From an optimization exercise on the open Yosys and OpenROAD flow, aimed at small area; shortcuts taken in it are not production practice.
Where RTL was checked, it was by simulation tests only, not by an equivalence proof against the original.
Some runs may be left out. An edit can pass the tests and still lose a function that they never use.
Function not checked in runs 2 to 6 and 11 to 18: the RTL went through the layout flow alone.
Power figures rest on the tool's default switching activity, not on a simulated workload.

<file path="flow/design.v">
module avalon_csr
(
	input  wire         clk,
	input  wire         rst,
	output wire         mm_waitrequest,
	output wire [31:0]  mm_readdata,
	output wire         mm_readdatavalid,
	input  wire [31:0]  mm_writedata,
	input  wire [9:0]   mm_address,
	input  wire         mm_write,
	input  wire         mm_read,
	output wire [31:0]  reg0,
	output wire [31:0]  reg1,
	output wire [31:0]  reg2,
	output wire [31:0]  reg3,
	output wire [31:0]  reg4
);
reg [31:0] regs [0:7];
reg        rvalid;
reg [2:0]  ridx;
reg        rhit;
wire        hit = (mm_address[9:5] == 5'd0) && (mm_address[1:0] == 2'd0);
wire [31:0] wdata = mm_writedata & {32{~rst}};
genvar i;
generate
	for (i = 0; i < 8; i = i + 1) begin : g_reg
		always @(posedge clk)
			if (rst || (mm_write && hit && mm_address[4:2] == i))
				regs[i] <= wdata;
	end
endgenerate
always @(posedge clk) begin
	rvalid <= mm_read & ~rst;
	ridx   <= mm_address[4:2];
	rhit   <= hit;
end
assign mm_waitrequest   = 1'b0;
assign mm_readdatavalid = rvalid;
assign mm_readdata      = regs[ridx] & {32{rhit}};
assign reg0 = regs[0];
assign reg1 = regs[1];
assign reg2 = regs[2];
assign reg3 = regs[3];
assign reg4 = regs[4];
endmodule
module dma_from_sdram
(
	input  wire        clk,
	input  wire        rst,
	input  wire        start,
	input  wire [28:0] begin_address,
	input  wire [31:0] size_buffer,
	output wire [28:0] sdram0_data_address,
	input  wire        sdram0_data_waitrequest,
	input  wire [47:0] sdram0_data_readdata,
	input  wire        sdram0_data_readdatavalid,
	output wire        sdram0_data_read,
	output wire [7:0]  sdram0_data_burstcount,
	output wire [9:0]  dist_address,
	output wire [47:0] dist_data,
	output wire        write_enable
);
localparam IDLE = 3'd0, READ = 3'd1, RESP = 3'd2, WRITE = 3'd3, STOP = 3'd4;
reg [2:0]  state;
reg [28:0] addr;
reg [31:0] count;
reg [47:0] data;
wire [31:0] count_inc = count + 32'd1;
always @(posedge clk) begin
	data <= sdram0_data_readdata;
	if (state == IDLE && start)
		addr <= begin_address;
	else if (state == WRITE)
		addr <= addr + 29'd1;
	if (rst) begin
		state <= IDLE;
		count <= 32'd0;
	end else begin
		case (state)
			IDLE:  if (start) state <= READ;
			READ:  if (!sdram0_data_waitrequest) state <= RESP;
			RESP:  if (sdram0_data_readdatavalid) state <= WRITE;
			WRITE: begin
				count <= count_inc;
				state <= (count_inc == size_buffer) ? STOP : READ;
			end
			default: state <= STOP;
		endcase
	end
end
assign sdram0_data_address    = addr;
assign sdram0_data_read       = (state == READ);
assign sdram0_data_burstcount = 8'd1;
assign dist_address           = count[9:0];
assign dist_data              = data;
assign write_enable           = (state == WRITE);
endmodule
module matrix
(
	input  wire        rst_n,
	input  wire        clk,
	output reg         r0,
	output reg         g0,
	output reg         b0,
	output reg         r1,
	output reg         g1,
	output reg         b1,
	output reg         r2,
	output reg         g2,
	output reg         b2,
	output reg         r3,
	output reg         g3,
	output reg         b3,
	output reg  [2:0]  a,
	output reg         blank,
	output reg         sclk,
	output reg         latch,
	output wire [9:0]  mem_address,
	input  wire        mem_enable,
	input  wire [47:0] mem_output_data
);
reg [12:0] t;
reg        first;
reg [1:0]  rd_bit;
reg [2:0]  rd_row;
wire shifting = (t[12:9] == 4'd0);
reg [12:0] t_end;
always @(*) begin
	if (first)
		t_end = 13'd960;
	else
		case (rd_bit)
			2'd1: t_end = 13'd940;
			2'd2: t_end = 13'd1900;
			2'd3: t_end = 13'd3820;
			default: t_end = 13'd7660;
		endcase
end
wire expire = (t == t_end);
wire [11:0] bits;
genvar i;
generate
	for (i = 0; i < 12; i = i + 1) begin : g_bit
		wire [3:0] nib = mem_output_data[4*i+3:4*i];
		assign bits[i] = nib[rd_bit] & mem_enable;
	end
endgenerate
always @(posedge clk) begin
	if (rst_n) begin
		t      <= 13'd0;
		first  <= 1'b1;
		rd_bit <= 2'd0;
		rd_row <= 3'd0;
		a      <= 3'd0;
		blank  <= 1'b1;
		sclk   <= 1'b0;
		latch  <= 1'b0;
		{r3, g3, b3, r2, g2, b2, r1, g1, b1, r0, g0, b0} <= 12'd0;
	end else begin
		if (expire) begin
			t     <= -13'sd19;
			first <= 1'b0;
		end else
			t <= t + 13'd1;
		if (expire)
			blank <= 1'b1;
		else if (t == -13'sd2)
			blank <= 1'b0;
		if (t == -13'sd11) begin
			latch <= 1'b1;
			a     <= rd_row;
		end else if (t == -13'sd2)
			latch <= 1'b0;
		if (t == -13'sd1) begin
			rd_bit <= rd_bit + 2'd1;
			if (rd_bit == 2'd3)
				rd_row <= rd_row + 3'd1;
		end
		sclk <= shifting && (t[1:0] == 2'd3);
		if (shifting && t[1:0] == 2'd1)
			{r3, g3, b3, r2, g2, b2, r1, g1, b1, r0, g0, b0} <= bits;
	end
end
assign mem_address = {rd_row, shifting ? t[8:2] : 7'd0};
endmodule
module memory_mux (
	input  wire [9:0]  slave_0_dist_address,
	input  wire [47:0] slave_0_dist_data,
	input  wire        slave_0_write_enable,
	input  wire [9:0]  slave_1_dist_address,
	output wire [9:0]  master_dist_address,
	output wire [47:0] master_dist_data,
	output wire        master_write_enable,
	input  wire        mux
);
assign master_dist_address = mux ? slave_1_dist_address : slave_0_dist_address;
assign master_dist_data    = slave_0_dist_data;
assign master_write_enable = ~mux & slave_0_write_enable;
endmodule
module led_matrix_soc (
	input  wire         clk,
	input  wire         rst,
	output wire         mm_waitrequest,
	output wire [31:0]  mm_readdata,
	output wire         mm_readdatavalid,
	input  wire [31:0]  mm_writedata,
	input  wire [9:0]   mm_address,
	input  wire         mm_write,
	input  wire         mm_read,
	output wire [28:0]  sdram_address,
	input  wire         sdram_waitrequest,
	input  wire [63:0]  sdram_readdata,
	input  wire         sdram_readdatavalid,
	output wire         sdram_read,
	output wire [7:0]   sdram_burstcount,
	output wire [9:0]   ram_address,
	output wire [47:0]  ram_data,
	output wire         ram_wren,
	input  wire [47:0]  ram_q,
	output wire         r0,
	output wire         g0,
	output wire         b0,
	output wire         r1,
	output wire         g1,
	output wire         b1,
	output wire         r2,
	output wire         g2,
	output wire         b2,
	output wire         r3,
	output wire         g3,
	output wire         b3,
	output wire [2:0]   a,
	output wire         blank,
	output wire         sclk,
	output wire         latch
);
wire [31:0] dma_start;
wire [31:0] begin_dma_address;
wire [31:0] size_of_buffer;
wire [31:0] mem_mux;
wire [31:0] matrix_rst;
wire [47:0] dist_dma;
wire        write_enable;
wire [9:0]  dist_address;
wire [9:0]  matrix_memory_address;
avalon_csr avalon_csr (
	.clk              (clk),
	.rst              (rst),
	.mm_waitrequest   (mm_waitrequest),
	.mm_readdata      (mm_readdata),
	.mm_readdatavalid (mm_readdatavalid),
	.mm_writedata     (mm_writedata),
	.mm_address       (mm_address),
	.mm_write         (mm_write),
	.mm_read          (mm_read),
	.reg0             (dma_start),
	.reg1             (begin_dma_address),
	.reg2             (size_of_buffer),
	.reg3             (mem_mux),
	.reg4             (matrix_rst)
);
matrix matrix (
	.rst_n            (matrix_rst[0]),
	.clk              (clk),
	.r0               (r0),
	.g0               (g0),
	.b0               (b0),
	.r1               (r1),
	.g1               (g1),
	.b1               (b1),
	.r2               (r2),
	.g2               (g2),
	.b2               (b2),
	.r3               (r3),
	.g3               (g3),
	.b3               (b3),
	.a                (a),
	.blank            (blank),
	.sclk             (sclk),
	.latch            (latch),
	.mem_address      (matrix_memory_address),
	.mem_enable       (mem_mux[0]),
	.mem_output_data  (ram_q)
);
dma_from_sdram dma_from_sdram (
	.clk                       (clk),
	.rst                       (rst),
	.start                     (dma_start[0]),
	.begin_address             (begin_dma_address[28:0]),
	.size_buffer               (size_of_buffer),
	.sdram0_data_address       (sdram_address),
	.sdram0_data_waitrequest   (sdram_waitrequest),
	.sdram0_data_readdata      (sdram_readdata[47:0]),
	.sdram0_data_readdatavalid (sdram_readdatavalid),
	.sdram0_data_read          (sdram_read),
	.sdram0_data_burstcount    (sdram_burstcount),
	.dist_address              (dist_address),
	.dist_data                 (dist_dma),
	.write_enable              (write_enable)
);
memory_mux memory_mux (
	.slave_0_dist_address (dist_address),
	.slave_0_dist_data    (dist_dma),
	.slave_0_write_enable (write_enable),
	.slave_1_dist_address (matrix_memory_address),
	.master_dist_address  (ram_address),
	.master_dist_data     (ram_data),
	.master_write_enable  (ram_wren),
	.mux                  (mem_mux[0])
);
endmodule
</file>
<file path="flow/run.sh">
#!/bin/bash
# synth_recipe.tcl (not shown) runs the flow's synth.tcl, then flattens the netlist and writes it again
# the make line also repeats each setting of config.mk as NAME=value (left out here)
make -C /OpenROAD-flow-scripts/flow DESIGN_CONFIG=/design/flow/config.mk WORK_HOME=/design/flow/orfs CLKGATE_MAP_FILE= SYNTH_SCRIPT=/design/flow/synth_recipe.tcl finish
</file>
<file path="flow/config.mk">
export PLATFORM = sky130hd
export DESIGN_NAME = led_matrix_soc
export DESIGN_NICKNAME = led_matrix_soc
export VERILOG_FILES = /design/flow/design.v
export SDC_FILE = /design/flow/constraint.sdc
export NUM_CORES = 4
export LEC_CHECK = 0
export CAP_MARGIN = 20
export CORE_MARGIN = 2
export CORE_UTILIZATION = 40
export SLEW_MARGIN = 20
</file>
<file path="flow/constraint.sdc">
create_clock -name core_clock -period 5.0 [get_ports {clk}]
set_input_delay 1.0000 -clock core_clock [delete_from_list [all_inputs] [get_ports {clk}]]
set_output_delay 1.0000 -clock core_clock [all_outputs]
set_load 0.01 [all_outputs]
</file>
### IR drop over the die, run 1

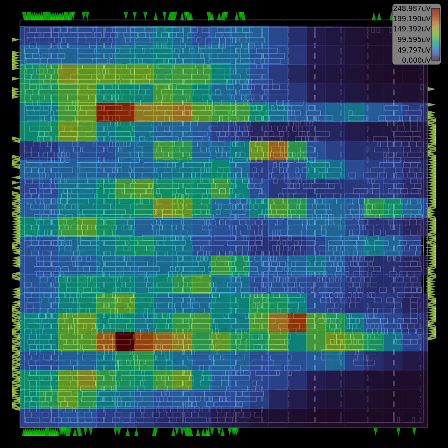
Power Total: 8.23 mW
Internal Power: 6.28 mW
Pwr Density: 365 nW/um^2
Psw: 1.95 mW

### Where the registers sit, run 1

Other sequential cells in the stronger gray, the rest of the logic in the fainter gray.
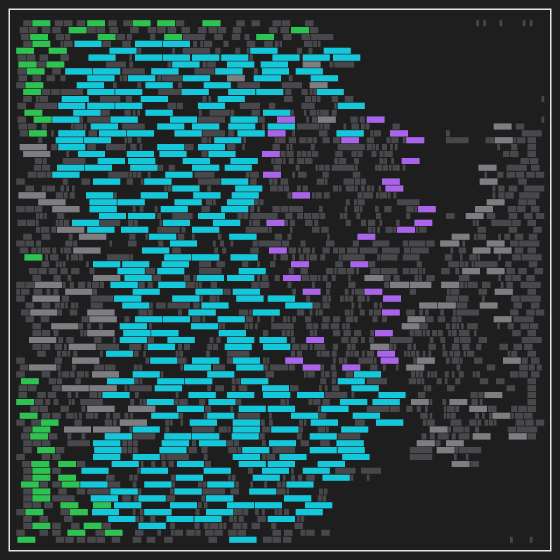
legend:
  `dma_from_sdram.count`:
    color: purple
    sequential_cells: 32
  `dma_from_sdram.data`:
    color: green
    sequential_cells: 48
    where: a vertical strip on the left
  `avalon_csr.regs`:
    color: cyan
    sequential_cells: 256
seq pwr: 4.07 mW
fraction of area in registers: 49.1%
final core occ: 52.2%
area occupied by registers: 11100 sq um

### Drive-strength map, run 1

Bar = 50 microns.
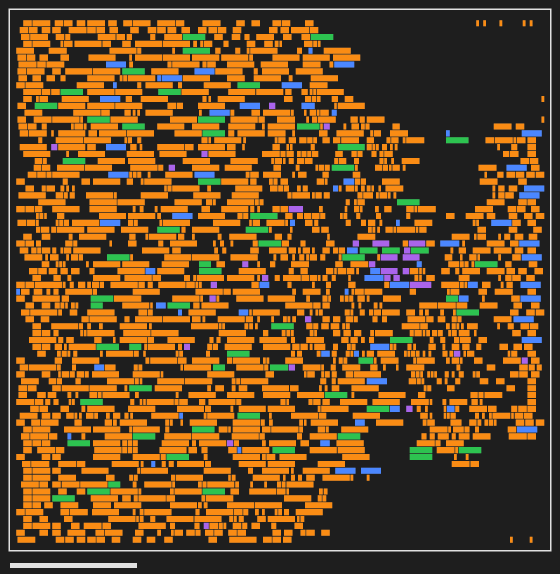
legend:
  x2:
    color: blue
    cells: 65
    share: 3.7%
    most_used: mux4_2
  x1 and smaller:
    color: orange
    cells: 1584
    share: 91%
    most_used: edfxtp_1
  x3 and x4:
    color: purple
    cells: 30
    share: 1.7%
    most_used: buf_4
  x6 and larger:
    color: green
    cells: 62
    share: 3.6%
    most_used: clkbuf_16
final worst slack: 0.683 ns
design area: 22500 sq um

### Clock nets, run 1

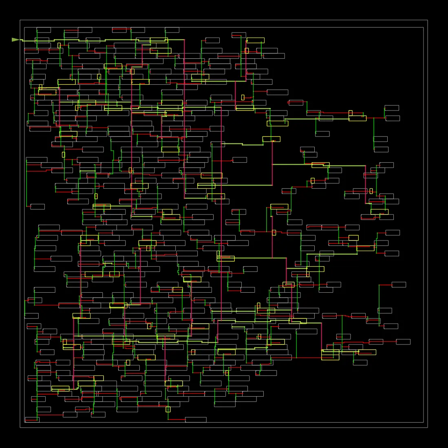
FF+latch count: 410
Fin Clk Skew: 0.0234 ns
Clk Latency, worst-skew pair: 0.58 ns
CTS Sinks: 410

==> flow_metrics.env, run 1 <==
export IMPL_gr_usage_met2_pct=34.2
export IMPL_crit_start="avalon_csr.ridx[2]$_DFF_P_"
export IMPL_fin_tns_setup_ns=0
export IMPL_comb_cell_power_uw=803
export IMPL_drt_total_wl_mm=48.8
export IMPL_synth_top_area_share_pct=48.8
export IMPL_largest_class="registers"
export IMPL_start_util_pct=40.6
export IMPL_clock_buffers=65
export IMPL_hold_class="register to register"
export IMPL_ios=309
export IMPL_swShare_pct=23.7
export IMPL_use_met1_pct=29.6
export IMPL_ant_nets=0
export IMPL_worst_r2r_setup_slack_ns=1.64
export IMPL_cp_slowest_cell="dfxtp_2"
export IMPL_status="no timing/DRC/antenna violations"
export IMPL_maxPowerGroup="sequential cells"
export IMPL_rows=76
export IMPL_drt_iter0_markers=819
export IMPL_drc=0
export IMPL_final_nets=1877
export IMPL_synth_distinct_cells=63
export IMPL_die_w_microns=213
export IMPL_pwr_share_comb_pct=9.7
export IMPL_cts_resized=0
export IMPL_layout_cells_non_filler=2326
export IMPL_syn2layout_area_growth_pct=28.6
export IMPL_critPathMaxStageDelay_ns=0.70
export IMPL_buffers_excl_clock=309
export IMPL_largest_register="avalon_csr.regs"
export IMPL_reg_largest_list="avalon_csr.regs (256), dma_from_sdram.data (48), dma_from_sdram.count (32)"
export IMPL_antenna_found_initial=0
export IMPL_yosysTopAreaCell="edfxtp_1"
export IMPL_num_multi_input_gates=904
export IMPL_final_common_cell="edfxtp_1"
export IMPL_taps=585
export IMPL_setup_viol=0
==> run 2: changes to the inputs <==
--- a/flow/design.v
+++ b/flow/design.v
@@ -19,4 +19,3 @@
 reg        rvalid;
-reg [2:0]  ridx;
-reg        rhit;
+reg [7:0]  rsel;
 wire        hit = (mm_address[9:5] == 5'd0) && (mm_address[1:0] == 2'd0);
@@ -33,4 +32,15 @@
 	rvalid <= mm_read & ~rst;
-	ridx   <= mm_address[4:2];
-	rhit   <= hit;
+end
+generate
+	for (i = 0; i < 8; i = i + 1) begin : g_sel
+		always @(posedge clk)
+			rsel[i] <= hit && (mm_address[4:2] == i);
+	end
+endgenerate
+reg [31:0] rdata;
+integer k;
+always @(*) begin
+	rdata = 32'd0;
+	for (k = 0; k < 8; k = k + 1)
+		rdata = rdata | (regs[k] & {32{rsel[k]}});
 end
@@ -38,3 +48,3 @@
 assign mm_readdatavalid = rvalid;
-assign mm_readdata      = regs[ridx] & {32{rhit}};
+assign mm_readdata      = rdata;
 assign reg0 = regs[0];
### Wire density map, run 2

Bar = 50 microns. The die is cut into 21 by 21 equal tiles; dark purple is low, yellow is high, scaled to the fullest tile. Values are wire area over tile area, all layers added.
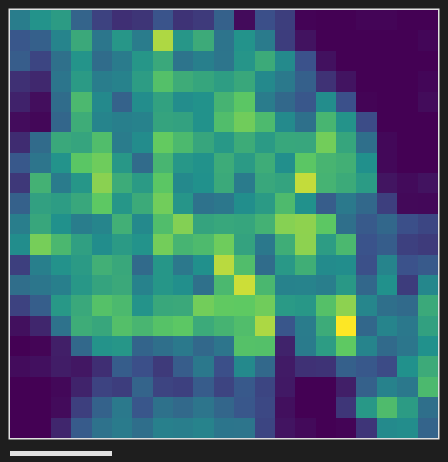
nearly empty tiles: 11%
mean over tiles: 0.17
densest ninth of the die: center
tiles over half the peak: 38%
emptiest ninth of the die: north-east
DRT Wirelength: 47.6 mm
gr usage total: 21.3%
vias post-DR: 12000
routed len/inst: 21.9 microns

### Clock nets, run 2

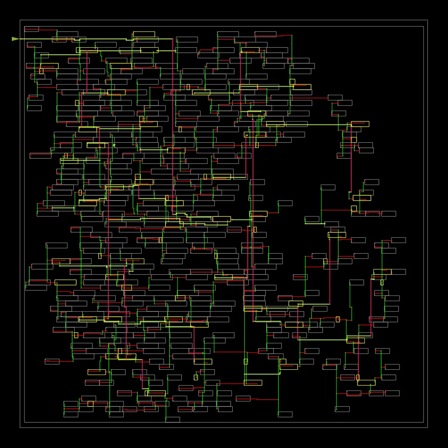
Clock Power: 3.27 mW
Fin Clk Skew: 0.0244 ns
CTS Sinks: 414

==> run 2 against run 1 <==
Compared with the run above:
- largest power group unchanged
- critical path depth decreased by 4
- global-route usage decreased by 0.17 points
- die area decreased by 3.1%
- cell area decreased by 3.3%
- first-iteration DRC count increased by 25%
- clock power decreased by 3%
- non-clock buffer count decreased by 11
==> flow_metrics.env, run 2 <==
export IMPL_p_seq_mw=4.21
export IMPL_use_met1_pct=29.6
export IMPL_fin_tns_setup_ns=0
export IMPL_p_total_mw=8.32
export IMPL_synth_simple_gate_area_share_pct=12.8
export IMPL_powerDensity_nw_per_um2=382
export IMPL_setup_ws_ns=1.31
export IMPL_intPower_mw=6.28
export IMPL_start_util_pct=40.5
export IMPL_setup_viol=0
export IMPL_final_util_pct=52.0
export IMPL_taps=539
export IMPL_cp_slowest_cell="dfxtp_2"
export IMPL_die_w_microns=210
export IMPL_final_nets=1772
export IMPL_critPathMaxStageDelay_ns=0.97
export IMPL_gr_usage_met2_pct=34.0
export IMPL_worst_r2r_setup_slack_ns=1.56
export IMPL_rows=75
export IMPL_ctsHoldBuffers=0
export IMPL_seq_area_share_pct=51.2
export IMPL_ios=309
export IMPL_layout_cells_non_filler=2175
export IMPL_hold_class="register to register"
export IMPL_drc=0
export IMPL_status="no timing/DRC/antenna violations"
export IMPL_final_cell_area_sq_um=21800
export IMPL_synth_distinct_cells=65
export IMPL_comb_cell_power_uw=843
export IMPL_num_multi_input_gates=818
export IMPL_synth_top_area_share_pct=50.4
export IMPL_buffers_excl_clock=298
export IMPL_clk_latency_ns=0.59
export IMPL_cp_top_family="flip-flops"
export IMPL_final_common_cell="edfxtp_1"
export IMPL_syn2layout_area_growth_pct=28.4
export IMPL_largest_class="registers"
export IMPL_antenna_found_initial=0
export IMPL_ant_nets=0
export IMPL_regArea_sq_um=11200
export IMPL_crit_start="avalon_csr.rsel[0]$_DFF_P_"
export IMPL_yosys_warnings=4
export IMPL_reg_largest_list="avalon_csr.regs (256), dma_from_sdram.data (48), dma_from_sdram.count (32)"
export IMPL_pwr_share_comb_pct=10.1
export IMPL_clock_buffers=54
export IMPL_drt_iter0_markers=1024
export IMPL_swShare_pct=24.5
export IMPL_yosysTopAreaCell="edfxtp_1"
export IMPL_largest_register="avalon_csr.regs"
export IMPL_seq_cells=414
export IMPL_finalHoldViolCount=0
export IMPL_vias_per_cell=5.53
==> run 3: changes to the inputs <==
==> flow/flow/run.sh (new file) <==
#!/bin/bash
# The standard layout (standard.sh, standard synthesis unchanged),
# with each port buffered by the smallest buffer cell instead of the
# default clkdlybuf4s50_1.
set -euo pipefail
bash standard.sh "BUFFER_PORTS_ARGS=-buffer_cell sky130_fd_sc_hd__buf_1" finish > flow_standard.log 2>&1
==> flow/standard.sh (new file) <==
#!/bin/bash
# synth_recipe.tcl (not shown) runs the flow's synth.tcl, then flattens the netlist and writes it again
# the make line also repeats each setting of config.mk as NAME=value (left out here)
make -C /OpenROAD-flow-scripts/flow DESIGN_CONFIG=/design/flow/config.mk WORK_HOME=/design/flow/orfs CLKGATE_MAP_FILE= SYNTH_SCRIPT=/design/flow/synth_recipe.tcl "${@:-finish}"
removed: flow/run.sh
### Wire density map, run 3

Bar = 50 microns. The die is cut into 21 by 21 equal tiles; dark purple is low, yellow is high, scaled to the fullest tile. Values are wire area over tile area, all layers added.
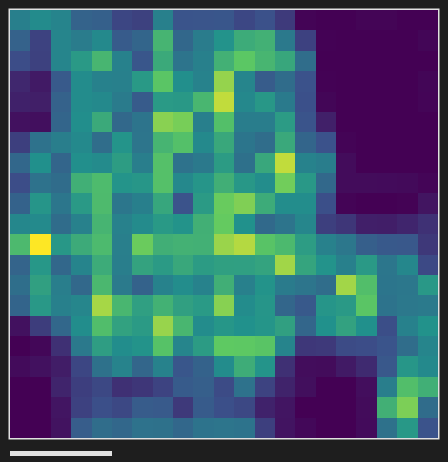
densest ninth of the die: center
mean over tiles: 0.17
emptiest ninth of the die: north-east
tiles over half the peak: 30%
fullest tile: 0.47
nearly empty tiles: 15%
DRT Wirelength: 45.9 mm
vias post-DR: 12000
routed len/inst: 21.1 microns
gr usage total: 20.5%

### Clock nets, run 3

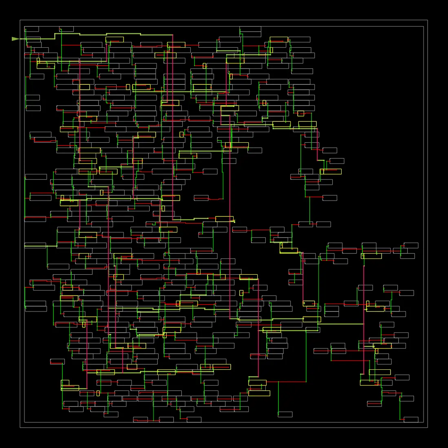
Fin Clk Skew: 0.0198 ns
Clock Power: 3.37 mW

==> run 3 against run 2 <==
Compared with the run above:
- still clean on timing, DRC and antenna
- cell area fell by 7.9%
- global-route usage fell by 0.79 points
- non-clock buffer count fell by 1
- core utilization fell by 4.1 points
- largest cell class unchanged
- highest routed layer unchanged
==> flow_metrics.env, run 3 <==
export IMPL_status="no timing/DRC/antenna violations"
export IMPL_cp_top_family="simple AND/OR/NAND/NOR gates"
export IMPL_largest_class="registers"
export IMPL_swShare_pct=24.2
export IMPL_p_seq_mw=4.20
export IMPL_clock_buffers=61
export IMPL_cts_resized=0
export IMPL_setup_ws_ns=1.59
export IMPL_cp_slowest_cell="or4_1"
export IMPL_ys_seq_area_share_pct=65.6
export IMPL_power_leakage_nw=6.52
export IMPL_reg_largest_list="avalon_csr.regs (256), dma_from_sdram.data (48), dma_from_sdram.count (32)"
export IMPL_final_nets=1771
export IMPL_synth_simple_gate_area_share_pct=12.8
export IMPL_cts_sinks=414
export IMPL_start_util_pct=40.5
export IMPL_num_multi_input_gates=818
export IMPL_ios=309
export IMPL_layout_cells_non_filler=2173
export IMPL_die_h_microns=210
export IMPL_final_util_pct=47.9
export IMPL_hold_class="register to register"
export IMPL_seq_area_share_pct=55.6
export IMPL_fill_cells=3801
export IMPL_synth_top_area_share_pct=50.4
export IMPL_postCtsSetupBuffers=0
export IMPL_gr_usage_met2_pct=32.4
export IMPL_rows=75
export IMPL_place_gp_congestion=0.844
export IMPL_synth_distinct_cells=65
export IMPL_syn2layout_area_growth_pct=18.2
export IMPL_buffers_excl_clock=297
export IMPL_p_total_mw=8.21
export IMPL_finalHoldViolCount=0
export IMPL_vias_per_cell=5.52
export IMPL_p_clk_share_pct=41.0
export IMPL_ant_nets=0
export IMPL_final_common_cell="edfxtp_1"
export IMPL_most_common_layout_cells="285 x edfxtp_1, 282 x buf_1, 142 x a22oi_1"
export IMPL_final_cell_area_sq_um=20100
export IMPL_taps=539
export IMPL_comb_cell_power_uw=644
export IMPL_worst_r2r_setup_slack_ns=1.59
export IMPL_ctsHoldBuffers=0
export IMPL_pwr_share_comb_pct=7.8
export IMPL_hold_ws_ns=0.493
export IMPL_largest_register="avalon_csr.regs"
export IMPL_setup_viol=0
export IMPL_yosysTopAreaCell="edfxtp_1"
export IMPL_drt_iter0_markers=1001
export IMPL_clk_latency_ns=0.58
export IMPL_antenna_found_initial=0
export IMPL_crit_start="dma_from_sdram.count[0]$_SDFFE_PP0P_"
export IMPL_drc=0
export IMPL_die_w_microns=210
export IMPL_use_met1_pct=28.5
export IMPL_regArea_sq_um=11200
==> run 4: changes to the inputs <==
--- a/flow/config.mk
+++ b/flow/config.mk
@@ -10,2 +10,3 @@
 export CORE_UTILIZATION = 40
+export CTS_BUF_LIST = sky130_fd_sc_hd__clkbuf_8
 export SLEW_MARGIN = 20
### Clock nets, run 4

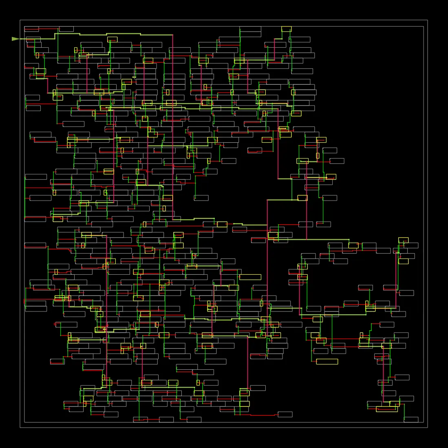
Clk Latency, worst-skew pair: 0.65 ns
Clock Power: 2.97 mW
clk_buf instances: 76

### Signal wires on met2, run 4

Bar = 50 microns. Cells faint in the background.
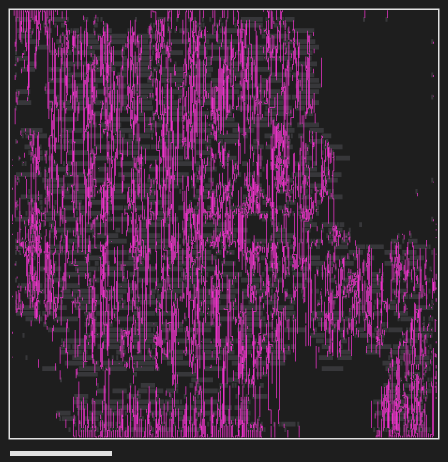
longest straight run: 65.8 microns
main direction: vertical
met2 Usage GRT: 32.5%
vias post-DR: 12100
DRT Wirelength: 46.3 mm

==> run 4 against run 3 <==
Compared with the run above:
- still clean
- largest cell class unchanged
- clock power decreased by 12%
- sequential cell count unchanged
- clock-buffer cell count increased by 15
- combinational power increased by 0.6%
- core utilization decreased by 0.32 points
- sequential share of layout area increased by 0.38 points
- via count increased by 0.97%
==> flow_metrics.env, run 4 <==
export IMPL_final_common_cell="edfxtp_1"
export IMPL_grt_usage_pct=20.6
export IMPL_taps=539
export IMPL_hold_class="primary input to register"
export IMPL_synth_distinct_cells=65
export IMPL_pwr_share_comb_pct=8.3
export IMPL_power_leakage_nw=6.59
export IMPL_wl_per_cell_microns=20.9
export IMPL_synth_flop_cell="edfxtp_1"
export IMPL_p_total_mw=7.82
export IMPL_cp_slowest_cell="or4_1"
export IMPL_finalClockSkew_ns=0.0484
export IMPL_rows=75
export IMPL_final_util_pct=47.5
export IMPL_final_cell_area_sq_um=19900
export IMPL_final_nets=1796
export IMPL_fill_cells=3853
export IMPL_use_met1_pct=28.2
export IMPL_layout_cells_non_filler=2216
export IMPL_seq_area_share_pct=55.9
export IMPL_regArea_sq_um=11200
export IMPL_num_multi_input_gates=818
export IMPL_finalHoldViolCount=0
export IMPL_setup_ws_ns=1.56
export IMPL_cp_top_family="simple AND/OR/NAND/NOR gates"
export IMPL_worst_pin_slew_ns=1.01
export IMPL_ys_seq_area_share_pct=65.6
export IMPL_largest_class="registers"
export IMPL_setup_viol=0
export IMPL_place_gp_congestion=0.844
export IMPL_hold_ws_ns=0.441
export IMPL_vias_per_cell=5.47
export IMPL_die_h_microns=210
export IMPL_buffers_excl_clock=297
export IMPL_hold_depth=1
export IMPL_ctsHoldBuffers=0
export IMPL_p_seq_mw=4.20
export IMPL_max_slew_margin_pct=32.6
export IMPL_crit_start="dma_from_sdram.count[0]$_SDFFE_PP0P_"
export IMPL_htree_levels=3
export IMPL_swShare_pct=25.9
export IMPL_ant_nets=0
export IMPL_synth_simple_gate_area_share_pct=12.8
export IMPL_largest_register="avalon_csr.regs"
export IMPL_postCtsSetupBuffers=0
export IMPL_p_clk_share_pct=38.0
export IMPL_cts_resized=0
export IMPL_ios=309
export IMPL_drt_iter0_markers=925
export IMPL_die_w_microns=210
export IMPL_cts_sinks=414
export IMPL_status="no timing/DRC/antenna violations"
export IMPL_antenna_found_initial=0
export IMPL_worst_r2r_setup_slack_ns=1.56
export IMPL_synth_top_area_share_pct=50.4
export IMPL_syn2layout_area_growth_pct=17.4
export IMPL_reg_largest_list="avalon_csr.regs (256), dma_from_sdram.data (48), dma_from_sdram.count (32)"
==> run 5: changes to the inputs <==
--- a/flow/config.mk
+++ b/flow/config.mk
@@ -10,3 +10,3 @@
 export CORE_UTILIZATION = 40
-export CTS_BUF_LIST = sky130_fd_sc_hd__clkbuf_8
+export CTS_BUF_LIST = sky130_fd_sc_hd__clkbuf_4
 export SLEW_MARGIN = 20
### Clock nets, run 5

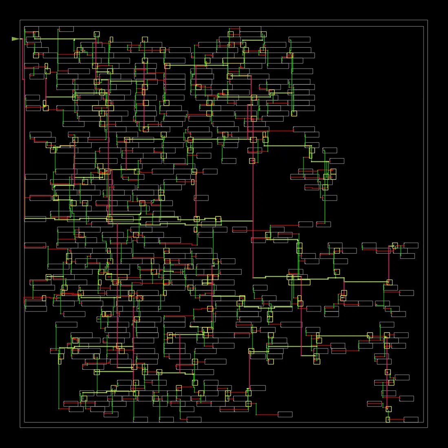
Clock Power: 2.94 mW
Clk Latency, worst-skew pair: 0.84 ns
cts bufs inserted: 104
clk_buf instances: 151

### IR drop over the die, run 5

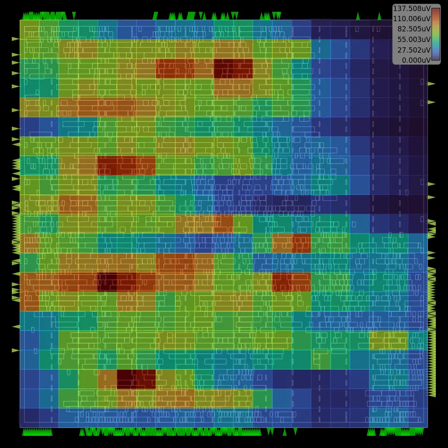
Power Total: 7.79 mW
Psw: 1.98 mW
Pwr Density: 391 nW/um^2
Internal Power: 5.81 mW

==> run 5 against run 4 <==
Compared with the run above:
- core utilization about the same
- cell area hardly changed
- total power is 0.44% lower
- sequential share of layout area is essentially flat
- largest power group unchanged
- critical endpoint is now ram_address[4]
- clock-buffer cell count is 75 higher
- combinational power about the same
- synthesized cell count is the same
- still clean on timing, DRC and antenna
==> flow_metrics.env, run 5 <==
export IMPL_status="no timing/DRC/antenna violations"
export IMPL_ant_nets=0
export IMPL_cts_sinks=414
export IMPL_fill_cells=3901
export IMPL_setup_viol=0
export IMPL_postCtsSetupBuffers=0
export IMPL_seq_area_share_pct=55.9
export IMPL_power_leakage_nw=6.59
export IMPL_grt_usage_pct=20.8
export IMPL_syn2layout_area_growth_pct=17.4
export IMPL_reg_largest_list="avalon_csr.regs (256), dma_from_sdram.data (48), dma_from_sdram.count (32)"
export IMPL_cp_top_family="simple AND/OR/NAND/NOR gates"
export IMPL_num_multi_input_gates=818
export IMPL_final_common_cell="edfxtp_1"
export IMPL_ys_seq_area_share_pct=65.6
export IMPL_taps=539
export IMPL_ctsHoldBuffers=0
export IMPL_cts_resized=0
export IMPL_synth_simple_gate_area_share_pct=12.8
export IMPL_drt_total_wl_mm=46.5
export IMPL_use_met1_pct=27.6
export IMPL_die_w_microns=210
export IMPL_layout_cells_non_filler=2271
export IMPL_drt_iter0_markers=978
export IMPL_hold_class="primary input to register"
export IMPL_final_cell_area_sq_um=19900
export IMPL_largest_register="avalon_csr.regs"
export IMPL_buffers_excl_clock=297
export IMPL_antenna_found_initial=1
export IMPL_gr_usage_met2_pct=32.9
export IMPL_vias_per_cell=5.45
export IMPL_setup_ws_ns=1.42
export IMPL_htree_levels=3
export IMPL_largest_class="registers"
export IMPL_synth_distinct_cells=65
export IMPL_final_util_pct=47.5
export IMPL_place_gp_congestion=0.844
export IMPL_swShare_pct=25.4
export IMPL_wl_per_cell_microns=20.5
export IMPL_finalHoldViolCount=0
export IMPL_crit_start="matrix.t[10]$_SDFF_PP0_"
==> run 6: changes to the inputs <==
--- a/flow/config.mk
+++ b/flow/config.mk
@@ -10,3 +10,5 @@
 export CORE_UTILIZATION = 40
-export CTS_BUF_LIST = sky130_fd_sc_hd__clkbuf_4
+export CTS_BUF_LIST = sky130_fd_sc_hd__clkbuf_16
+export CTS_CLUSTER_DIAMETER = 100
+export CTS_CLUSTER_SIZE = 30
 export SLEW_MARGIN = 20
### Where the registers sit, run 6

Other sequential cells in the stronger gray, the rest of the logic in the fainter gray.
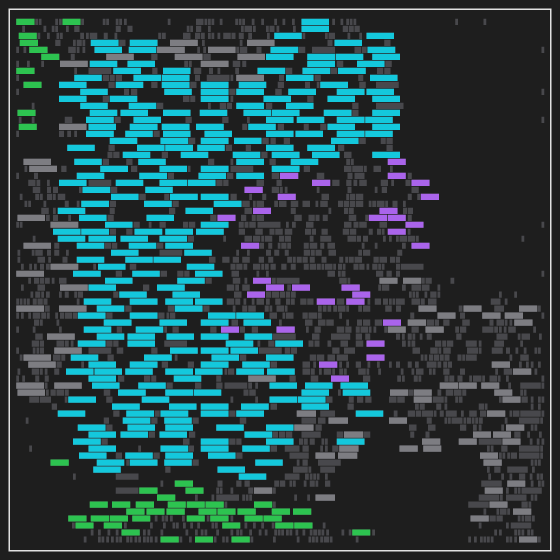
legend:
  `dma_from_sdram.count`:
    color: purple
    sequential_cells: 32
  `dma_from_sdram.data`:
    color: green
    sequential_cells: 48
  `avalon_csr.regs`:
    color: cyan
    sequential_cells: 256
not colored: 78
area occupied by registers: 11200 sq um
final core occ: 45.7%
fraction of area in registers: 58.2%
seq pwr: 4.19 mW

### IR drop over the die, run 6

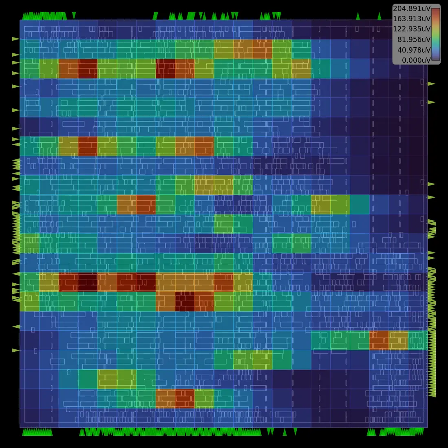
Pwr Density: 348 nW/um^2
Internal Power: 4.97 mW

==> run 6 against run 5 <==
Compared with the run above:
- still clean
- final cell count down 6.5%
- global-route usage down 0.88 points
- total power down 14%
- clock power down 38%
- combinational power about the same
- sequential cell count unchanged
- clock-buffer cell count down 131
- die area unchanged
- clock skew down 0.028 ns
- area after synthesis unchanged
- synthesized cell count unchanged
- critical path depth up 3
- critical path type is now register to register
- largest cell class unchanged
==> flow_metrics.env, run 6 <==
export IMPL_cts_sinks=414
export IMPL_final_cell_area_sq_um=19200
export IMPL_drt_total_wl_mm=45.4
export IMPL_final_common_cell="edfxtp_1"
export IMPL_postCtsSetupBuffers=0
export IMPL_wl_per_cell_microns=21.4
export IMPL_setup_ws_ns=1.56
export IMPL_drt_iter0_markers=1147
export IMPL_largest_register="avalon_csr.regs"
export IMPL_p_total_mw=6.66
export IMPL_reg_largest_list="avalon_csr.regs (256), dma_from_sdram.data (48), dma_from_sdram.count (32)"
export IMPL_buffers_excl_clock=297
export IMPL_largest_class="registers"
export IMPL_power_switching_mw=1.70
export IMPL_finalHoldViolCount=0
export IMPL_cp_top_family="simple AND/OR/NAND/NOR gates"
export IMPL_taps=539
export IMPL_setup_viol=0
export IMPL_htree_levels=1
export IMPL_place_gp_congestion=0.844
export IMPL_use_met1_pct=28.3
export IMPL_status="no timing/DRC/antenna violations"
export IMPL_synth_distinct_cells=65
export IMPL_syn2layout_area_growth_pct=12.8
export IMPL_power_leakage_nw=6.10
export IMPL_gr_usage_met2_pct=32.7
export IMPL_hold_class="register to register"
export IMPL_clock_power_mw=1.83
export IMPL_num_multi_input_gates=818
export IMPL_ctsHoldBuffers=0
export IMPL_swShare_pct=25.4
export IMPL_crit_start="dma_from_sdram.count[0]$_SDFFE_PP0P_"
export IMPL_ant_nets=0
export IMPL_grt_usage_pct=19.9
export IMPL_vias_per_cell=5.55
export IMPL_fill_cells=3890
==> run 7: changes to the inputs <==
--- a/flow/design.v
+++ b/flow/design.v
@@ -136,15 +136,18 @@
 wire shifting = (t[12:9] == 4'd0);
-reg [12:0] t_end;
+wire neg = &t[12:9];
+reg  expire;
 always @(*) begin
 	if (first)
-		t_end = 13'd960;
+		expire = t[9] & t[8] & t[7] & t[6];                         
 	else
 		case (rd_bit)
-			2'd1: t_end = 13'd940;
-			2'd2: t_end = 13'd1900;
-			2'd3: t_end = 13'd3820;
-			default: t_end = 13'd7660;
+			2'd1: expire = ~t[12] & t[9] & t[8] & t[7] & t[5] & t[3] & t[2];           
+			2'd2: expire = ~t[12] & t[10] & t[9] & t[8] & t[6] & t[5] & t[3] & t[2];   
+			2'd3: expire = ~t[12] & t[11] & t[10] & t[9] & t[7] & t[6] & t[5] & t[3] & t[2];  
+			default: expire = ~t[9] & t[12] & t[11] & t[10] & t[8] & t[7] & t[6] & t[5] & t[3] & t[2];  
 		endcase
 end
-wire expire = (t == t_end);
+wire at_m11 = neg & (t[4:0] == 5'b10101);    
+wire at_m2  = neg & (t[4:0] == 5'b11110);    
+wire at_m1  = neg & (t[4:0] == 5'b11111);    
 wire [11:0] bits;
@@ -176,10 +179,10 @@
 			blank <= 1'b1;
-		else if (t == -13'sd2)
+		else if (at_m2)
 			blank <= 1'b0;
-		if (t == -13'sd11) begin
+		if (at_m11) begin
 			latch <= 1'b1;
 			a     <= rd_row;
-		end else if (t == -13'sd2)
+		end else if (at_m2)
 			latch <= 1'b0;
-		if (t == -13'sd1) begin
+		if (at_m1) begin
 			rd_bit <= rd_bit + 2'd1;
### IR drop over the die, run 7

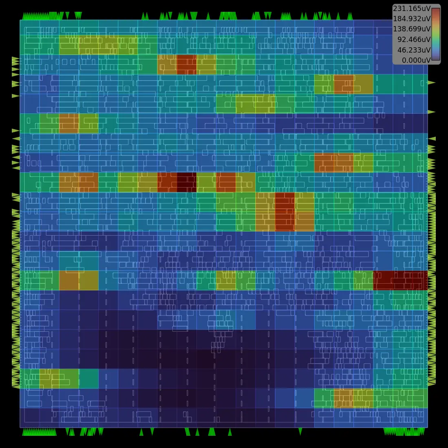
Pwr Density: 336 nW/um^2
Psw: 1.51 mW

### Clock nets, run 7

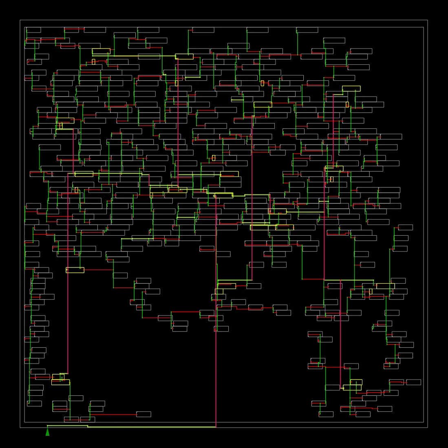
FF+latch count: 414
clk_buf instances: 19
Fin Clk Skew: 0.0153 ns

==> run 7 against run 6 <==
Compared with the run above:
- combinational power shrank 27%
- final cell count decreased by 2.5%
- non-clock buffer count rose by 3
- clock power decreased by 3%
- cell area decreased by 1.8%
- still clean on timing, DRC and antenna
- sequential cell count stayed put
- largest power group unchanged
- register-to-register slack better by 0.35 ns
- core utilization rose by 0.31 points
==> flow_metrics.env, run 7 <==
export IMPL_status="no timing/DRC/antenna violations"
export IMPL_synth_distinct_cells=53
export IMPL_final_util_pct=46.0
export IMPL_ant_nets=0
export IMPL_ctsHoldBuffers=0
export IMPL_seq_area_share_pct=59.3
export IMPL_num_multi_input_gates=770
export IMPL_buffers_excl_clock=300
export IMPL_htree_levels=1
export IMPL_drt_total_wl_mm=44.1
export IMPL_postCtsSetupBuffers=0
export IMPL_setup_ws_ns=1.62
export IMPL_intPower_mw=4.81
export IMPL_vias_per_cell=5.51
export IMPL_grt_usage_pct=20.0
export IMPL_gr_usage_met2_pct=33.5
export IMPL_hold_class="register to register"
export IMPL_swShare_pct=23.8
export IMPL_largest_register="avalon_csr.regs"
export IMPL_largest_class="registers"
export IMPL_place_gp_congestion=0.845
export IMPL_regArea_sq_um=11200
export IMPL_power_leakage_nw=6.06
export IMPL_wl_per_cell_microns=21.3
export IMPL_final_common_cell="edfxtp_1"
export IMPL_p_seq_mw=4.08
==> run 8: changes to the inputs <==
--- a/flow/config.mk
+++ b/flow/config.mk
@@ -9,6 +9,6 @@
 export CORE_MARGIN = 2
-export CORE_UTILIZATION = 40
+export CORE_UTILIZATION = 65
 export CTS_BUF_LIST = sky130_fd_sc_hd__clkbuf_16
 export CTS_CLUSTER_DIAMETER = 100
-export CTS_CLUSTER_SIZE = 30
+export CTS_CLUSTER_SIZE = 20
 export SLEW_MARGIN = 20
### Wire density map, run 8

Bar = 50 microns. The die is cut into 33 by 33 equal tiles; dark purple is low, yellow is high, scaled to the fullest tile. Values are wire area over tile area, all layers added.
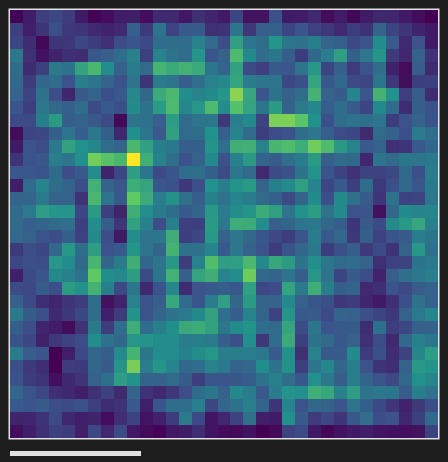
tiles over half the peak: 14%
mean over tiles: 0.25
emptiest ninth of the die: south-west
fullest tile: 0.77
nearly empty tiles: 0.70%
gr usage total: 29.4%
DRT Wirelength: 40.0 mm

### Where the registers sit, run 8

Other sequential cells in the stronger gray, the rest of the logic in the fainter gray.
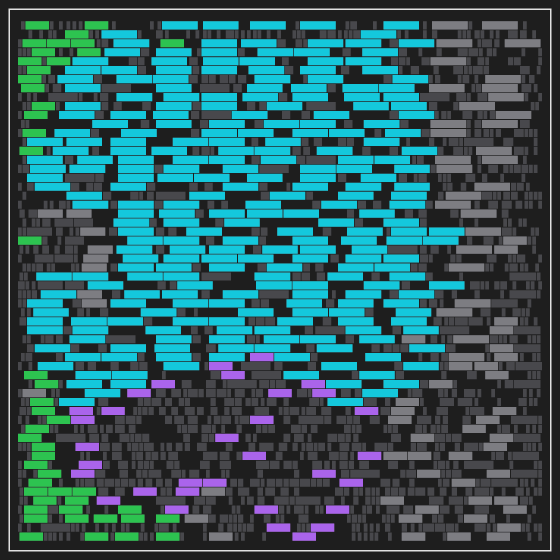
legend:
  `dma_from_sdram.count`:
    color: purple
    sequential_cells: 32
  `avalon_csr.regs`:
    color: cyan
    sequential_cells: 256
  `dma_from_sdram.data`:
    color: green
    sequential_cells: 48
    where: a vertical strip on the left
not colored: 78
final core occ: 74.3%
seq pwr: 4.09 mW
fraction of area in registers: 59.7%

==> run 8 against run 7 <==
Compared with the run above:
- hold slack better by 0.011 ns
- global-route usage is 9.4 points higher
- register-to-register slack better by 0.15 ns
- highest routed layer unchanged
==> flow_metrics.env, run 8 <==
export IMPL_drive_above_1_share_pct=5.38
export IMPL_core_area_sq_um=25100
export IMPL_vias_per_cell=6.05
export IMPL_port_buffers=283
export IMPL_buffers_excl_clock=295
export IMPL_largest_reg_flops=256
export IMPL_synth_simple_gate_area_share_pct=11.8
export IMPL_power_switching_mw=1.49
export IMPL_seq_cells=414
export IMPL_gr_usage_met2_pct=47.8
export IMPL_fill_cells=1772
export IMPL_regArea_sq_um=11200
export IMPL_crit_path_start_kind="register"
export IMPL_peakVddDrop_uv=343
export IMPL_hold_class="register to register"
export IMPL_clk_share_pct=3.74
export IMPL_vias=11300
export IMPL_die_area_sq_um=26800
export IMPL_synth_top_area_share_pct=51.6
export IMPL_comb_cell_power_uw=453
export IMPL_intPower_mw=5.00
export IMPL_cp_depth=5
export IMPL_inv_count=21
export IMPL_finalHoldViolCount=0
export IMPL_clock_buffers=25
export IMPL_ios=309
export IMPL_period_share_pct=65.0
export IMPL_largest_register="avalon_csr.regs"
export IMPL_wl_met1_mm=16.2
export IMPL_grt_pass1_vias=10700
export IMPL_place_gp_congestion=0.901
export IMPL_die_h_microns=164
export IMPL_num_multi_input_gates=770
export IMPL_synth_distinct_cells=53
export IMPL_power_leakage_nw=6.13
export IMPL_rsz0062_at_grt="false"
export IMPL_hold_depth=1
export IMPL_crit_required_ns=4.00
export IMPL_ant_nets=0
export IMPL_ctsHoldBuffers=0
export IMPL_finalClockSkew_ns=0.0119
export IMPL_htree_levels=1
export IMPL_largest_class="registers"
export IMPL_postCtsSetupBuffers=0
export IMPL_crit_start="matrix.t[9]$_SDFF_PP0_"
export IMPL_dp_cells=1830
export IMPL_grt_busiest_layer="met2"
export IMPL_powerDensity_nw_per_um2=348
export IMPL_clock_power_mw=1.95
export IMPL_rows=58
export IMPL_status="no timing/DRC/antenna violations"
export IMPL_wl_per_cell_microns=21.4
export IMPL_grt_max_degree=70
export IMPL_yosys_warnings=4
export IMPL_swShare_pct=23.0
export IMPL_setup_ws_ns=1.75
export IMPL_final_common_cell="edfxtp_1"
export IMPL_r2r_cells=8
export IMPL_netlist_top_cells_count="285 x edfxtp_1, 140 x a22oi_1, 129 x dfxtp_1, 85 x nor2_1, 79 x nand2_1"
==> run 9: changes to the inputs <==
--- a/flow/config.mk
+++ b/flow/config.mk
@@ -9,3 +9,3 @@
 export CORE_MARGIN = 2
-export CORE_UTILIZATION = 65
+export CORE_UTILIZATION = 40
 export CTS_BUF_LIST = sky130_fd_sc_hd__clkbuf_16
### IR drop over the die, run 9

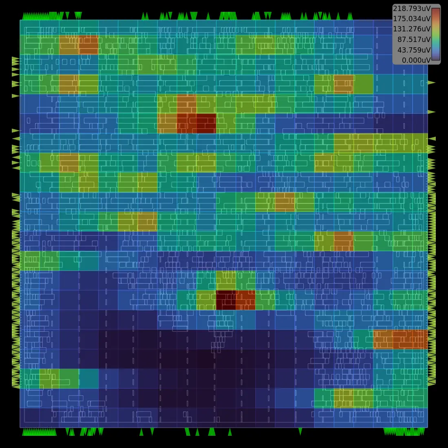
Power Total: 6.59 mW
Psw: 1.56 mW
Pwr Density: 348 nW/um^2
Internal Power: 5.03 mW

### Drive-strength map, run 9

Bar = 50 microns.
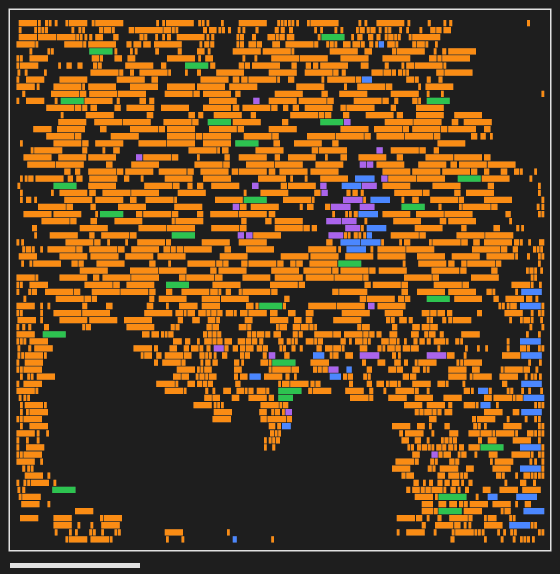
legend:
  x6 and larger:
    color: green
    cells: 26
    share: 1.7%
    most_used: clkbuf_16
  x2:
    color: blue
    cells: 32
    share: 2.1%
    most_used: mux4_2
  x1 and smaller:
    color: orange
    cells: 1462
    share: 94%
    most_used: edfxtp_1
  x3 and x4:
    color: purple
    cells: 29
    share: 1.9%
    most_used: buf_4
design area: 19000 sq um
area grow syn2layout: 14.3%

==> run 9 against run 8 <==
Compared with the run above:
- via count is 0.71% higher
- first-iteration DRC count is 24% lower
- total power is 1.5% higher
- area after synthesis stayed put
- maximum frequency is 3.5% lower
- still clean
- wire length is 11% higher
- critical path depth stayed put
- die area is 61% higher
- largest cell class unchanged
==> flow_metrics.env, run 9 <==
export IMPL_drive_above_1_share_pct=5.62
export IMPL_grt_pass1_vias=11200
export IMPL_largest_reg_flops=256
export IMPL_path_buf_inv=1
export IMPL_drt_total_wl_mm=44.5
export IMPL_ant_nets=0
export IMPL_p_seq_mw=4.08
export IMPL_place_gp_congestion=0.845
export IMPL_netlist_top_cells_count="285 x edfxtp_1, 140 x a22oi_1, 129 x dfxtp_1, 85 x nor2_1, 79 x nand2_1"
export IMPL_hold_class="register to register"
export IMPL_finalHoldViolCount=0
export IMPL_clk_share_pct=3.77
export IMPL_die_area_sq_um=43100
export IMPL_postCtsSetupBuffers=0
export IMPL_grt_max_degree=59
export IMPL_finalClockSkew_ns=0.0141
export IMPL_rows=74
export IMPL_seq_area_share_pct=58.8
export IMPL_final_util_pct=46.3
export IMPL_status="no timing/DRC/antenna violations"
export IMPL_clock_buffers=24
export IMPL_synth_top_area_share_pct=51.6
export IMPL_wl_met1_mm=19.1
export IMPL_rsz0062_at_grt="false"
export IMPL_power_leakage_nw=6.16
export IMPL_ctsHoldBuffers=0
export IMPL_peakVddDrop_uv=264
export IMPL_vias=11400
export IMPL_synth_simple_gate_area_share_pct=11.8
export IMPL_port_buffers=283
export IMPL_largest_class="registers"
export IMPL_buffers_excl_clock=300
export IMPL_hold_depth=1
export IMPL_dp_cells=2037
export IMPL_gr_usage_met2_pct=33.4
export IMPL_setup_ws_ns=1.63
export IMPL_crit_required_ns=4.00
export IMPL_regArea_sq_um=11200
export IMPL_r2r_cells=8
export IMPL_synth_distinct_cells=53
export IMPL_num_multi_input_gates=770
export IMPL_seq_cells=414
export IMPL_crit_path_start_kind="register"
export IMPL_largest_register="avalon_csr.regs"
export IMPL_comb_cell_power_uw=473
export IMPL_cp_depth=5
export IMPL_fill_cells=3778
export IMPL_clock_power_mw=2.04
==> run 10: changes to the inputs <==
--- a/flow/config.mk
+++ b/flow/config.mk
@@ -7,8 +7,8 @@
 export LEC_CHECK = 0
-export CAP_MARGIN = 20
+export CAP_MARGIN = 0
 export CORE_MARGIN = 2
-export CORE_UTILIZATION = 40
+export CORE_UTILIZATION = 65
 export CTS_BUF_LIST = sky130_fd_sc_hd__clkbuf_16
 export CTS_CLUSTER_DIAMETER = 100
-export CTS_CLUSTER_SIZE = 20
-export SLEW_MARGIN = 20
+export CTS_CLUSTER_SIZE = 25
+export SLEW_MARGIN = 0
### Signal wires on met2, run 10

Bar = 50 microns. Cells faint in the background.
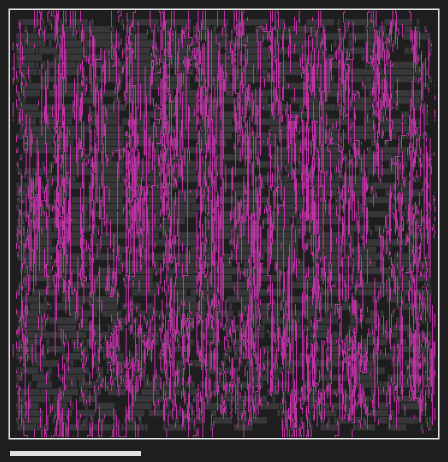
nets with wire on the layer: 1407
main direction: vertical
wire length on this layer: 18700 microns
vias post-DR: 11300
DRT Wirelength: 40.1 mm
met2 Usage GRT: 47.5%

### Where the registers sit, run 10

Other sequential cells in the stronger gray, the rest of the logic in the fainter gray.
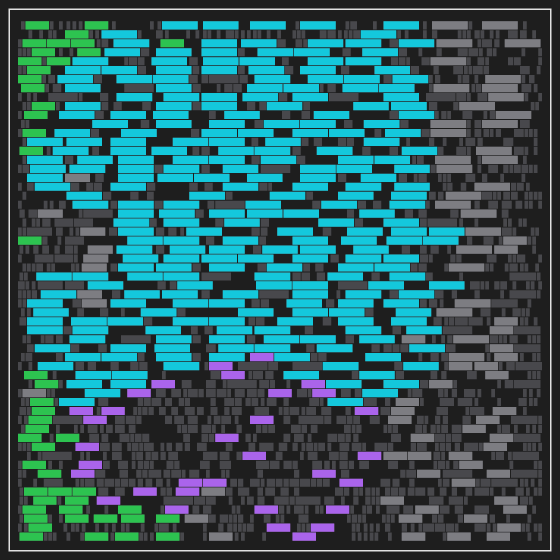
legend:
  `avalon_csr.regs`:
    color: cyan
    sequential_cells: 256
  `dma_from_sdram.count`:
    color: purple
    sequential_cells: 32
  `dma_from_sdram.data`:
    color: green
    sequential_cells: 48
    where: a vertical strip on the left
fraction of area in registers: 60.1%
final core occ: 73.9%

==> run 10 against run 9 <==
Compared with the run above:
- sequential power about the same
- global-route usage rose by 9.2 points
- sequential cell count stayed put
- die area down 38%
- synthesized cell count unchanged
- clock power shrank 12%
- critical endpoint is now ram_address[4]
- still clean
- non-clock buffer count down 5
- total power is 3.8% lower
==> flow_metrics.env, run 10 <==
export IMPL_power_switching_mw=1.47
export IMPL_largest_register="avalon_csr.regs"
export IMPL_clock_power_mw=1.80
export IMPL_largest_reg_flops=256
export IMPL_status="no timing/DRC/antenna violations"
export IMPL_synth_simple_gate_area_share_pct=11.8
export IMPL_syn2layout_area_growth_pct=11.8
export IMPL_place_gp_congestion=0.901
export IMPL_die_area_sq_um=26800
export IMPL_grt_use_met3_pct=4.32
export IMPL_r2r_cells=8
export IMPL_synth_top_area_share_pct=51.6
export IMPL_ctsHoldBuffers=0
export IMPL_hold_class="register to register"
export IMPL_ant_nets=0
export IMPL_p_total_mw=6.34
export IMPL_powerDensity_nw_per_um2=342
export IMPL_grt_pass1_vias=10600
export IMPL_num_multi_input_gates=770
export IMPL_grt_max_degree=70
export IMPL_port_buffers=283
export IMPL_fill_cells=1785
export IMPL_p_seq_mw=4.09
export IMPL_buffers_excl_clock=295
export IMPL_clock_buffers=21
export IMPL_wl_met1_mm=16.6
export IMPL_drive_above_1_share_pct=5.08
export IMPL_largest_class="registers"
export IMPL_finalHoldViolCount=0
export IMPL_path_buf_inv=1
export IMPL_comb_cell_power_uw=453
export IMPL_clk_share_pct=3.20
export IMPL_setup_ws_ns=1.81
export IMPL_crit_path_start_kind="register"
export IMPL_crit_required_ns=4.00
export IMPL_finalClockSkew_ns=0.0181
export IMPL_seq_cells=414
export IMPL_postCtsSetupBuffers=0
export IMPL_dp_cells=1830
==> run 11: changes to the inputs <==
--- a/flow/design.v
+++ b/flow/design.v
@@ -123,6 +123,6 @@
 	output reg         b3,
-	output reg  [2:0]  a,
-	output reg         blank,
+	output wire [2:0]  a,
+	output wire        blank,
 	output reg         sclk,
-	output reg         latch,
+	output wire        latch,
 	output wire [9:0]  mem_address,
@@ -140,3 +140,3 @@
 	if (first)
-		expire = t[9] & t[8] & t[7] & t[6];                         
+		expire = ~t[12] & t[9] & t[8] & t[7] & t[6];               
 	else
@@ -149,4 +149,3 @@
 end
-wire at_m11 = neg & (t[4:0] == 5'b10101);    
-wire at_m2  = neg & (t[4:0] == 5'b11110);    
+wire late   = neg & t[4] & (t[3] | (t[2] & t[1]));    
 wire at_m1  = neg & (t[4:0] == 5'b11111);    
@@ -166,23 +165,11 @@
 		rd_row <= 3'd0;
-		a      <= 3'd0;
-		blank  <= 1'b1;
 		sclk   <= 1'b0;
-		latch  <= 1'b0;
 		{r3, g3, b3, r2, g2, b2, r1, g1, b1, r0, g0, b0} <= 12'd0;
 	end else begin
-		if (expire) begin
-			t     <= -13'sd19;
-			first <= 1'b0;
-		end else
-			t <= t + 13'd1;
 		if (expire)
-			blank <= 1'b1;
-		else if (at_m2)
-			blank <= 1'b0;
-		if (at_m11) begin
-			latch <= 1'b1;
-			a     <= rd_row;
-		end else if (at_m2)
-			latch <= 1'b0;
+			t <= -13'sd19;
+		else
+			t <= t + 13'd1;
 		if (at_m1) begin
+			first  <= 1'b0;
 			rd_bit <= rd_bit + 2'd1;
@@ -196,2 +183,6 @@
 end
+assign blank = neg ? ~at_m1 : first;
+assign latch = late & ~at_m1;
+wire a_lags = (rd_bit == 2'd0) & ~first & ~late;
+assign a = rd_row - {2'd0, a_lags};
 assign mem_address = {rd_row, shifting ? t[8:2] : 7'd0};
--- a/flow/config.mk
+++ b/flow/config.mk
@@ -7,5 +7,5 @@
 export LEC_CHECK = 0
-export CAP_MARGIN = 0
+export CAP_MARGIN = 20
 export CORE_MARGIN = 2
-export CORE_UTILIZATION = 65
+export CORE_UTILIZATION = 80
 export CTS_BUF_LIST = sky130_fd_sc_hd__clkbuf_16
@@ -13,2 +13,2 @@
 export CTS_CLUSTER_SIZE = 25
-export SLEW_MARGIN = 0
+export SLEW_MARGIN = 20
### IR drop over the die, run 11

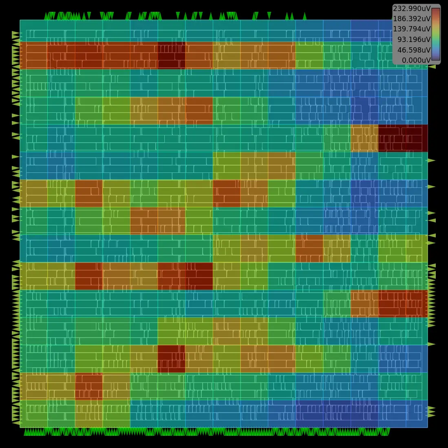
Internal Power: 4.83 mW
Power Total: 6.47 mW
Psw: 1.64 mW
Pwr Density: 351 nW/um^2

### Drive-strength map, run 11

Bar = 50 microns.
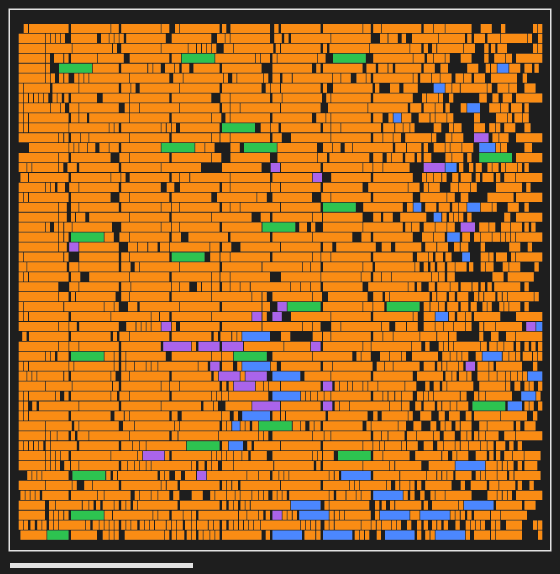
legend:
  x3 and x4:
    color: purple
    cells: 26
    share: 1.7%
    most_used: buf_4
  x1 and smaller:
    color: orange
    cells: 1453
    share: 95%
    most_used: edfxtp_1
  x2:
    color: blue
    cells: 36
    share: 2.3%
    most_used: mux4_2
  x6 and larger:
    color: green
    cells: 22
    share: 1.4%
    most_used: clkbuf_16
final worst slack: 1.17 ns
design area: 18400 sq um
area grow syn2layout: 11.4%
bufs w/o clock: 298

==> run 11 against run 10 <==
Compared with the run above:
- still clean
- critical path depth rose by 2
- area after synthesis shrank 0.23%
- maximum frequency down 17%
- core utilization rose by 17 points
- sequential power about the same
- hold slack improved by 0.014 ns
- die area is 18% lower
- total power is 2.0% higher
- non-clock buffer count rose by 3
- first-iteration DRC count up 95%
- cell area is 0.59% lower
- synthesized cell count is 0.47% lower
- critical endpoint is now a[1]
==> flow_metrics.env, run 11 <==
export IMPL_port_buffers=283
export IMPL_cts_sinks=409
export IMPL_ant_nets=0
export IMPL_finalClockSkew_ns=0.0308
export IMPL_r2r_cells=8
export IMPL_clk_share_pct=3.22
export IMPL_hold_ws_ns=0.496
export IMPL_grt_use_met3_pct=13.5
export IMPL_path_max_fanout=15
export IMPL_largest_class="registers"
export IMPL_synth_top_area_share_pct=51.7
export IMPL_grt_pass1_wl_mm=78.2
export IMPL_holdPathEnd="matrix.t[0]$_SDFF_PP0_"
export IMPL_num_multi_input_gates=768
export IMPL_fill_cells=730
export IMPL_status="no timing/DRC/antenna violations"
export IMPL_drive_above_1_share_pct=5.47
export IMPL_drt_total_wl_mm=52.3
export IMPL_clock_power_mw=1.86
export IMPL_postCtsSetupBuffers=0
export IMPL_place_gp_congestion=0.897
export IMPL_inv_count=26
export IMPL_swShare_pct=25.3
export IMPL_seq_area_share_pct=59.9
export IMPL_comb_cell_power_uw=495
export IMPL_grt_max_degree=69
export IMPL_start_util_pct=81.6
export IMPL_crit_path_start_kind="register"
export IMPL_grt_pass1_vias=12800
export IMPL_final_util_pct=90.9
export IMPL_crit_type="register to output pin"
export IMPL_die_area_sq_um=21900
export IMPL_p_seq_mw=4.11
export IMPL_vias=13200
export IMPL_wl_met1_mm=15.8
export IMPL_clock_buffers=21
export IMPL_path_buf_inv=3
export IMPL_hold_class="register to register"
export IMPL_synth_simple_gate_area_share_pct=11.9
export IMPL_dp_cells=1771
export IMPL_crit_required_ns=4.00
export IMPL_finalHoldViolCount=0
export IMPL_ctsHoldBuffers=0
export IMPL_cp_slowest_cell="dfxtp_1"
==> run 12: changes to the inputs <==
--- a/flow/config.mk
+++ b/flow/config.mk
@@ -9,3 +9,3 @@
 export CORE_MARGIN = 2
-export CORE_UTILIZATION = 80
+export CORE_UTILIZATION = 65
 export CTS_BUF_LIST = sky130_fd_sc_hd__clkbuf_16
### Clock nets, run 12

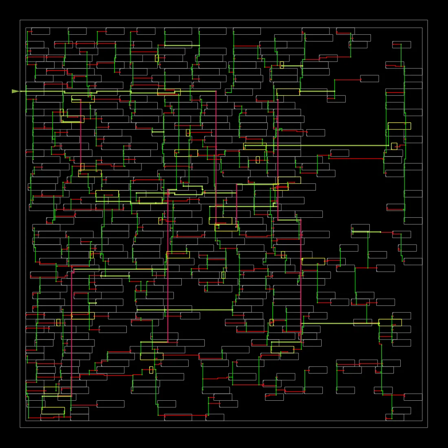
cts bufs inserted: 20
Clock Power: 1.78 mW

### IR drop over the die, run 12

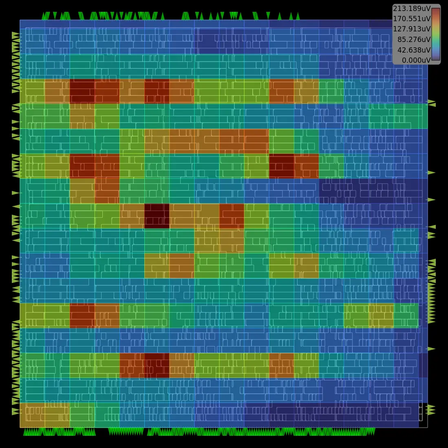
Power Total: 6.28 mW
Pwr Density: 339 nW/um^2
Internal Power: 4.80 mW
Psw: 1.48 mW

==> run 12 against run 11 <==
Compared with the run above:
- still clean
- cell area up 0.33%
- synthesized cell count unchanged
- final cell count up 3.2%
- hold slack better by 0.022 ns
- worst setup slack better by 0.090 ns
==> flow_metrics.env, run 12 <==
export IMPL_num_multi_input_gates=768
export IMPL_inv_count=26
export IMPL_port_buffers=283
export IMPL_syn_area_sq_um=16600
export IMPL_ant_nets=0
export IMPL_synth_simple_gate_area_share_pct=11.9
export IMPL_crit_path_start_kind="register"
export IMPL_hold_class="register to register"
export IMPL_postCtsSetupBuffers=0
export IMPL_grt_pass1_wl_mm=61.0
export IMPL_cts_sinks=409
export IMPL_finalClockSkew_ns=0.0210
export IMPL_grt_max_degree=69
export IMPL_grt_use_met3_pct=5.36
export IMPL_largest_class="registers"
export IMPL_crit_required_ns=4.00
export IMPL_crit_type="register to output pin"
export IMPL_vias=11400
export IMPL_cp_slowest_cell="dfxtp_1"
export IMPL_drt_total_wl_mm=41.0
export IMPL_clock_buffers=20
export IMPL_finalHoldViolCount=0
export IMPL_drive_above_1_share_pct=5.54
export IMPL_fill_cells=1755
export IMPL_clk_share_pct=3.18
export IMPL_final_cell_area_sq_um=18500
export IMPL_die_area_sq_um=26800
export IMPL_start_util_pct=65.9
export IMPL_setup_ws_ns=1.26
export IMPL_swShare_pct=23.6
export IMPL_wl_met1_mm=16.4
export IMPL_ctsHoldBuffers=0
export IMPL_hold_ws_ns=0.518
export IMPL_p_seq_mw=4.06
export IMPL_comb_cell_power_uw=442
export IMPL_syn2layout_area_growth_pct=11.8
export IMPL_path_max_fanout=15
export IMPL_place_gp_congestion=0.837
export IMPL_status="no timing/DRC/antenna violations"
export IMPL_path_buf_inv=3
export IMPL_seq_area_share_pct=59.7
export IMPL_buffers_excl_clock=296
==> run 13: changes to the inputs <==
--- a/flow/config.mk
+++ b/flow/config.mk
@@ -11,4 +11,4 @@
 export CTS_BUF_LIST = sky130_fd_sc_hd__clkbuf_16
-export CTS_CLUSTER_DIAMETER = 100
-export CTS_CLUSTER_SIZE = 25
+export CTS_CLUSTER_DIAMETER = 50
+export CTS_CLUSTER_SIZE = 30
 export SLEW_MARGIN = 20
### Where the registers sit, run 13

Other sequential cells in the stronger gray, the rest of the logic in the fainter gray.
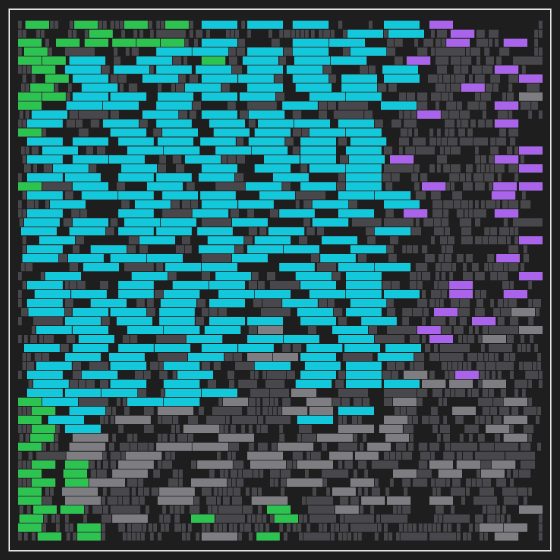
legend:
  `dma_from_sdram.count`:
    color: purple
    sequential_cells: 32
  `avalon_csr.regs`:
    color: cyan
    sequential_cells: 256
  `dma_from_sdram.data`:
    color: green
    sequential_cells: 48
not colored: 73
seq pwr: 4.06 mW
area occupied by registers: 11000 sq um
fraction of area in registers: 57.6%
final core occ: 76.4%

### Clock nets, run 13

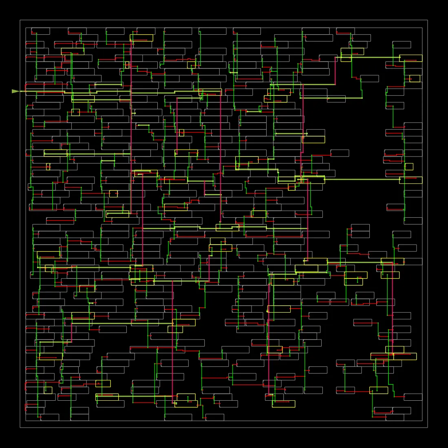
Clock Power: 2.92 mW
clk_buf instances: 38
cts bufs inserted: 35

==> run 13 against run 12 <==
Compared with the run above:
- via count up 1.8%
- sequential share of layout area shrank 2.1 points
- clock power increased by 64%
- clock-buffer cell count rose by 18
- cell area increased by 3.6%
- global-route usage grew 0.83 points
- highest routed layer unchanged
==> flow_metrics.env, run 13 <==
export IMPL_status="no timing/DRC/antenna violations"
export IMPL_num_multi_input_gates=768
export IMPL_comb_cell_power_uw=445
export IMPL_grt_busiest_layer="met2"
export IMPL_hold_depth=2
export IMPL_grt_pass1_wl_mm=62.6
export IMPL_cp_depth=7
export IMPL_taps=330
export IMPL_power_switching_mw=1.87
export IMPL_min_from="matrix.b2$_SDFFE_PP0P_"
export IMPL_syn2layout_area_growth_pct=15.9
export IMPL_cp_slowest_cell="dfxtp_1"
export IMPL_clk_latency_ns=0.55
export IMPL_final_common_cell="edfxtp_1"
export IMPL_wl_met1_mm=16.8
export IMPL_grt_max_degree=69
export IMPL_powerDensity_nw_per_um2=387
export IMPL_cts_sinks=409
export IMPL_grt_use_met3_pct=4.60
export IMPL_synth_enable_flop_cells=285
export IMPL_cts_resized=0
export IMPL_dp_cells=1828
export IMPL_path_buf_inv=2
export IMPL_drive_above_1_share_pct=7.75
export IMPL_vias=11600
export IMPL_hold_ws_ns=0.516
export IMPL_finalHoldViolCount=0
export IMPL_ys_ff_latch=409
export IMPL_ant_nets=0
export IMPL_finalClockSkew_ns=0.0313
export IMPL_synth_simple_gate_area_share_pct=11.9
export IMPL_synth_flop_cell="edfxtp_1"
export IMPL_swShare_pct=25.2
export IMPL_inv_count=26
export IMPL_ctsHoldBuffers=0
export IMPL_largest_class="registers"
export IMPL_synth_distinct_cells=62
export IMPL_die_w_microns=164
export IMPL_placed_area_sq_um=17900
export IMPL_intPower_mw=5.55
export IMPL_layout_cells_non_filler=1891
export IMPL_hold_class="register to register"
export IMPL_postCtsSetupBuffers=0
export IMPL_fill_cells=1647
export IMPL_crit_type="register to output pin"
export IMPL_crit_path_start_kind="register"
export IMPL_p_total_mw=7.42
export IMPL_port_buffers=283
export IMPL_drt_total_wl_mm=42.0
export IMPL_buffers_excl_clock=296
export IMPL_syn_area_sq_um=16600
export IMPL_final_cell_area_sq_um=19200
export IMPL_path_max_fanout=15
export IMPL_setup_ws_ns=1.29
export IMPL_clk_share_pct=6.50
export IMPL_crit_required_ns=4.00
export IMPL_start_util_pct=65.9
==> run 14: changes to the inputs <==
--- a/flow/config.mk
+++ b/flow/config.mk
@@ -11,4 +11,4 @@
 export CTS_BUF_LIST = sky130_fd_sc_hd__clkbuf_16
-export CTS_CLUSTER_DIAMETER = 50
-export CTS_CLUSTER_SIZE = 30
+export CTS_CLUSTER_DIAMETER = 60
+export CTS_CLUSTER_SIZE = 40
 export SLEW_MARGIN = 20
### Drive-strength map, run 14

Bar = 50 microns.
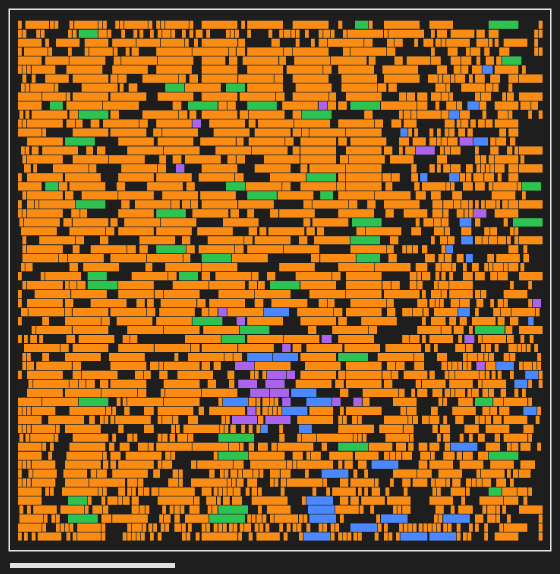
legend:
  x3 and x4:
    color: purple
    cells: 26
    share: 1.7%
    most_used: buf_4
  x2:
    color: blue
    cells: 38
    share: 2.5%
    most_used: mux4_2
  x6 and larger:
    color: green
    cells: 47
    share: 3.0%
    most_used: clkbuf_16
  x1 and smaller:
    color: orange
    cells: 1438
    share: 93%
    most_used: edfxtp_1
bufs w/o clock: 296
design area: 19000 sq um
area grow syn2layout: 14.5%
final worst slack: 1.21 ns

### Where the registers sit, run 14

Other sequential cells in the stronger gray, the rest of the logic in the fainter gray.
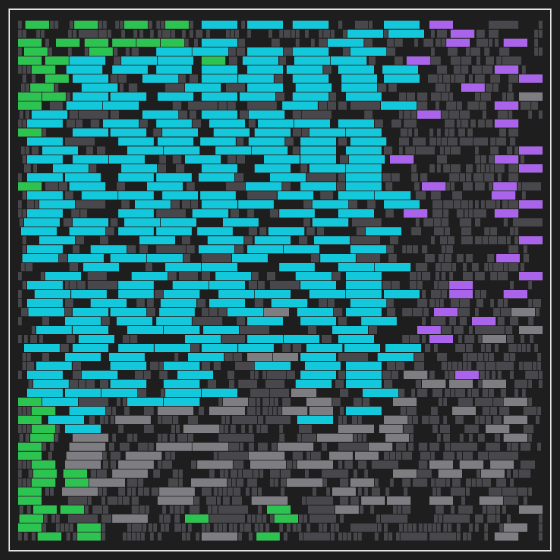
legend:
  `avalon_csr.regs`:
    color: cyan
    sequential_cells: 256
  `dma_from_sdram.data`:
    color: green
    sequential_cells: 48
  `dma_from_sdram.count`:
    color: purple
    sequential_cells: 32
final core occ: 75.5%
fraction of area in registers: 58.3%

==> run 14 against run 13 <==
Compared with the run above:
- area after synthesis is the same
- sequential share of layout area up 0.69 points
- clock power down 14%
- clock skew down 0.0079 ns
- non-clock buffer count is the same
- worst setup slack worse by 0.083 ns
- final cell count decreased by 0.63%
- die area unchanged
- first-iteration DRC count grew 2.1%
- critical path type unchanged
- critical endpoint is now a[1]
- largest power group unchanged
==> flow_metrics.env, run 14 <==
export IMPL_cts_resized=0
export IMPL_worst_r2r_setup_slack_ns=1.92
export IMPL_comb_cell_power_uw=443
export IMPL_die_w_microns=164
export IMPL_clk_latency_ns=0.59
export IMPL_layout_cells_non_filler=1879
export IMPL_inv_count=26
export IMPL_grt_use_met3_pct=3.99
export IMPL_ios=309
export IMPL_cts_buffers=27
export IMPL_hold_class="primary input to register"
export IMPL_clk_share_pct=5.45
export IMPL_regArea_sq_um=11000
export IMPL_ant_nets=0
export IMPL_synth_xor_area_share_pct=5.93
export IMPL_fill_cells=1676
export IMPL_synth_simple_gate_area_share_pct=11.9
export IMPL_min_from="sdram_readdata[35]"
export IMPL_start_util_pct=65.9
export IMPL_drive_above_1_share_pct=7.17
export IMPL_clock_buffers=28
export IMPL_wl_met1_mm=17.0
export IMPL_synth_enable_flop_cells=285
export IMPL_swShare_pct=25.8
export IMPL_taps=330
export IMPL_cp_depth=7
export IMPL_finalClockSkew_ns=0.0235
export IMPL_syn_area_sq_um=16600
export IMPL_powerDensity_nw_per_um2=370
export IMPL_top_layer_used="met4"
export IMPL_status="no timing/DRC/antenna violations"
export IMPL_cts_tree="yes"
export IMPL_placed_area_sq_um=17900
export IMPL_synth_distinct_cells=62
export IMPL_power_switching_mw=1.81
export IMPL_final_common_cell="edfxtp_1"
export IMPL_port_buffers=283
export IMPL_postCtsSetupBuffers=0
export IMPL_clock_power_mw=2.51
export IMPL_p_total_mw=7.01
export IMPL_hold_ws_ns=0.487
export IMPL_vias=11500
export IMPL_ctsHoldBuffers=0
export IMPL_grt_busiest_layer="met2"
export IMPL_drt_total_wl_mm=41.5
export IMPL_dp_cells=1828
export IMPL_path_buf_inv=3
export IMPL_crit_type="register to output pin"
export IMPL_intPower_mw=5.20
export IMPL_finalHoldViolCount=0
export IMPL_hold_depth=1
export IMPL_grt_max_degree=69
export IMPL_crit_path_start_kind="register"
export IMPL_crit_required_ns=4.00
export IMPL_cp_slowest_cell="dfxtp_1"
export IMPL_largest_class="registers"
export IMPL_synth_flop_cell="edfxtp_1"
export IMPL_end_kind="output pin"
export IMPL_path_max_fanout=15
==> run 15: changes to the inputs <==
--- a/flow/config.mk
+++ b/flow/config.mk
@@ -11,4 +11,4 @@
 export CTS_BUF_LIST = sky130_fd_sc_hd__clkbuf_16
-export CTS_CLUSTER_DIAMETER = 60
-export CTS_CLUSTER_SIZE = 40
+export CTS_CLUSTER_DIAMETER = 300
+export CTS_CLUSTER_SIZE = 20
 export SLEW_MARGIN = 20
### IR drop over the die, run 15

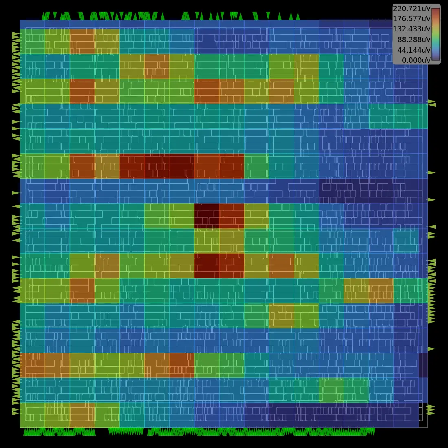
Power Total: 6.48 mW
Internal Power: 4.96 mW
Psw: 1.52 mW
Pwr Density: 348 nW/um^2

### Where the registers sit, run 15

Other sequential cells in the stronger gray, the rest of the logic in the fainter gray.
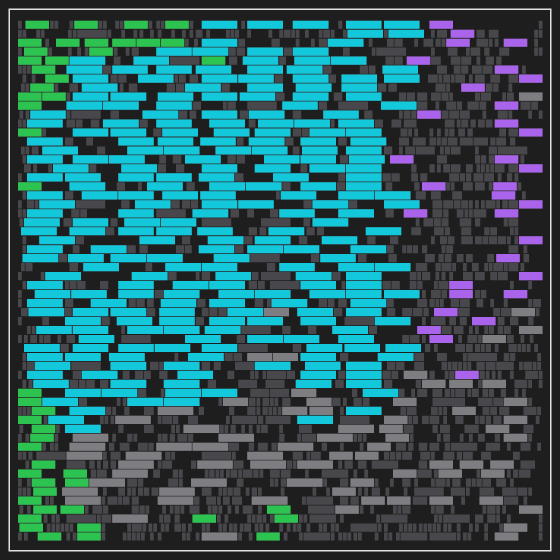
legend:
  `dma_from_sdram.data`:
    color: green
    sequential_cells: 48
  `avalon_csr.regs`:
    color: cyan
    sequential_cells: 256
  `dma_from_sdram.count`:
    color: purple
    sequential_cells: 32
not colored: 73
fraction of area in registers: 59.3%
final core occ: 74.2%

==> run 15 against run 14 <==
Compared with the run above:
- clock power down 21%
- core utilization down 1.2 points
- still clean
- area after synthesis unchanged
- combinational power about the same
- largest cell class unchanged
- sequential cell count unchanged
==> flow_metrics.env, run 15 <==
export IMPL_vias=11400
export IMPL_clock_power_mw=1.98
export IMPL_setup_ws_ns=1.22
export IMPL_crit_required_ns=4.00
export IMPL_top_layer_used="met5"
export IMPL_hold_depth=2
export IMPL_final_cell_area_sq_um=18600
export IMPL_final_common_cell="edfxtp_1"
export IMPL_end_kind="output pin"
export IMPL_synth_distinct_cells=62
export IMPL_grt_max_degree=69
export IMPL_grt_use_met3_pct=6.04
export IMPL_regArea_sq_um=11000
export IMPL_cts_buffers=24
export IMPL_synth_enable_flop_cells=285
export IMPL_ios=309
export IMPL_hold_class="register to register"
export IMPL_status="no timing/DRC/antenna violations"
export IMPL_finalClockSkew_ns=0.0188
export IMPL_drive_above_1_share_pct=5.70
export IMPL_ant_nets=0
export IMPL_cp_depth=7
export IMPL_min_from="matrix.b2$_SDFFE_PP0P_"
export IMPL_clk_share_pct=3.81
export IMPL_synth_flop_cell="edfxtp_1"
export IMPL_finalHoldViolCount=0
export IMPL_path_max_fanout=15
export IMPL_hold_ws_ns=0.516
export IMPL_fill_cells=1746
export IMPL_swShare_pct=23.5
export IMPL_syn2layout_area_growth_pct=12.6
export IMPL_drt_total_wl_mm=41.6
export IMPL_cp_slowest_cell="dfxtp_1"
==> run 16: changes to the inputs <==
--- a/flow/config.mk
+++ b/flow/config.mk
@@ -11,4 +11,4 @@
 export CTS_BUF_LIST = sky130_fd_sc_hd__clkbuf_16
-export CTS_CLUSTER_DIAMETER = 300
-export CTS_CLUSTER_SIZE = 20
+export CTS_CLUSTER_DIAMETER = 200
+export CTS_CLUSTER_SIZE = 25
 export SLEW_MARGIN = 20
### IR drop over the die, run 16

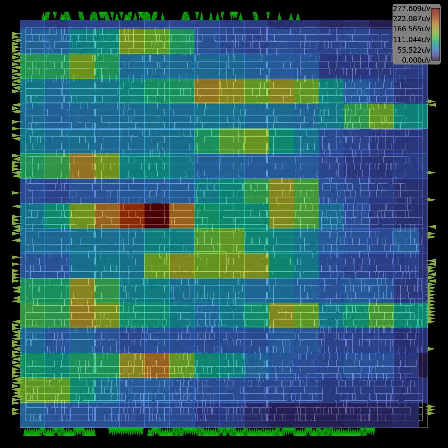
Pwr Density: 339 nW/um^2
Internal Power: 4.80 mW

### Clock nets, run 16

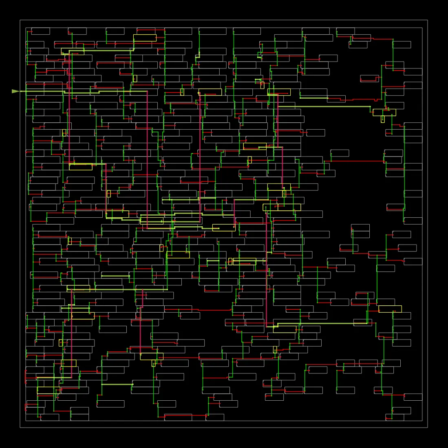
CTS Sinks: 409
Fin Clk Skew: 0.0329 ns

==> run 16 against run 15 <==
Compared with the run above:
- still clean on timing, DRC and antenna
- critical path depth did not move
- final cell count fell by 0.43%
- clock skew rose by 0.014 ns
- sequential share of layout area rose by 0.44 points
- maximum frequency rose by 1.1%
- sequential cell count did not move
- global-route usage fell by 0.33 points
- critical endpoint unchanged
- largest cell class unchanged
- largest power group unchanged
- highest routed layer is now met4
==> flow_metrics.env, run 16 <==
export IMPL_swShare_pct=23.6
export IMPL_top_layer_used="met4"
export IMPL_end_kind="output pin"
export IMPL_status="no timing/DRC/antenna violations"
export IMPL_hold_depth=2
export IMPL_grt_max_degree=69
export IMPL_final_cell_area_sq_um=18500
export IMPL_hold_class="register to register"
export IMPL_taps=330
export IMPL_grt_use_met3_pct=4.85
export IMPL_ant_nets=0
export IMPL_final_common_cell="edfxtp_1"
export IMPL_crit_chain="inv_1 -> ha_1 -> and3b_1 -> ha_1 -> ha_1 -> inv_1 -> buf_1"
export IMPL_syn2layout_area_growth_pct=11.8
export IMPL_crit_required_ns=4.00
export IMPL_seq_cells=409
export IMPL_cp_slowest_cell="dfxtp_1"
export IMPL_min_from="matrix.b3$_SDFFE_PP0P_"
export IMPL_arrival_ns=2.74
export IMPL_vias=11400
export IMPL_setup_ws_ns=1.26
export IMPL_dp_slack_ns=1.47
export IMPL_setup_viol=0
export IMPL_p_seq_mw=4.06
export IMPL_cts_buffers=20
export IMPL_netlist_top_cells_count="285 x edfxtp_1, 141 x a22oi_1, 124 x dfxtp_1, 85 x nor2_1, 83 x nand2_1"
export IMPL_start_util_pct=65.9
export IMPL_antenna_found_initial=0
export IMPL_place_gp_congestion=0.837
export IMPL_cp_depth=7
export IMPL_p_total_mw=6.28
export IMPL_clk_share_pct=3.16
export IMPL_finalHoldViolCount=0
export IMPL_fill_cells=1741
export IMPL_path_buf_inv=3
export IMPL_seq_area_share_pct=59.7
export IMPL_clock_power_mw=1.78
export IMPL_drt_iter0_markers=1268
export IMPL_synth_flop_cell="edfxtp_1"
export IMPL_maxCapViolations=0
export IMPL_ys_async_sr_fraction_pct=0
export IMPL_synthMuxAreaShare_pct=2.03
export IMPL_synth_enable_flop_cells=285
export IMPL_peakVddDrop_uv=389
export IMPL_overflow=0
export IMPL_drive_above_1_share_pct=5.47
export IMPL_hold_ws_ns=0.520
export IMPL_power_switching_mw=1.48
==> run 17: changes to the inputs <==
--- a/flow/design.v
+++ b/flow/design.v
@@ -77,3 +77,17 @@
 reg [47:0] data;
-wire [31:0] count_inc = count + 32'd1;
+wire [32:0] count_c;
+wire [29:0] addr_c;
+assign count_c[0] = 1'b1;
+assign addr_c[0]  = 1'b1;
+genvar i;
+generate
+	for (i = 0; i < 32; i = i + 1) begin : g_cinc
+		assign count_c[i+1] = count_c[i] & count[i];
+	end
+	for (i = 0; i < 29; i = i + 1) begin : g_ainc
+		assign addr_c[i+1] = addr_c[i] & addr[i];
+	end
+endgenerate
+wire [31:0] count_inc = count ^ count_c[31:0];
+wire [28:0] addr_inc  = addr ^ addr_c[28:0];
 always @(posedge clk) begin
@@ -83,3 +97,3 @@
 	else if (state == WRITE)
-		addr <= addr + 29'd1;
+		addr <= addr_inc;
 	if (rst) begin
@@ -136,2 +150,11 @@
 wire shifting = (t[12:9] == 4'd0);
+wire [13:0] t_c;
+assign t_c[0] = 1'b1;
+genvar j;
+generate
+	for (j = 0; j < 13; j = j + 1) begin : g_tinc
+		assign t_c[j+1] = t_c[j] & t[j];
+	end
+endgenerate
+wire [12:0] t_inc = t ^ t_c[12:0];
 wire neg = &t[12:9];
@@ -171,3 +194,3 @@
 		else
-			t <= t + 13'd1;
+			t <= t_inc;
 		if (at_m1) begin
--- a/flow/config.mk
+++ b/flow/config.mk
@@ -11,3 +11,3 @@
 export CTS_BUF_LIST = sky130_fd_sc_hd__clkbuf_16
-export CTS_CLUSTER_DIAMETER = 200
+export CTS_CLUSTER_DIAMETER = 100
 export CTS_CLUSTER_SIZE = 25
### Clock nets, run 17

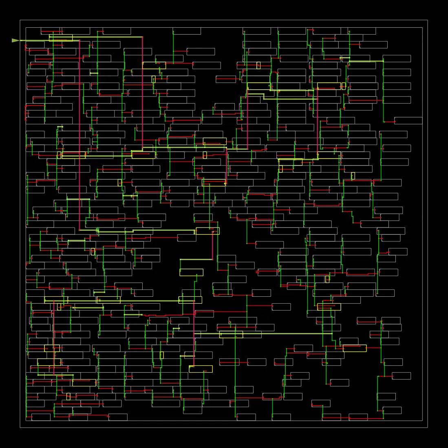
cts bufs inserted: 20
FF+latch count: 409

### Where the registers sit, run 17

Other sequential cells in the stronger gray, the rest of the logic in the fainter gray.
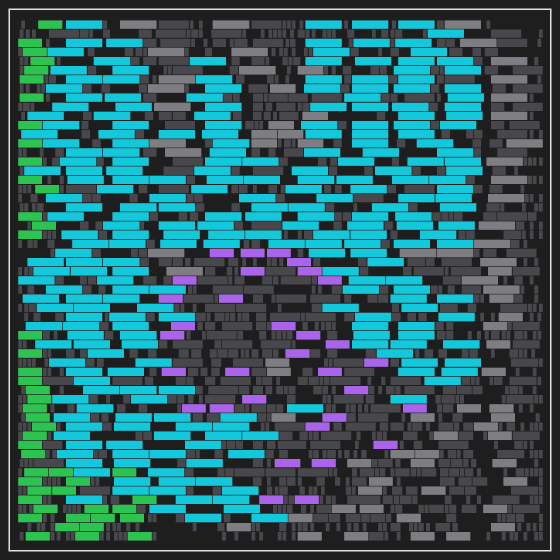
legend:
  `avalon_csr.regs`:
    color: cyan
    sequential_cells: 256
    where: spread over the die
  `dma_from_sdram.count`:
    color: purple
    sequential_cells: 32
  `dma_from_sdram.data`:
    color: green
    sequential_cells: 48
    where: a vertical strip on the left
not colored: 73
final core occ: 77.6%
fraction of area in registers: 58.7%
seq pwr: 4.02 mW
area occupied by registers: 11100 sq um

==> run 17 against run 16 <==
Compared with the run above:
- now fails the layout checks on negative setup slack
- highest routed layer unchanged
- final cell count fell by 8.5%
- combinational power rose by 2%
- sequential share of layout area fell by 0.99 points
==> flow_metrics.env, run 17 <==
export IMPL_status="failed layout checks"
export IMPL_so_faults="negative setup slack"
export IMPL_clock_power_mw=1.78
export IMPL_synthMuxAreaShare_pct=3.94
export IMPL_hold_depth=1
export IMPL_netlist_top_cells_count="285 x edfxtp_1, 140 x a22oi_1, 124 x dfxtp_1, 81 x nand2_1, 76 x ha_1"
export IMPL_top_layer_used="met4"
export IMPL_hold_class="register to register"
export IMPL_final_common_cell="edfxtp_1"
export IMPL_ys_async_sr_fraction_pct=0
export IMPL_intPower_mw=4.84
export IMPL_setup_viol=9
export IMPL_min_from="matrix.t[0]$_SDFF_PP0_"
export IMPL_powerDensity_nw_per_um2=332
export IMPL_drt_iter0_markers=861
export IMPL_taps=324
export IMPL_maxCapViolations=0
export IMPL_clk_share_pct=3.14
export IMPL_fill_cells=1485
export IMPL_cp_slowest_cell="dfxtp_2"
export IMPL_synth_enable_flop_cells=285
export IMPL_swShare_pct=22.5
export IMPL_syn2layout_area_growth_pct=17.9
export IMPL_peakVddDrop_uv=458
export IMPL_finalHoldViolCount=0
export IMPL_cts_sinks=409
export IMPL_setup_ws_ns=-1.18
export IMPL_place_gp_congestion=0.821
export IMPL_synth_flop_cell="edfxtp_1"
export IMPL_arrival_ns=6.59
==> run 18: changes to the inputs <==
--- a/flow/design.v
+++ b/flow/design.v
@@ -77,6 +77,7 @@
 reg [47:0] data;
+wire        step = (state == WRITE);
 wire [32:0] count_c;
 wire [29:0] addr_c;
-assign count_c[0] = 1'b1;
-assign addr_c[0]  = 1'b1;
+assign count_c[0] = step;
+assign addr_c[0]  = step;
 genvar i;
@@ -90,14 +91,10 @@
 endgenerate
-wire [31:0] count_inc = count ^ count_c[31:0];
-wire [28:0] addr_inc  = addr ^ addr_c[28:0];
+wire [31:0] count_next = count ^ count_c[31:0];
 always @(posedge clk) begin
 	data <= sdram0_data_readdata;
-	if (state == IDLE && start)
-		addr <= begin_address;
-	else if (state == WRITE)
-		addr <= addr_inc;
-	if (rst) begin
+	addr  <= (state == IDLE) ? begin_address : (addr ^ addr_c[28:0]);
+	count <= count_next & {32{~rst}};
+	if (rst)
 		state <= IDLE;
-		count <= 32'd0;
-	end else begin
+	else
 		case (state)
@@ -106,9 +103,5 @@
 			RESP:  if (sdram0_data_readdatavalid) state <= WRITE;
-			WRITE: begin
-				count <= count_inc;
-				state <= (count_inc == size_buffer) ? STOP : READ;
-			end
+			WRITE: state <= (count_next == size_buffer) ? STOP : READ;
 			default: state <= STOP;
 		endcase
-	end
 end
@@ -174,2 +167,10 @@
 wire at_m1  = neg & (t[4:0] == 5'b11111);    
+wire [4:0] plane = {rd_row, rd_bit};
+wire [5:0] p_c;
+assign p_c[0] = at_m1;
+generate
+	for (j = 0; j < 5; j = j + 1) begin : g_pinc
+		assign p_c[j+1] = p_c[j] & plane[j];
+	end
+endgenerate
 wire [11:0] bits;
@@ -195,8 +196,5 @@
 			t <= t_inc;
-		if (at_m1) begin
-			first  <= 1'b0;
-			rd_bit <= rd_bit + 2'd1;
-			if (rd_bit == 2'd3)
-				rd_row <= rd_row + 3'd1;
-		end
+		if (at_m1)
+			first <= 1'b0;
+		{rd_row, rd_bit} <= plane ^ p_c[4:0];
 		sclk <= shifting && (t[1:0] == 2'd3);
### Clock nets, run 18

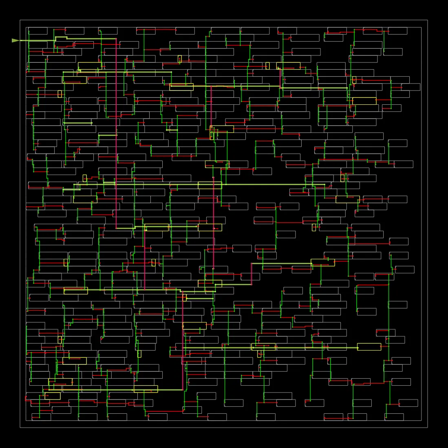
clk_buf instances: 21
Clock Power: 1.79 mW
Fin Clk Skew: 0.0169 ns
Clk Latency, worst-skew pair: 0.53 ns

### Drive-strength map, run 18

Bar = 50 microns.
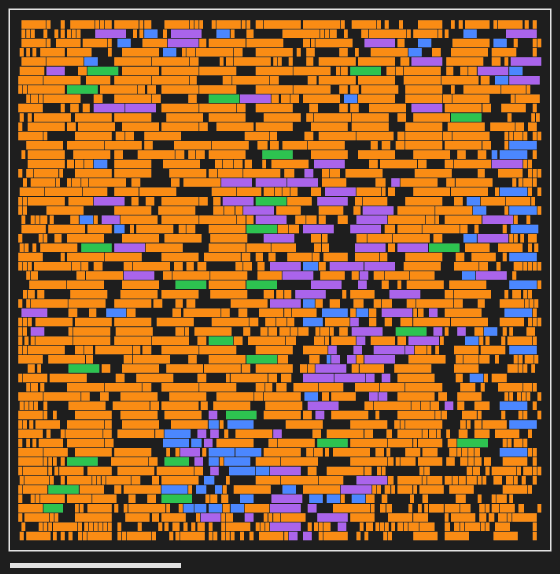
legend:
  x3 and x4:
    color: purple
    cells: 98
    share: 7.4%
    most_used: ha_4
  x2:
    color: blue
    cells: 67
    share: 5.1%
    most_used: mux2_2
  x1 and smaller:
    color: orange
    cells: 1132
    share: 86%
    most_used: buf_1
  x6 and larger:
    color: green
    cells: 24
    share: 1.8%
    most_used: clkbuf_16
area grow syn2layout: 19.2%
final worst slack: -1.27 ns

==> run 18 against run 17 <==
Compared with the run above:
- largest cell class unchanged
- critical endpoint unchanged
- final cell count fell by 3.9%
- hold slack got worse by 0.0022 ns
- non-clock buffer count rose by 8
- clock skew fell by 0.00098 ns
- synthesized cell count fell by 7.0%
- combinational power rose by 7.1%
- sequential share of layout area fell by 0.072 points
- via count fell by 5.8%
- cell area fell by 2.5%
- die area fell by 3.5%
- worst setup slack got worse by 0.090 ns
- still fails the layout checks on negative setup slack
- wire length fell by 4.2%
==> flow_metrics.env, run 18 <==
export IMPL_seq_cells=409
export IMPL_setup_viol=13
export IMPL_regArea_sq_um=10800
export IMPL_so_faults="negative setup slack"
export IMPL_peakVddDrop_uv=396
export IMPL_taps=319
export IMPL_hold_class="register to register"
export IMPL_top_layer_used="met4"
export IMPL_cp_slowest_cell="dfxtp_2"
export IMPL_maxCapViolations=0
export IMPL_intPower_mw=4.82
export IMPL_synthMuxAreaShare_pct=4.15
export IMPL_hold_depth=1
export IMPL_netlist_top_cells_count="256 x edfxtp_1, 153 x dfxtp_1, 140 x a22oi_1, 77 x ha_1, 69 x nor2b_1"
export IMPL_powerDensity_nw_per_um2=341
export IMPL_drt_iter0_markers=868
export IMPL_ys_async_sr_fraction_pct=0
export IMPL_swShare_pct=23.0
export IMPL_synth_flop_cell="edfxtp_1"
export IMPL_final_util_pct=78.7
export IMPL_arrival_ns=6.67
export IMPL_setup_ws_ns=-1.27
export IMPL_min_from="matrix.t[0]$_SDFF_PP0_"
export IMPL_status="failed layout checks"
export IMPL_final_common_cell="buf_1"
export IMPL_cts_buffers=20
export IMPL_clk_share_pct=3.24
==> run 19: changes to the inputs <==
--- a/flow/design.v
+++ b/flow/design.v
@@ -78,6 +78,4 @@
 wire        step = (state == WRITE);
-wire [32:0] count_c;
-wire [29:0] addr_c;
-assign count_c[0] = step;
-assign addr_c[0]  = step;
+wire [31:0] count_c;
+wire [28:0] addr_c;
 genvar i;
@@ -85,12 +83,26 @@
 	for (i = 0; i < 32; i = i + 1) begin : g_cinc
-		assign count_c[i+1] = count_c[i] & count[i];
+		if (i % 8 == 0) begin : g_blk
+			if (i == 0)
+				assign count_c[i] = step;
+			else
+				assign count_c[i] = step & (&count[i-1:0]);
+		end else begin : g_rip
+			assign count_c[i] = count_c[i-1] & count[i-1];
+		end
 	end
 	for (i = 0; i < 29; i = i + 1) begin : g_ainc
-		assign addr_c[i+1] = addr_c[i] & addr[i];
+		if (i % 8 == 0) begin : g_blk
+			if (i == 0)
+				assign addr_c[i] = step;
+			else
+				assign addr_c[i] = step & (&addr[i-1:0]);
+		end else begin : g_rip
+			assign addr_c[i] = addr_c[i-1] & addr[i-1];
+		end
 	end
 endgenerate
-wire [31:0] count_next = count ^ count_c[31:0];
+wire [31:0] count_next = count ^ count_c;
 always @(posedge clk) begin
 	data <= sdram0_data_readdata;
-	addr  <= (state == IDLE) ? begin_address : (addr ^ addr_c[28:0]);
+	addr  <= (state == IDLE) ? begin_address : (addr ^ addr_c);
 	count <= count_next & {32{~rst}};
--- a/flow/config.mk
+++ b/flow/config.mk
@@ -10,5 +10,5 @@
 export CORE_UTILIZATION = 65
-export CTS_BUF_LIST = sky130_fd_sc_hd__clkbuf_16
+export CTS_BUF_LIST = sky130_fd_sc_hd__clkbuf_8
 export CTS_CLUSTER_DIAMETER = 100
-export CTS_CLUSTER_SIZE = 25
+export CTS_CLUSTER_SIZE = 15
 export SLEW_MARGIN = 20
### Drive-strength map, run 19

Bar = 50 microns.
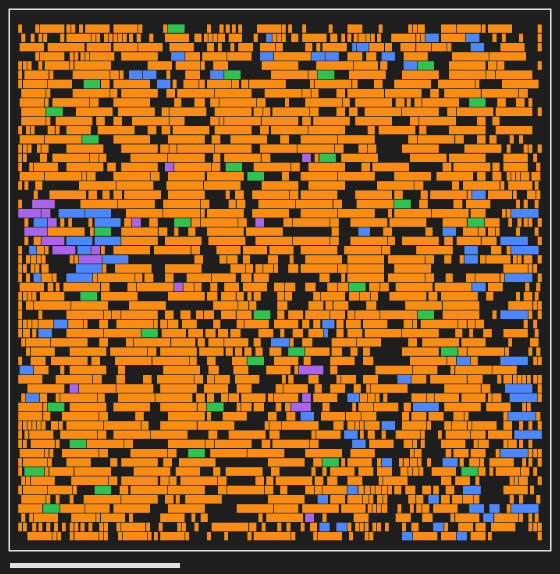
legend:
  x2:
    color: blue
    cells: 75
    share: 5.6%
    most_used: mux2_2
  x3 and x4:
    color: purple
    cells: 19
    share: 1.4%
    most_used: buf_4
  x6 and larger:
    color: green
    cells: 32
    share: 2.4%
    most_used: clkbuf_8
  x1 and smaller:
    color: orange
    cells: 1222
    share: 91%
    most_used: buf_1
bufs w/o clock: 294
final worst slack: 1.38 ns
design area: 17500 sq um

### IR drop over the die, run 19

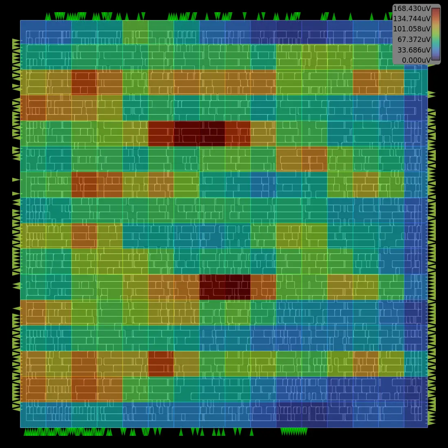
Pwr Density: 343 nW/um^2
Internal Power: 4.60 mW
Power Total: 6.02 mW
Psw: 1.42 mW

==> run 19 against run 18 <==
Compared with the run above:
- the run now finishes clean
- global-route usage decreased by 1.8 points
- sequential cell count unchanged
- area after synthesis increased by 1.7%
- synthesized cell count increased by 3.0%
- worst setup slack improved by 2.7 ns
- final cell count increased by 1.6%
- die area increased by 1.6%
- cell area decreased by 4.4%
- combinational power decreased by 11%
==> flow_metrics.env, run 19 <==
export IMPL_clock_buffers=31
export IMPL_clk_latency_ns=0.60
export IMPL_grt_use_met3_pct=4.09
export IMPL_wl_met1_mm=14.7
export IMPL_regArea_sq_um=10800
export IMPL_drive_above_1_share_pct=9.35
export IMPL_worst_path_most_repeated_cell="ha_1"
export IMPL_final_util_pct=74.5
export IMPL_finalClockSkew_ns=0.0141
export IMPL_reg_largest_list="avalon_csr.regs (256), dma_from_sdram.data (48), dma_from_sdram.count (32)"
export IMPL_peakVddDrop_uv=334
export IMPL_clk_share_pct=3.06
export IMPL_dr_pass1_iters=7
export IMPL_cts_buffers=31
export IMPL_swShare_pct=23.6
export IMPL_wl_per_cell_microns=21.1
export IMPL_r2r_cells=16
export IMPL_r2r_start="dma_from_sdram.state[1]$_SDFFE_PP0P_"
export IMPL_ios=309
export IMPL_clock_power_mw=1.61
export IMPL_cp_slowest_cell="dfxtp_1"
export IMPL_htree_levels=1
export IMPL_crit_required_ns=5.55
export IMPL_power_leakage_nw=6.43
export IMPL_final_common_cell="buf_1"
export IMPL_overflow=0
export IMPL_drt_iter0_markers=784
export IMPL_syn2layout_area_growth_pct=12.1
export IMPL_arrival_ns=4.17
export IMPL_rsz0062_at_grt="false"
export IMPL_syn_avg_cell_area_sq_um=14.9
export IMPL_drt_total_wl_mm=35.2
export IMPL_p_seq_mw=3.98
export IMPL_wl_met3_mm=2.87
export IMPL_finalMaxSlewViolations=0
export IMPL_top_layer_used="met4"
export IMPL_maxCapViolations=0
export IMPL_grt_pass1_vias=9613
export IMPL_hold_class="primary input to register"
export IMPL_largest_class="registers"
export IMPL_seq_cells=409
export IMPL_setup_viol=0
export IMPL_taps=319
export IMPL_yosys_top_cells_area="edfxtp_1 49%, dfxtp_1 20%, a22oi_1 6.7%, ha_1 5.7%, nor2b_1 2.6%"
export IMPL_antenna_found_initial=0
export IMPL_hold_depth=1
export IMPL_max_slew_margin_pct=36.0
export IMPL_cp_depth=16
export IMPL_synthMuxAreaShare_pct=3.88
export IMPL_period_share_pct=72.4
export IMPL_min_from="sdram_readdata[23]"
export IMPL_netlist_top_cells_count="256 x edfxtp_1, 153 x dfxtp_1, 140 x a22oi_1, 71 x ha_1, 66 x nor2b_1"
export IMPL_synth_most_common_cell="edfxtp_1"
export IMPL_die_w_microns=159
export IMPL_dp_hpwl_mm=22.8
export IMPL_clk_pin_slew_ns=0.11
export IMPL_ys_async_sr_fraction_pct=0
export IMPL_inv_count=28
export IMPL_status="no timing/DRC/antenna violations"
export IMPL_synth_flop_cell="edfxtp_1"
==> run 20: changes to the inputs <==
--- a/flow/config.mk
+++ b/flow/config.mk
@@ -10,3 +10,3 @@
 export CORE_UTILIZATION = 65
-export CTS_BUF_LIST = sky130_fd_sc_hd__clkbuf_8
+export CTS_BUF_LIST = sky130_fd_sc_hd__clkbuf_4 sky130_fd_sc_hd__clkbuf_8 sky130_fd_sc_hd__clkbuf_16
 export CTS_CLUSTER_DIAMETER = 100
### Signal wires on met2, run 20

Bar = 50 microns. Cells faint in the background.
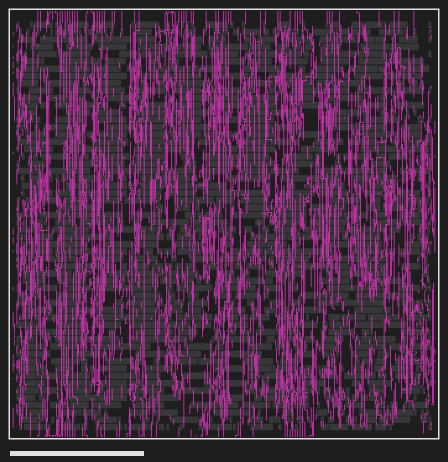
share of all routed wire: 48%
main direction: vertical
wire length on this layer: 17200 microns
vias post-DR: 9891
met2 Usage GRT: 46.0%

### Drive-strength map, run 20

Bar = 50 microns.
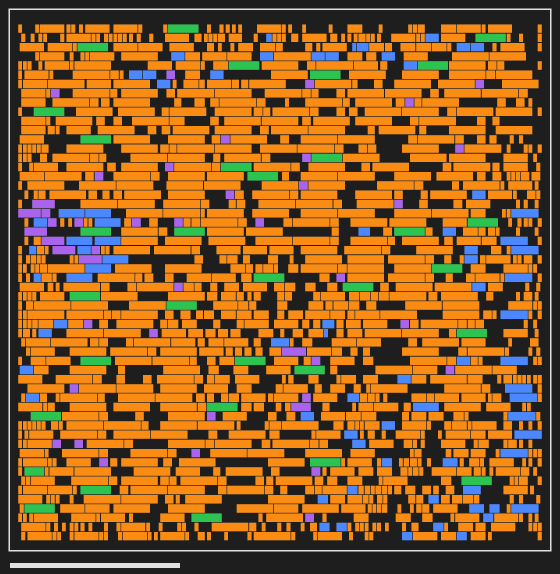
legend:
  x3 and x4:
    color: purple
    cells: 44
    share: 3.3%
    most_used: clkbuf_4
  x6 and larger:
    color: green
    cells: 32
    share: 2.4%
    most_used: clkbuf_16
  x2:
    color: blue
    cells: 75
    share: 5.6%
    most_used: mux2_2
  x1 and smaller:
    color: orange
    cells: 1197
    share: 89%
    most_used: buf_1
design area: 18000 sq um
final worst slack: 1.34 ns
area grow syn2layout: 14.9%

==> run 20 against run 19 <==
Compared with the run above:
- clock skew rose by 0.00082 ns
- critical endpoint unchanged
- area after synthesis unchanged
- combinational power barely moved
- worst setup slack lost 0.039 ns
- sequential share of layout area fell by 1.5 points
- hold slack got worse by 0.0059 ns
- non-clock buffer count is the same
- still clean on timing, DRC and antenna
- highest routed layer unchanged
- via count rose by 1.0%
==> flow_metrics.env, run 20 <==
export IMPL_die_w_microns=159
export IMPL_synth_flop_cell="edfxtp_1"
export IMPL_final_util_pct=76.4
export IMPL_hold_class="register to register"
export IMPL_worst_path_most_repeated_cell="ha_1"
export IMPL_min_from="matrix.t[0]$_SDFF_PP0_"
export IMPL_r2r_cells=16
export IMPL_synthMuxAreaShare_pct=3.88
export IMPL_status="no timing/DRC/antenna violations"
export IMPL_netlist_top_cells_count="256 x edfxtp_1, 153 x dfxtp_1, 140 x a22oi_1, 71 x ha_1, 66 x nor2b_1"
export IMPL_rsz0062_at_grt="false"
export IMPL_dr_pass1_iters=6
export IMPL_cts_buffers=31
export IMPL_max_slew_margin_pct=36.8
export IMPL_wl_met3_mm=3.15
export IMPL_htree_levels=1
export IMPL_drt_total_wl_mm=35.5
export IMPL_yosys_top_cells_area="edfxtp_1 49%, dfxtp_1 20%, a22oi_1 6.7%, ha_1 5.7%, nor2b_1 2.6%"
export IMPL_peakVddDrop_uv=392
export IMPL_maxCapViolations=0
export IMPL_buffers_excl_clock=294
export IMPL_finalClockSkew_ns=0.0149
export IMPL_cp_depth=16
export IMPL_regArea_sq_um=10800
export IMPL_drive_above_1_share_pct=11.2
export IMPL_p_seq_mw=3.98
export IMPL_taps=319
export IMPL_clk_share_pct=5.45
export IMPL_seq_cells=409
export IMPL_power_leakage_nw=6.57
export IMPL_inv_count=28
export IMPL_cp_slowest_cell="dfxtp_1"
export IMPL_wl_per_cell_microns=21.3
export IMPL_power_switching_mw=1.49
export IMPL_overflow=0
export IMPL_clk_pin_slew_ns=0.07
export IMPL_final_common_cell="buf_1"
export IMPL_crit_required_ns=5.52
export IMPL_clock_buffers=56
export IMPL_clock_power_mw=2.40
export IMPL_synth_most_common_cell="edfxtp_1"
export IMPL_period_share_pct=73.2
export IMPL_swShare_pct=21.9
export IMPL_p_total_mw=6.81
export IMPL_dp_hpwl_mm=22.8
export IMPL_r2r_start="dma_from_sdram.state[0]$_SDFFE_PP0P_"
export IMPL_syn_avg_cell_area_sq_um=14.9
export IMPL_ios=309
export IMPL_finalMaxSlewViolations=0
export IMPL_reg_largest_list="avalon_csr.regs (256), dma_from_sdram.data (48), dma_from_sdram.count (32)"
==> run 21: changes to the inputs <==
--- a/flow/config.mk
+++ b/flow/config.mk
@@ -10,5 +10,5 @@
 export CORE_UTILIZATION = 65
-export CTS_BUF_LIST = sky130_fd_sc_hd__clkbuf_4 sky130_fd_sc_hd__clkbuf_8 sky130_fd_sc_hd__clkbuf_16
+export CTS_BUF_LIST = sky130_fd_sc_hd__clkbuf_16
 export CTS_CLUSTER_DIAMETER = 100
-export CTS_CLUSTER_SIZE = 15
+export CTS_CLUSTER_SIZE = 25
 export SLEW_MARGIN = 20
### Drive-strength map, run 21

Bar = 50 microns.
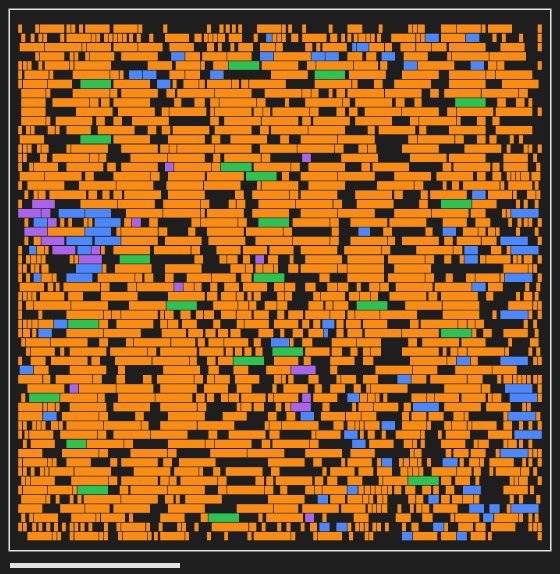
legend:
  x3 and x4:
    color: purple
    cells: 19
    share: 1.4%
    most_used: buf_4
  x6 and larger:
    color: green
    cells: 22
    share: 1.7%
    most_used: clkbuf_16
  x2:
    color: blue
    cells: 75
    share: 5.7%
    most_used: mux2_2
  x1 and smaller:
    color: orange
    cells: 1211
    share: 91%
    most_used: buf_1
design area: 17600 sq um
final worst slack: 1.28 ns

### Wire density map, run 21

Bar = 50 microns. The die is cut into 32 by 32 equal tiles; dark purple is low, yellow is high, scaled to the fullest tile. Values are wire area over tile area, all layers added.
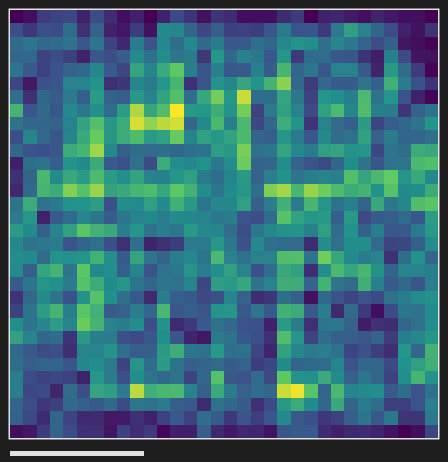
mean over tiles: 0.23
tiles over half the peak: 25%
nearly empty tiles: 0.90%
routed len/inst: 21.4 microns
DRT Wirelength: 35.2 mm

==> run 21 against run 20 <==
Compared with the run above:
- die area stayed put
- global-route usage is 0.25 points lower
- critical endpoint unchanged
- critical path depth stayed put
- wire length is 0.99% lower
- final cell count is 1.3% lower
- first-iteration DRC count is 8.2% lower
- highest routed layer unchanged
- non-clock buffer count stayed put
==> flow_metrics.env, run 21 <==
export IMPL_synthMuxAreaShare_pct=3.88
export IMPL_overflow=0
export IMPL_die_w_microns=159
export IMPL_multi_input_area_sq_um=4600
export IMPL_synth_compound_area_share_pct=8.57
export IMPL_swShare_pct=22.7
export IMPL_synth_most_common_cell="edfxtp_1"
export IMPL_min_from="matrix.t[0]$_SDFF_PP0_"
export IMPL_reg_largest_list="avalon_csr.regs (256), dma_from_sdram.data (48), dma_from_sdram.count (32)"
export IMPL_syn_avg_cell_area_sq_um=14.9
export IMPL_dr_pass1_iters=5
export IMPL_seq_cells=409
export IMPL_syn2layout_area_growth_pct=12.5
export IMPL_cts_buffers=20
export IMPL_cp_slowest_cell="dfxtp_1"
export IMPL_clock_buffers=21
export IMPL_yosysTopAreaCell="edfxtp_1"
export IMPL_p_seq_mw=3.97
export IMPL_max_slew_margin_pct=35.6
export IMPL_taps=319
export IMPL_rsz0062_at_grt="false"
export IMPL_wl_met3_mm=3.08
export IMPL_inv_count=28
export IMPL_yosys_top_cells_area="edfxtp_1 49%, dfxtp_1 20%, a22oi_1 6.7%, ha_1 5.7%, nor2b_1 2.6%"
export IMPL_synth_flop_cell="edfxtp_1"
export IMPL_fill_cells=1581
export IMPL_drive_above_1_share_pct=8.74
export IMPL_regArea_sq_um=10800
export IMPL_drc=0
export IMPL_finalMaxSlewViolations=0
export IMPL_vias=9800
export IMPL_htree_levels=1
export IMPL_maxCapViolations=0
export IMPL_dp_hpwl_mm=22.8
export IMPL_worst_path_most_repeated_cell="ha_1"
export IMPL_final_util_pct=74.8
export IMPL_peakVddDrop_uv=369
export IMPL_netlist_top_cells_count="256 x edfxtp_1, 153 x dfxtp_1, 140 x a22oi_1, 71 x ha_1, 66 x nor2b_1"
export IMPL_power_switching_mw=1.40
export IMPL_r2r_cells=16
export IMPL_crit_type="register to register"
export IMPL_clk_share_pct=3.38
export IMPL_hold_class="register to register"
export IMPL_r2r_start="dma_from_sdram.state[0]$_SDFFE_PP0P_"
export IMPL_finalClockSkew_ns=0.0194
export IMPL_crit_required_ns=5.48
export IMPL_clk_pin_slew_ns=0.10
export IMPL_p_total_mw=6.19
export IMPL_status="no timing/DRC/antenna violations"
export IMPL_gr_usage_met2_pct=45.7
export IMPL_synth_cells=1048
==> run 22: changes to the inputs <==
--- a/flow/design.v
+++ b/flow/design.v
@@ -187,2 +187,7 @@
 endgenerate
+wire [3:0] psel;
+assign psel[0] = mem_enable & (rd_bit == 2'd0);
+assign psel[1] = mem_enable & (rd_bit == 2'd1);
+assign psel[2] = mem_enable & (rd_bit == 2'd2);
+assign psel[3] = mem_enable & (rd_bit == 2'd3);
 wire [11:0] bits;
@@ -192,3 +197,3 @@
 		wire [3:0] nib = mem_output_data[4*i+3:4*i];
-		assign bits[i] = nib[rd_bit] & mem_enable;
+		assign bits[i] = |(nib & psel);
 	end
--- a/flow/config.mk
+++ b/flow/config.mk
@@ -10,5 +10,5 @@
 export CORE_UTILIZATION = 65
-export CTS_BUF_LIST = sky130_fd_sc_hd__clkbuf_16
+export CTS_BUF_LIST = sky130_fd_sc_hd__clkbuf_8
 export CTS_CLUSTER_DIAMETER = 100
-export CTS_CLUSTER_SIZE = 25
+export CTS_CLUSTER_SIZE = 15
 export SLEW_MARGIN = 20
### Drive-strength map, run 22

Bar = 50 microns.
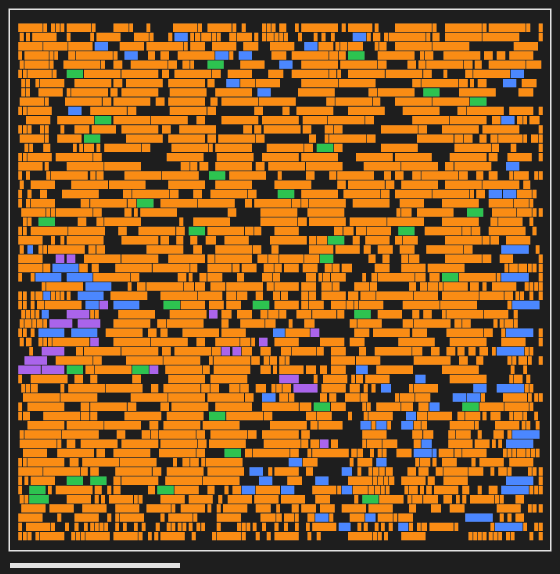
legend:
  x1 and smaller:
    color: orange
    cells: 1219
    share: 91%
    most_used: buf_1
  x3 and x4:
    color: purple
    cells: 20
    share: 1.5%
    most_used: buf_4
  x6 and larger:
    color: green
    cells: 33
    share: 2.5%
    most_used: clkbuf_8
  x2:
    color: blue
    cells: 70
    share: 5.2%
    most_used: mux2_2
design area: 17500 sq um
final worst slack: 1.16 ns

### Signal wires on met2, run 22

Bar = 50 microns. Cells faint in the background.
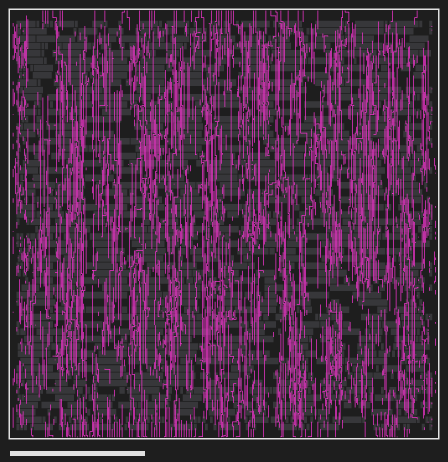
share of all routed wire: 49%
longest straight run: 56.1 microns
main direction: vertical
met2 Usage GRT: 46.9%
vias post-DR: 9796
DRT Wirelength: 35.3 mm

==> run 22 against run 21 <==
Compared with the run above:
- still clean
- sequential share of layout area is 0.32 points higher
- area after synthesis is 0.38% lower
- maximum frequency is 3.2% lower
- sequential power hardly changed
- synthesized cell count is 0.67% lower
- cell area is 0.53% lower
- worst setup slack worse by 0.12 ns
- via count hardly changed
==> flow_metrics.env, run 22 <==
export IMPL_dp_hpwl_mm=22.4
export IMPL_r2r_cells=17
export IMPL_yosys_top_cells_area="edfxtp_1 49%, dfxtp_1 20%, a22oi_1 6.7%, ha_1 5.7%, nor2b_1 2.6%"
export IMPL_wl_met3_mm=2.93
export IMPL_inv_count=28
export IMPL_power_switching_mw=1.42
export IMPL_finalClockSkew_ns=0.0155
export IMPL_yosysTopAreaCell="edfxtp_1"
export IMPL_syn2layout_area_growth_pct=12.3
export IMPL_cp_slowest_cell="dfxtp_1"
export IMPL_overflow=0
export IMPL_cts_tree="yes"
export IMPL_cts_buffers=31
export IMPL_rsz0062_at_grt="false"
export IMPL_max_slew_margin_pct=32.9
export IMPL_taps=319
export IMPL_synthMuxAreaShare_pct=3.89
export IMPL_clock_buffers=31
export IMPL_final_util_pct=74.4
export IMPL_synth_compound_area_share_pct=8.67
export IMPL_wl_per_cell_microns=21.3
export IMPL_ys_async_sr_fraction_pct=0
export IMPL_crit_type="register to register"
export IMPL_p_total_mw=6.02
export IMPL_clk_share_pct=3.13
export IMPL_htree_levels=1
export IMPL_swShare_pct=23.6
export IMPL_p_seq_mw=3.97
export IMPL_status="no timing/DRC/antenna violations"
export IMPL_reg_largest_list="avalon_csr.regs (256), dma_from_sdram.data (48), dma_from_sdram.count (32)"
export IMPL_maxCapViolations=0
export IMPL_synth_cells=1041
export IMPL_die_w_microns=159
export IMPL_dr_pass1_iters=7
export IMPL_r2r_start="dma_from_sdram.state[1]$_SDFFE_PP0P_"
export IMPL_regArea_sq_um=10800
export IMPL_hold_class="primary input to register"
export IMPL_clk_pin_slew_ns=0.10
export IMPL_multi_input_area_sq_um=4550
export IMPL_drive_above_1_share_pct=9.17
export IMPL_drc=0
export IMPL_finalMaxSlewViolations=0
export IMPL_fill_cells=1558
export IMPL_peakVddDrop_uv=315

==> gallery <==
Drive-strength map.
Bar = 50 microns.
panel A
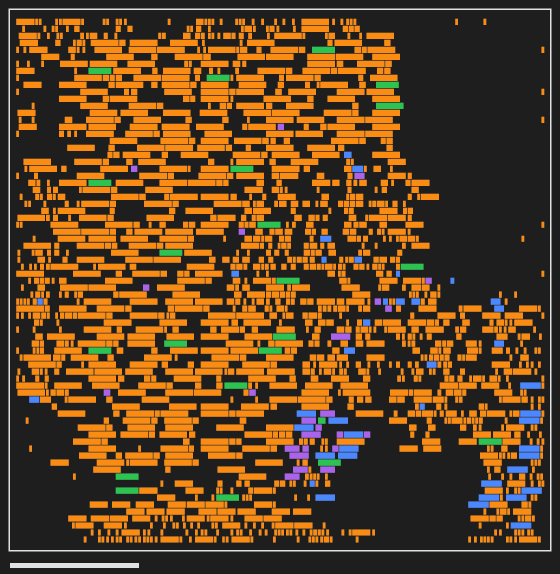
panel B
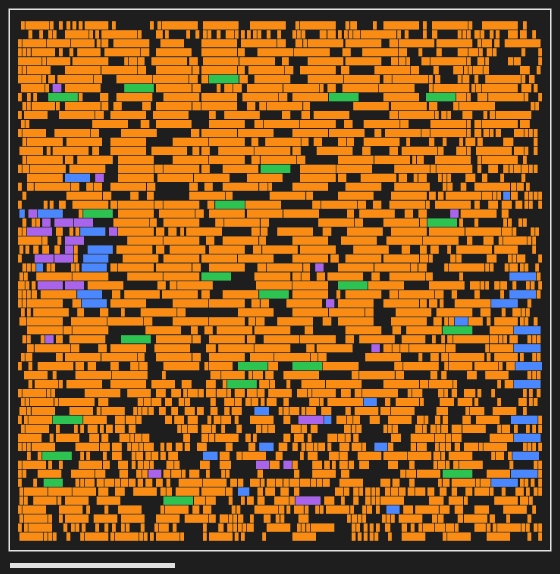
panel C
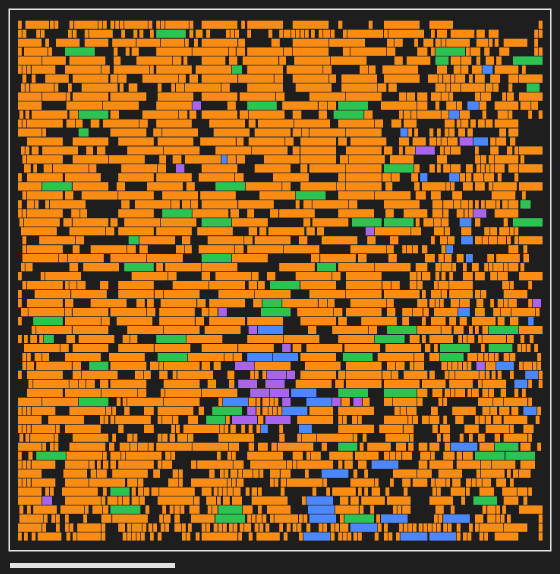
panel D
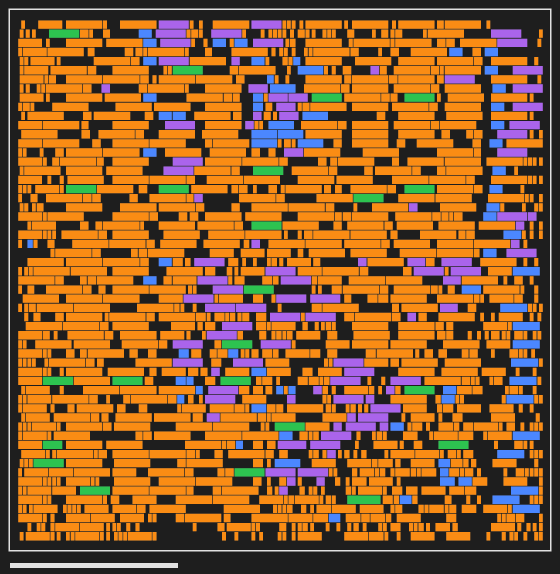
panel E
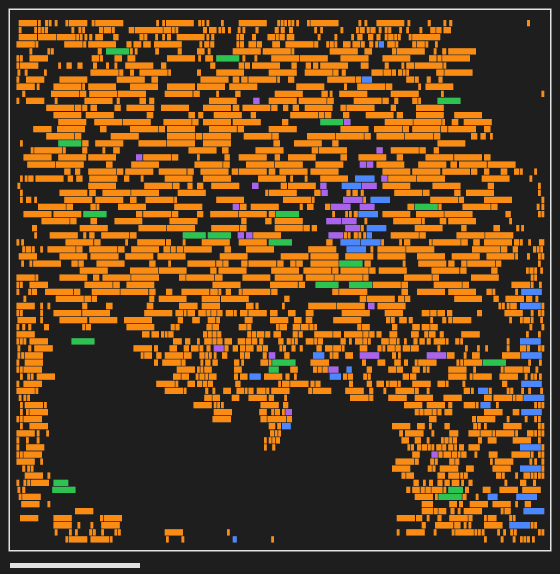
| picture | from |
|---|---|
| panel B | run 10 |
| panel A | run 6 |
| panel C | run 13 |
| panel D | run 17 |
| panel E | run 7 |

Key to panel A:
legend:
  x3 and x4:
    color: purple
    cells: 24
    share: 1.5%
    most_used: buf_4
  x6 and larger:
    color: green
    cells: 22
    share: 1.4%
    most_used: clkbuf_16
  x1 and smaller:
    color: orange
    cells: 1497
    share: 95%
    most_used: edfxtp_1
  x2:
    color: blue
    cells: 41
    share: 2.6%
    most_used: mux4_2

## re-timing with driven ports
The results above use ideal ports. As a check the final layouts listed here were re-extracted and re-timed, cells and wires unchanged. Step 1 assumes that a clkbuf_16 drives the clock port and a buf_2 every other input. Step 2 moves the port delays by t, midway between the first and last clock arrival at a register: inputs arrive t later, outputs are due t later. That takes back most of the time a late clock gives input paths. Three values: ideal ports, drivers, drivers and shift; two values: the first two.
run | shift t [ns] | slack for setup (ns) | worst hold slack (ns) | worst register clock-pin slew, ns | cell pins on the clock port's net
run 1 | 0.629 | 0.683 / 0.626 / 1.223 | 0.438 / 0.438 / 0.438 | 0.07 / 0.07 | 1
run 2 | 0.635 | 1.307 / 1.251 / 1.371 | 0.498 / 0.498 / 0.498 | 0.06 / 0.06 | 1
run 3 | 0.623 | 1.593 / 1.593 / 1.530 | 0.493 / 0.484 / 0.493 | 0.07 / 0.07 | 1
run 4 | 0.678 | 1.556 / 1.556 / 1.521 | 0.441 / 0.411 / 0.492 | 0.07 / 0.07 | 1
run 5 | 0.865 | 1.423 / 1.373 / 1.499 | 0.259 / 0.231 / 0.496 | 0.07 / 0.07 | 1
run 6 | 0.596 | 1.559 / 1.559 / 1.544 | 0.505 / 0.491 / 0.505 | 0.12 / 0.12 | 1
run 7 | 0.587 | 1.620 / 1.564 / 1.475 | 0.468 / 0.468 / 0.468 | 0.12 / 0.12 | 1
run 8 | 0.585 | 1.751 / 1.705 / 1.544 | 0.479 / 0.479 / 0.479 | 0.09 / 0.09 | 1
run 9 | 0.612 | 1.633 / 1.588 / 1.475 | 0.464 / 0.464 / 0.464 | 0.09 / 0.09 | 1
run 10 | 0.568 | 1.810 / 1.765 / 1.554 | 0.482 / 0.482 / 0.482 | 0.10 / 0.10 | 1
run 11 | 0.589 | 1.169 / 1.118 / 1.350 | 0.496 / 0.496 / 0.496 | 0.11 / 0.11 | 1
run 12 | 0.584 | 1.260 / 1.214 / 1.440 | 0.518 / 0.511 / 0.518 | 0.11 / 0.11 | 1
run 13 | 0.576 | 1.294 / 1.247 / 1.430 | 0.516 / 0.516 / 0.516 | 0.10 / 0.10 | 1
run 14 | 0.629 | 1.211 / 1.163 / 1.440 | 0.487 / 0.462 / 0.517 | 0.11 / 0.11 | 1
run 15 | 0.591 | 1.220 / 1.171 / 1.417 | 0.516 / 0.515 / 0.516 | 0.09 / 0.09 | 1
run 16 | 0.589 | 1.263 / 1.213 / 1.424 | 0.520 / 0.503 / 0.520 | 0.11 / 0.11 | 1
run 17 | 0.556 | -1.182 / -1.182 / -1.182 | 0.490 / 0.490 / 0.490 | 0.11 / 0.11 | 1
run 18 | 0.568 | -1.273 / -1.273 / -1.273 | 0.488 / 0.488 / 0.488 | 0.10 / 0.10 | 1
run 19 | 0.631 | 1.378 / 1.378 / 1.378 | 0.487 / 0.462 / 0.489 | 0.11 / 0.11 | 1
run 20 | 0.605 | 1.339 / 1.339 / 1.339 | 0.481 / 0.481 / 0.481 | 0.07 / 0.07 | 1
run 21 | 0.573 | 1.283 / 1.283 / 1.283 | 0.484 / 0.484 / 0.484 | 0.10 / 0.10 | 1
run 22 | 0.641 | 1.161 / 1.161 / 1.161 | 0.472 / 0.457 / 0.495 | 0.10 / 0.10 | 1
For run 10, which loses most, drivers alone change the setup slack by -0.045 ns; drivers and shift together by -0.256 ns.
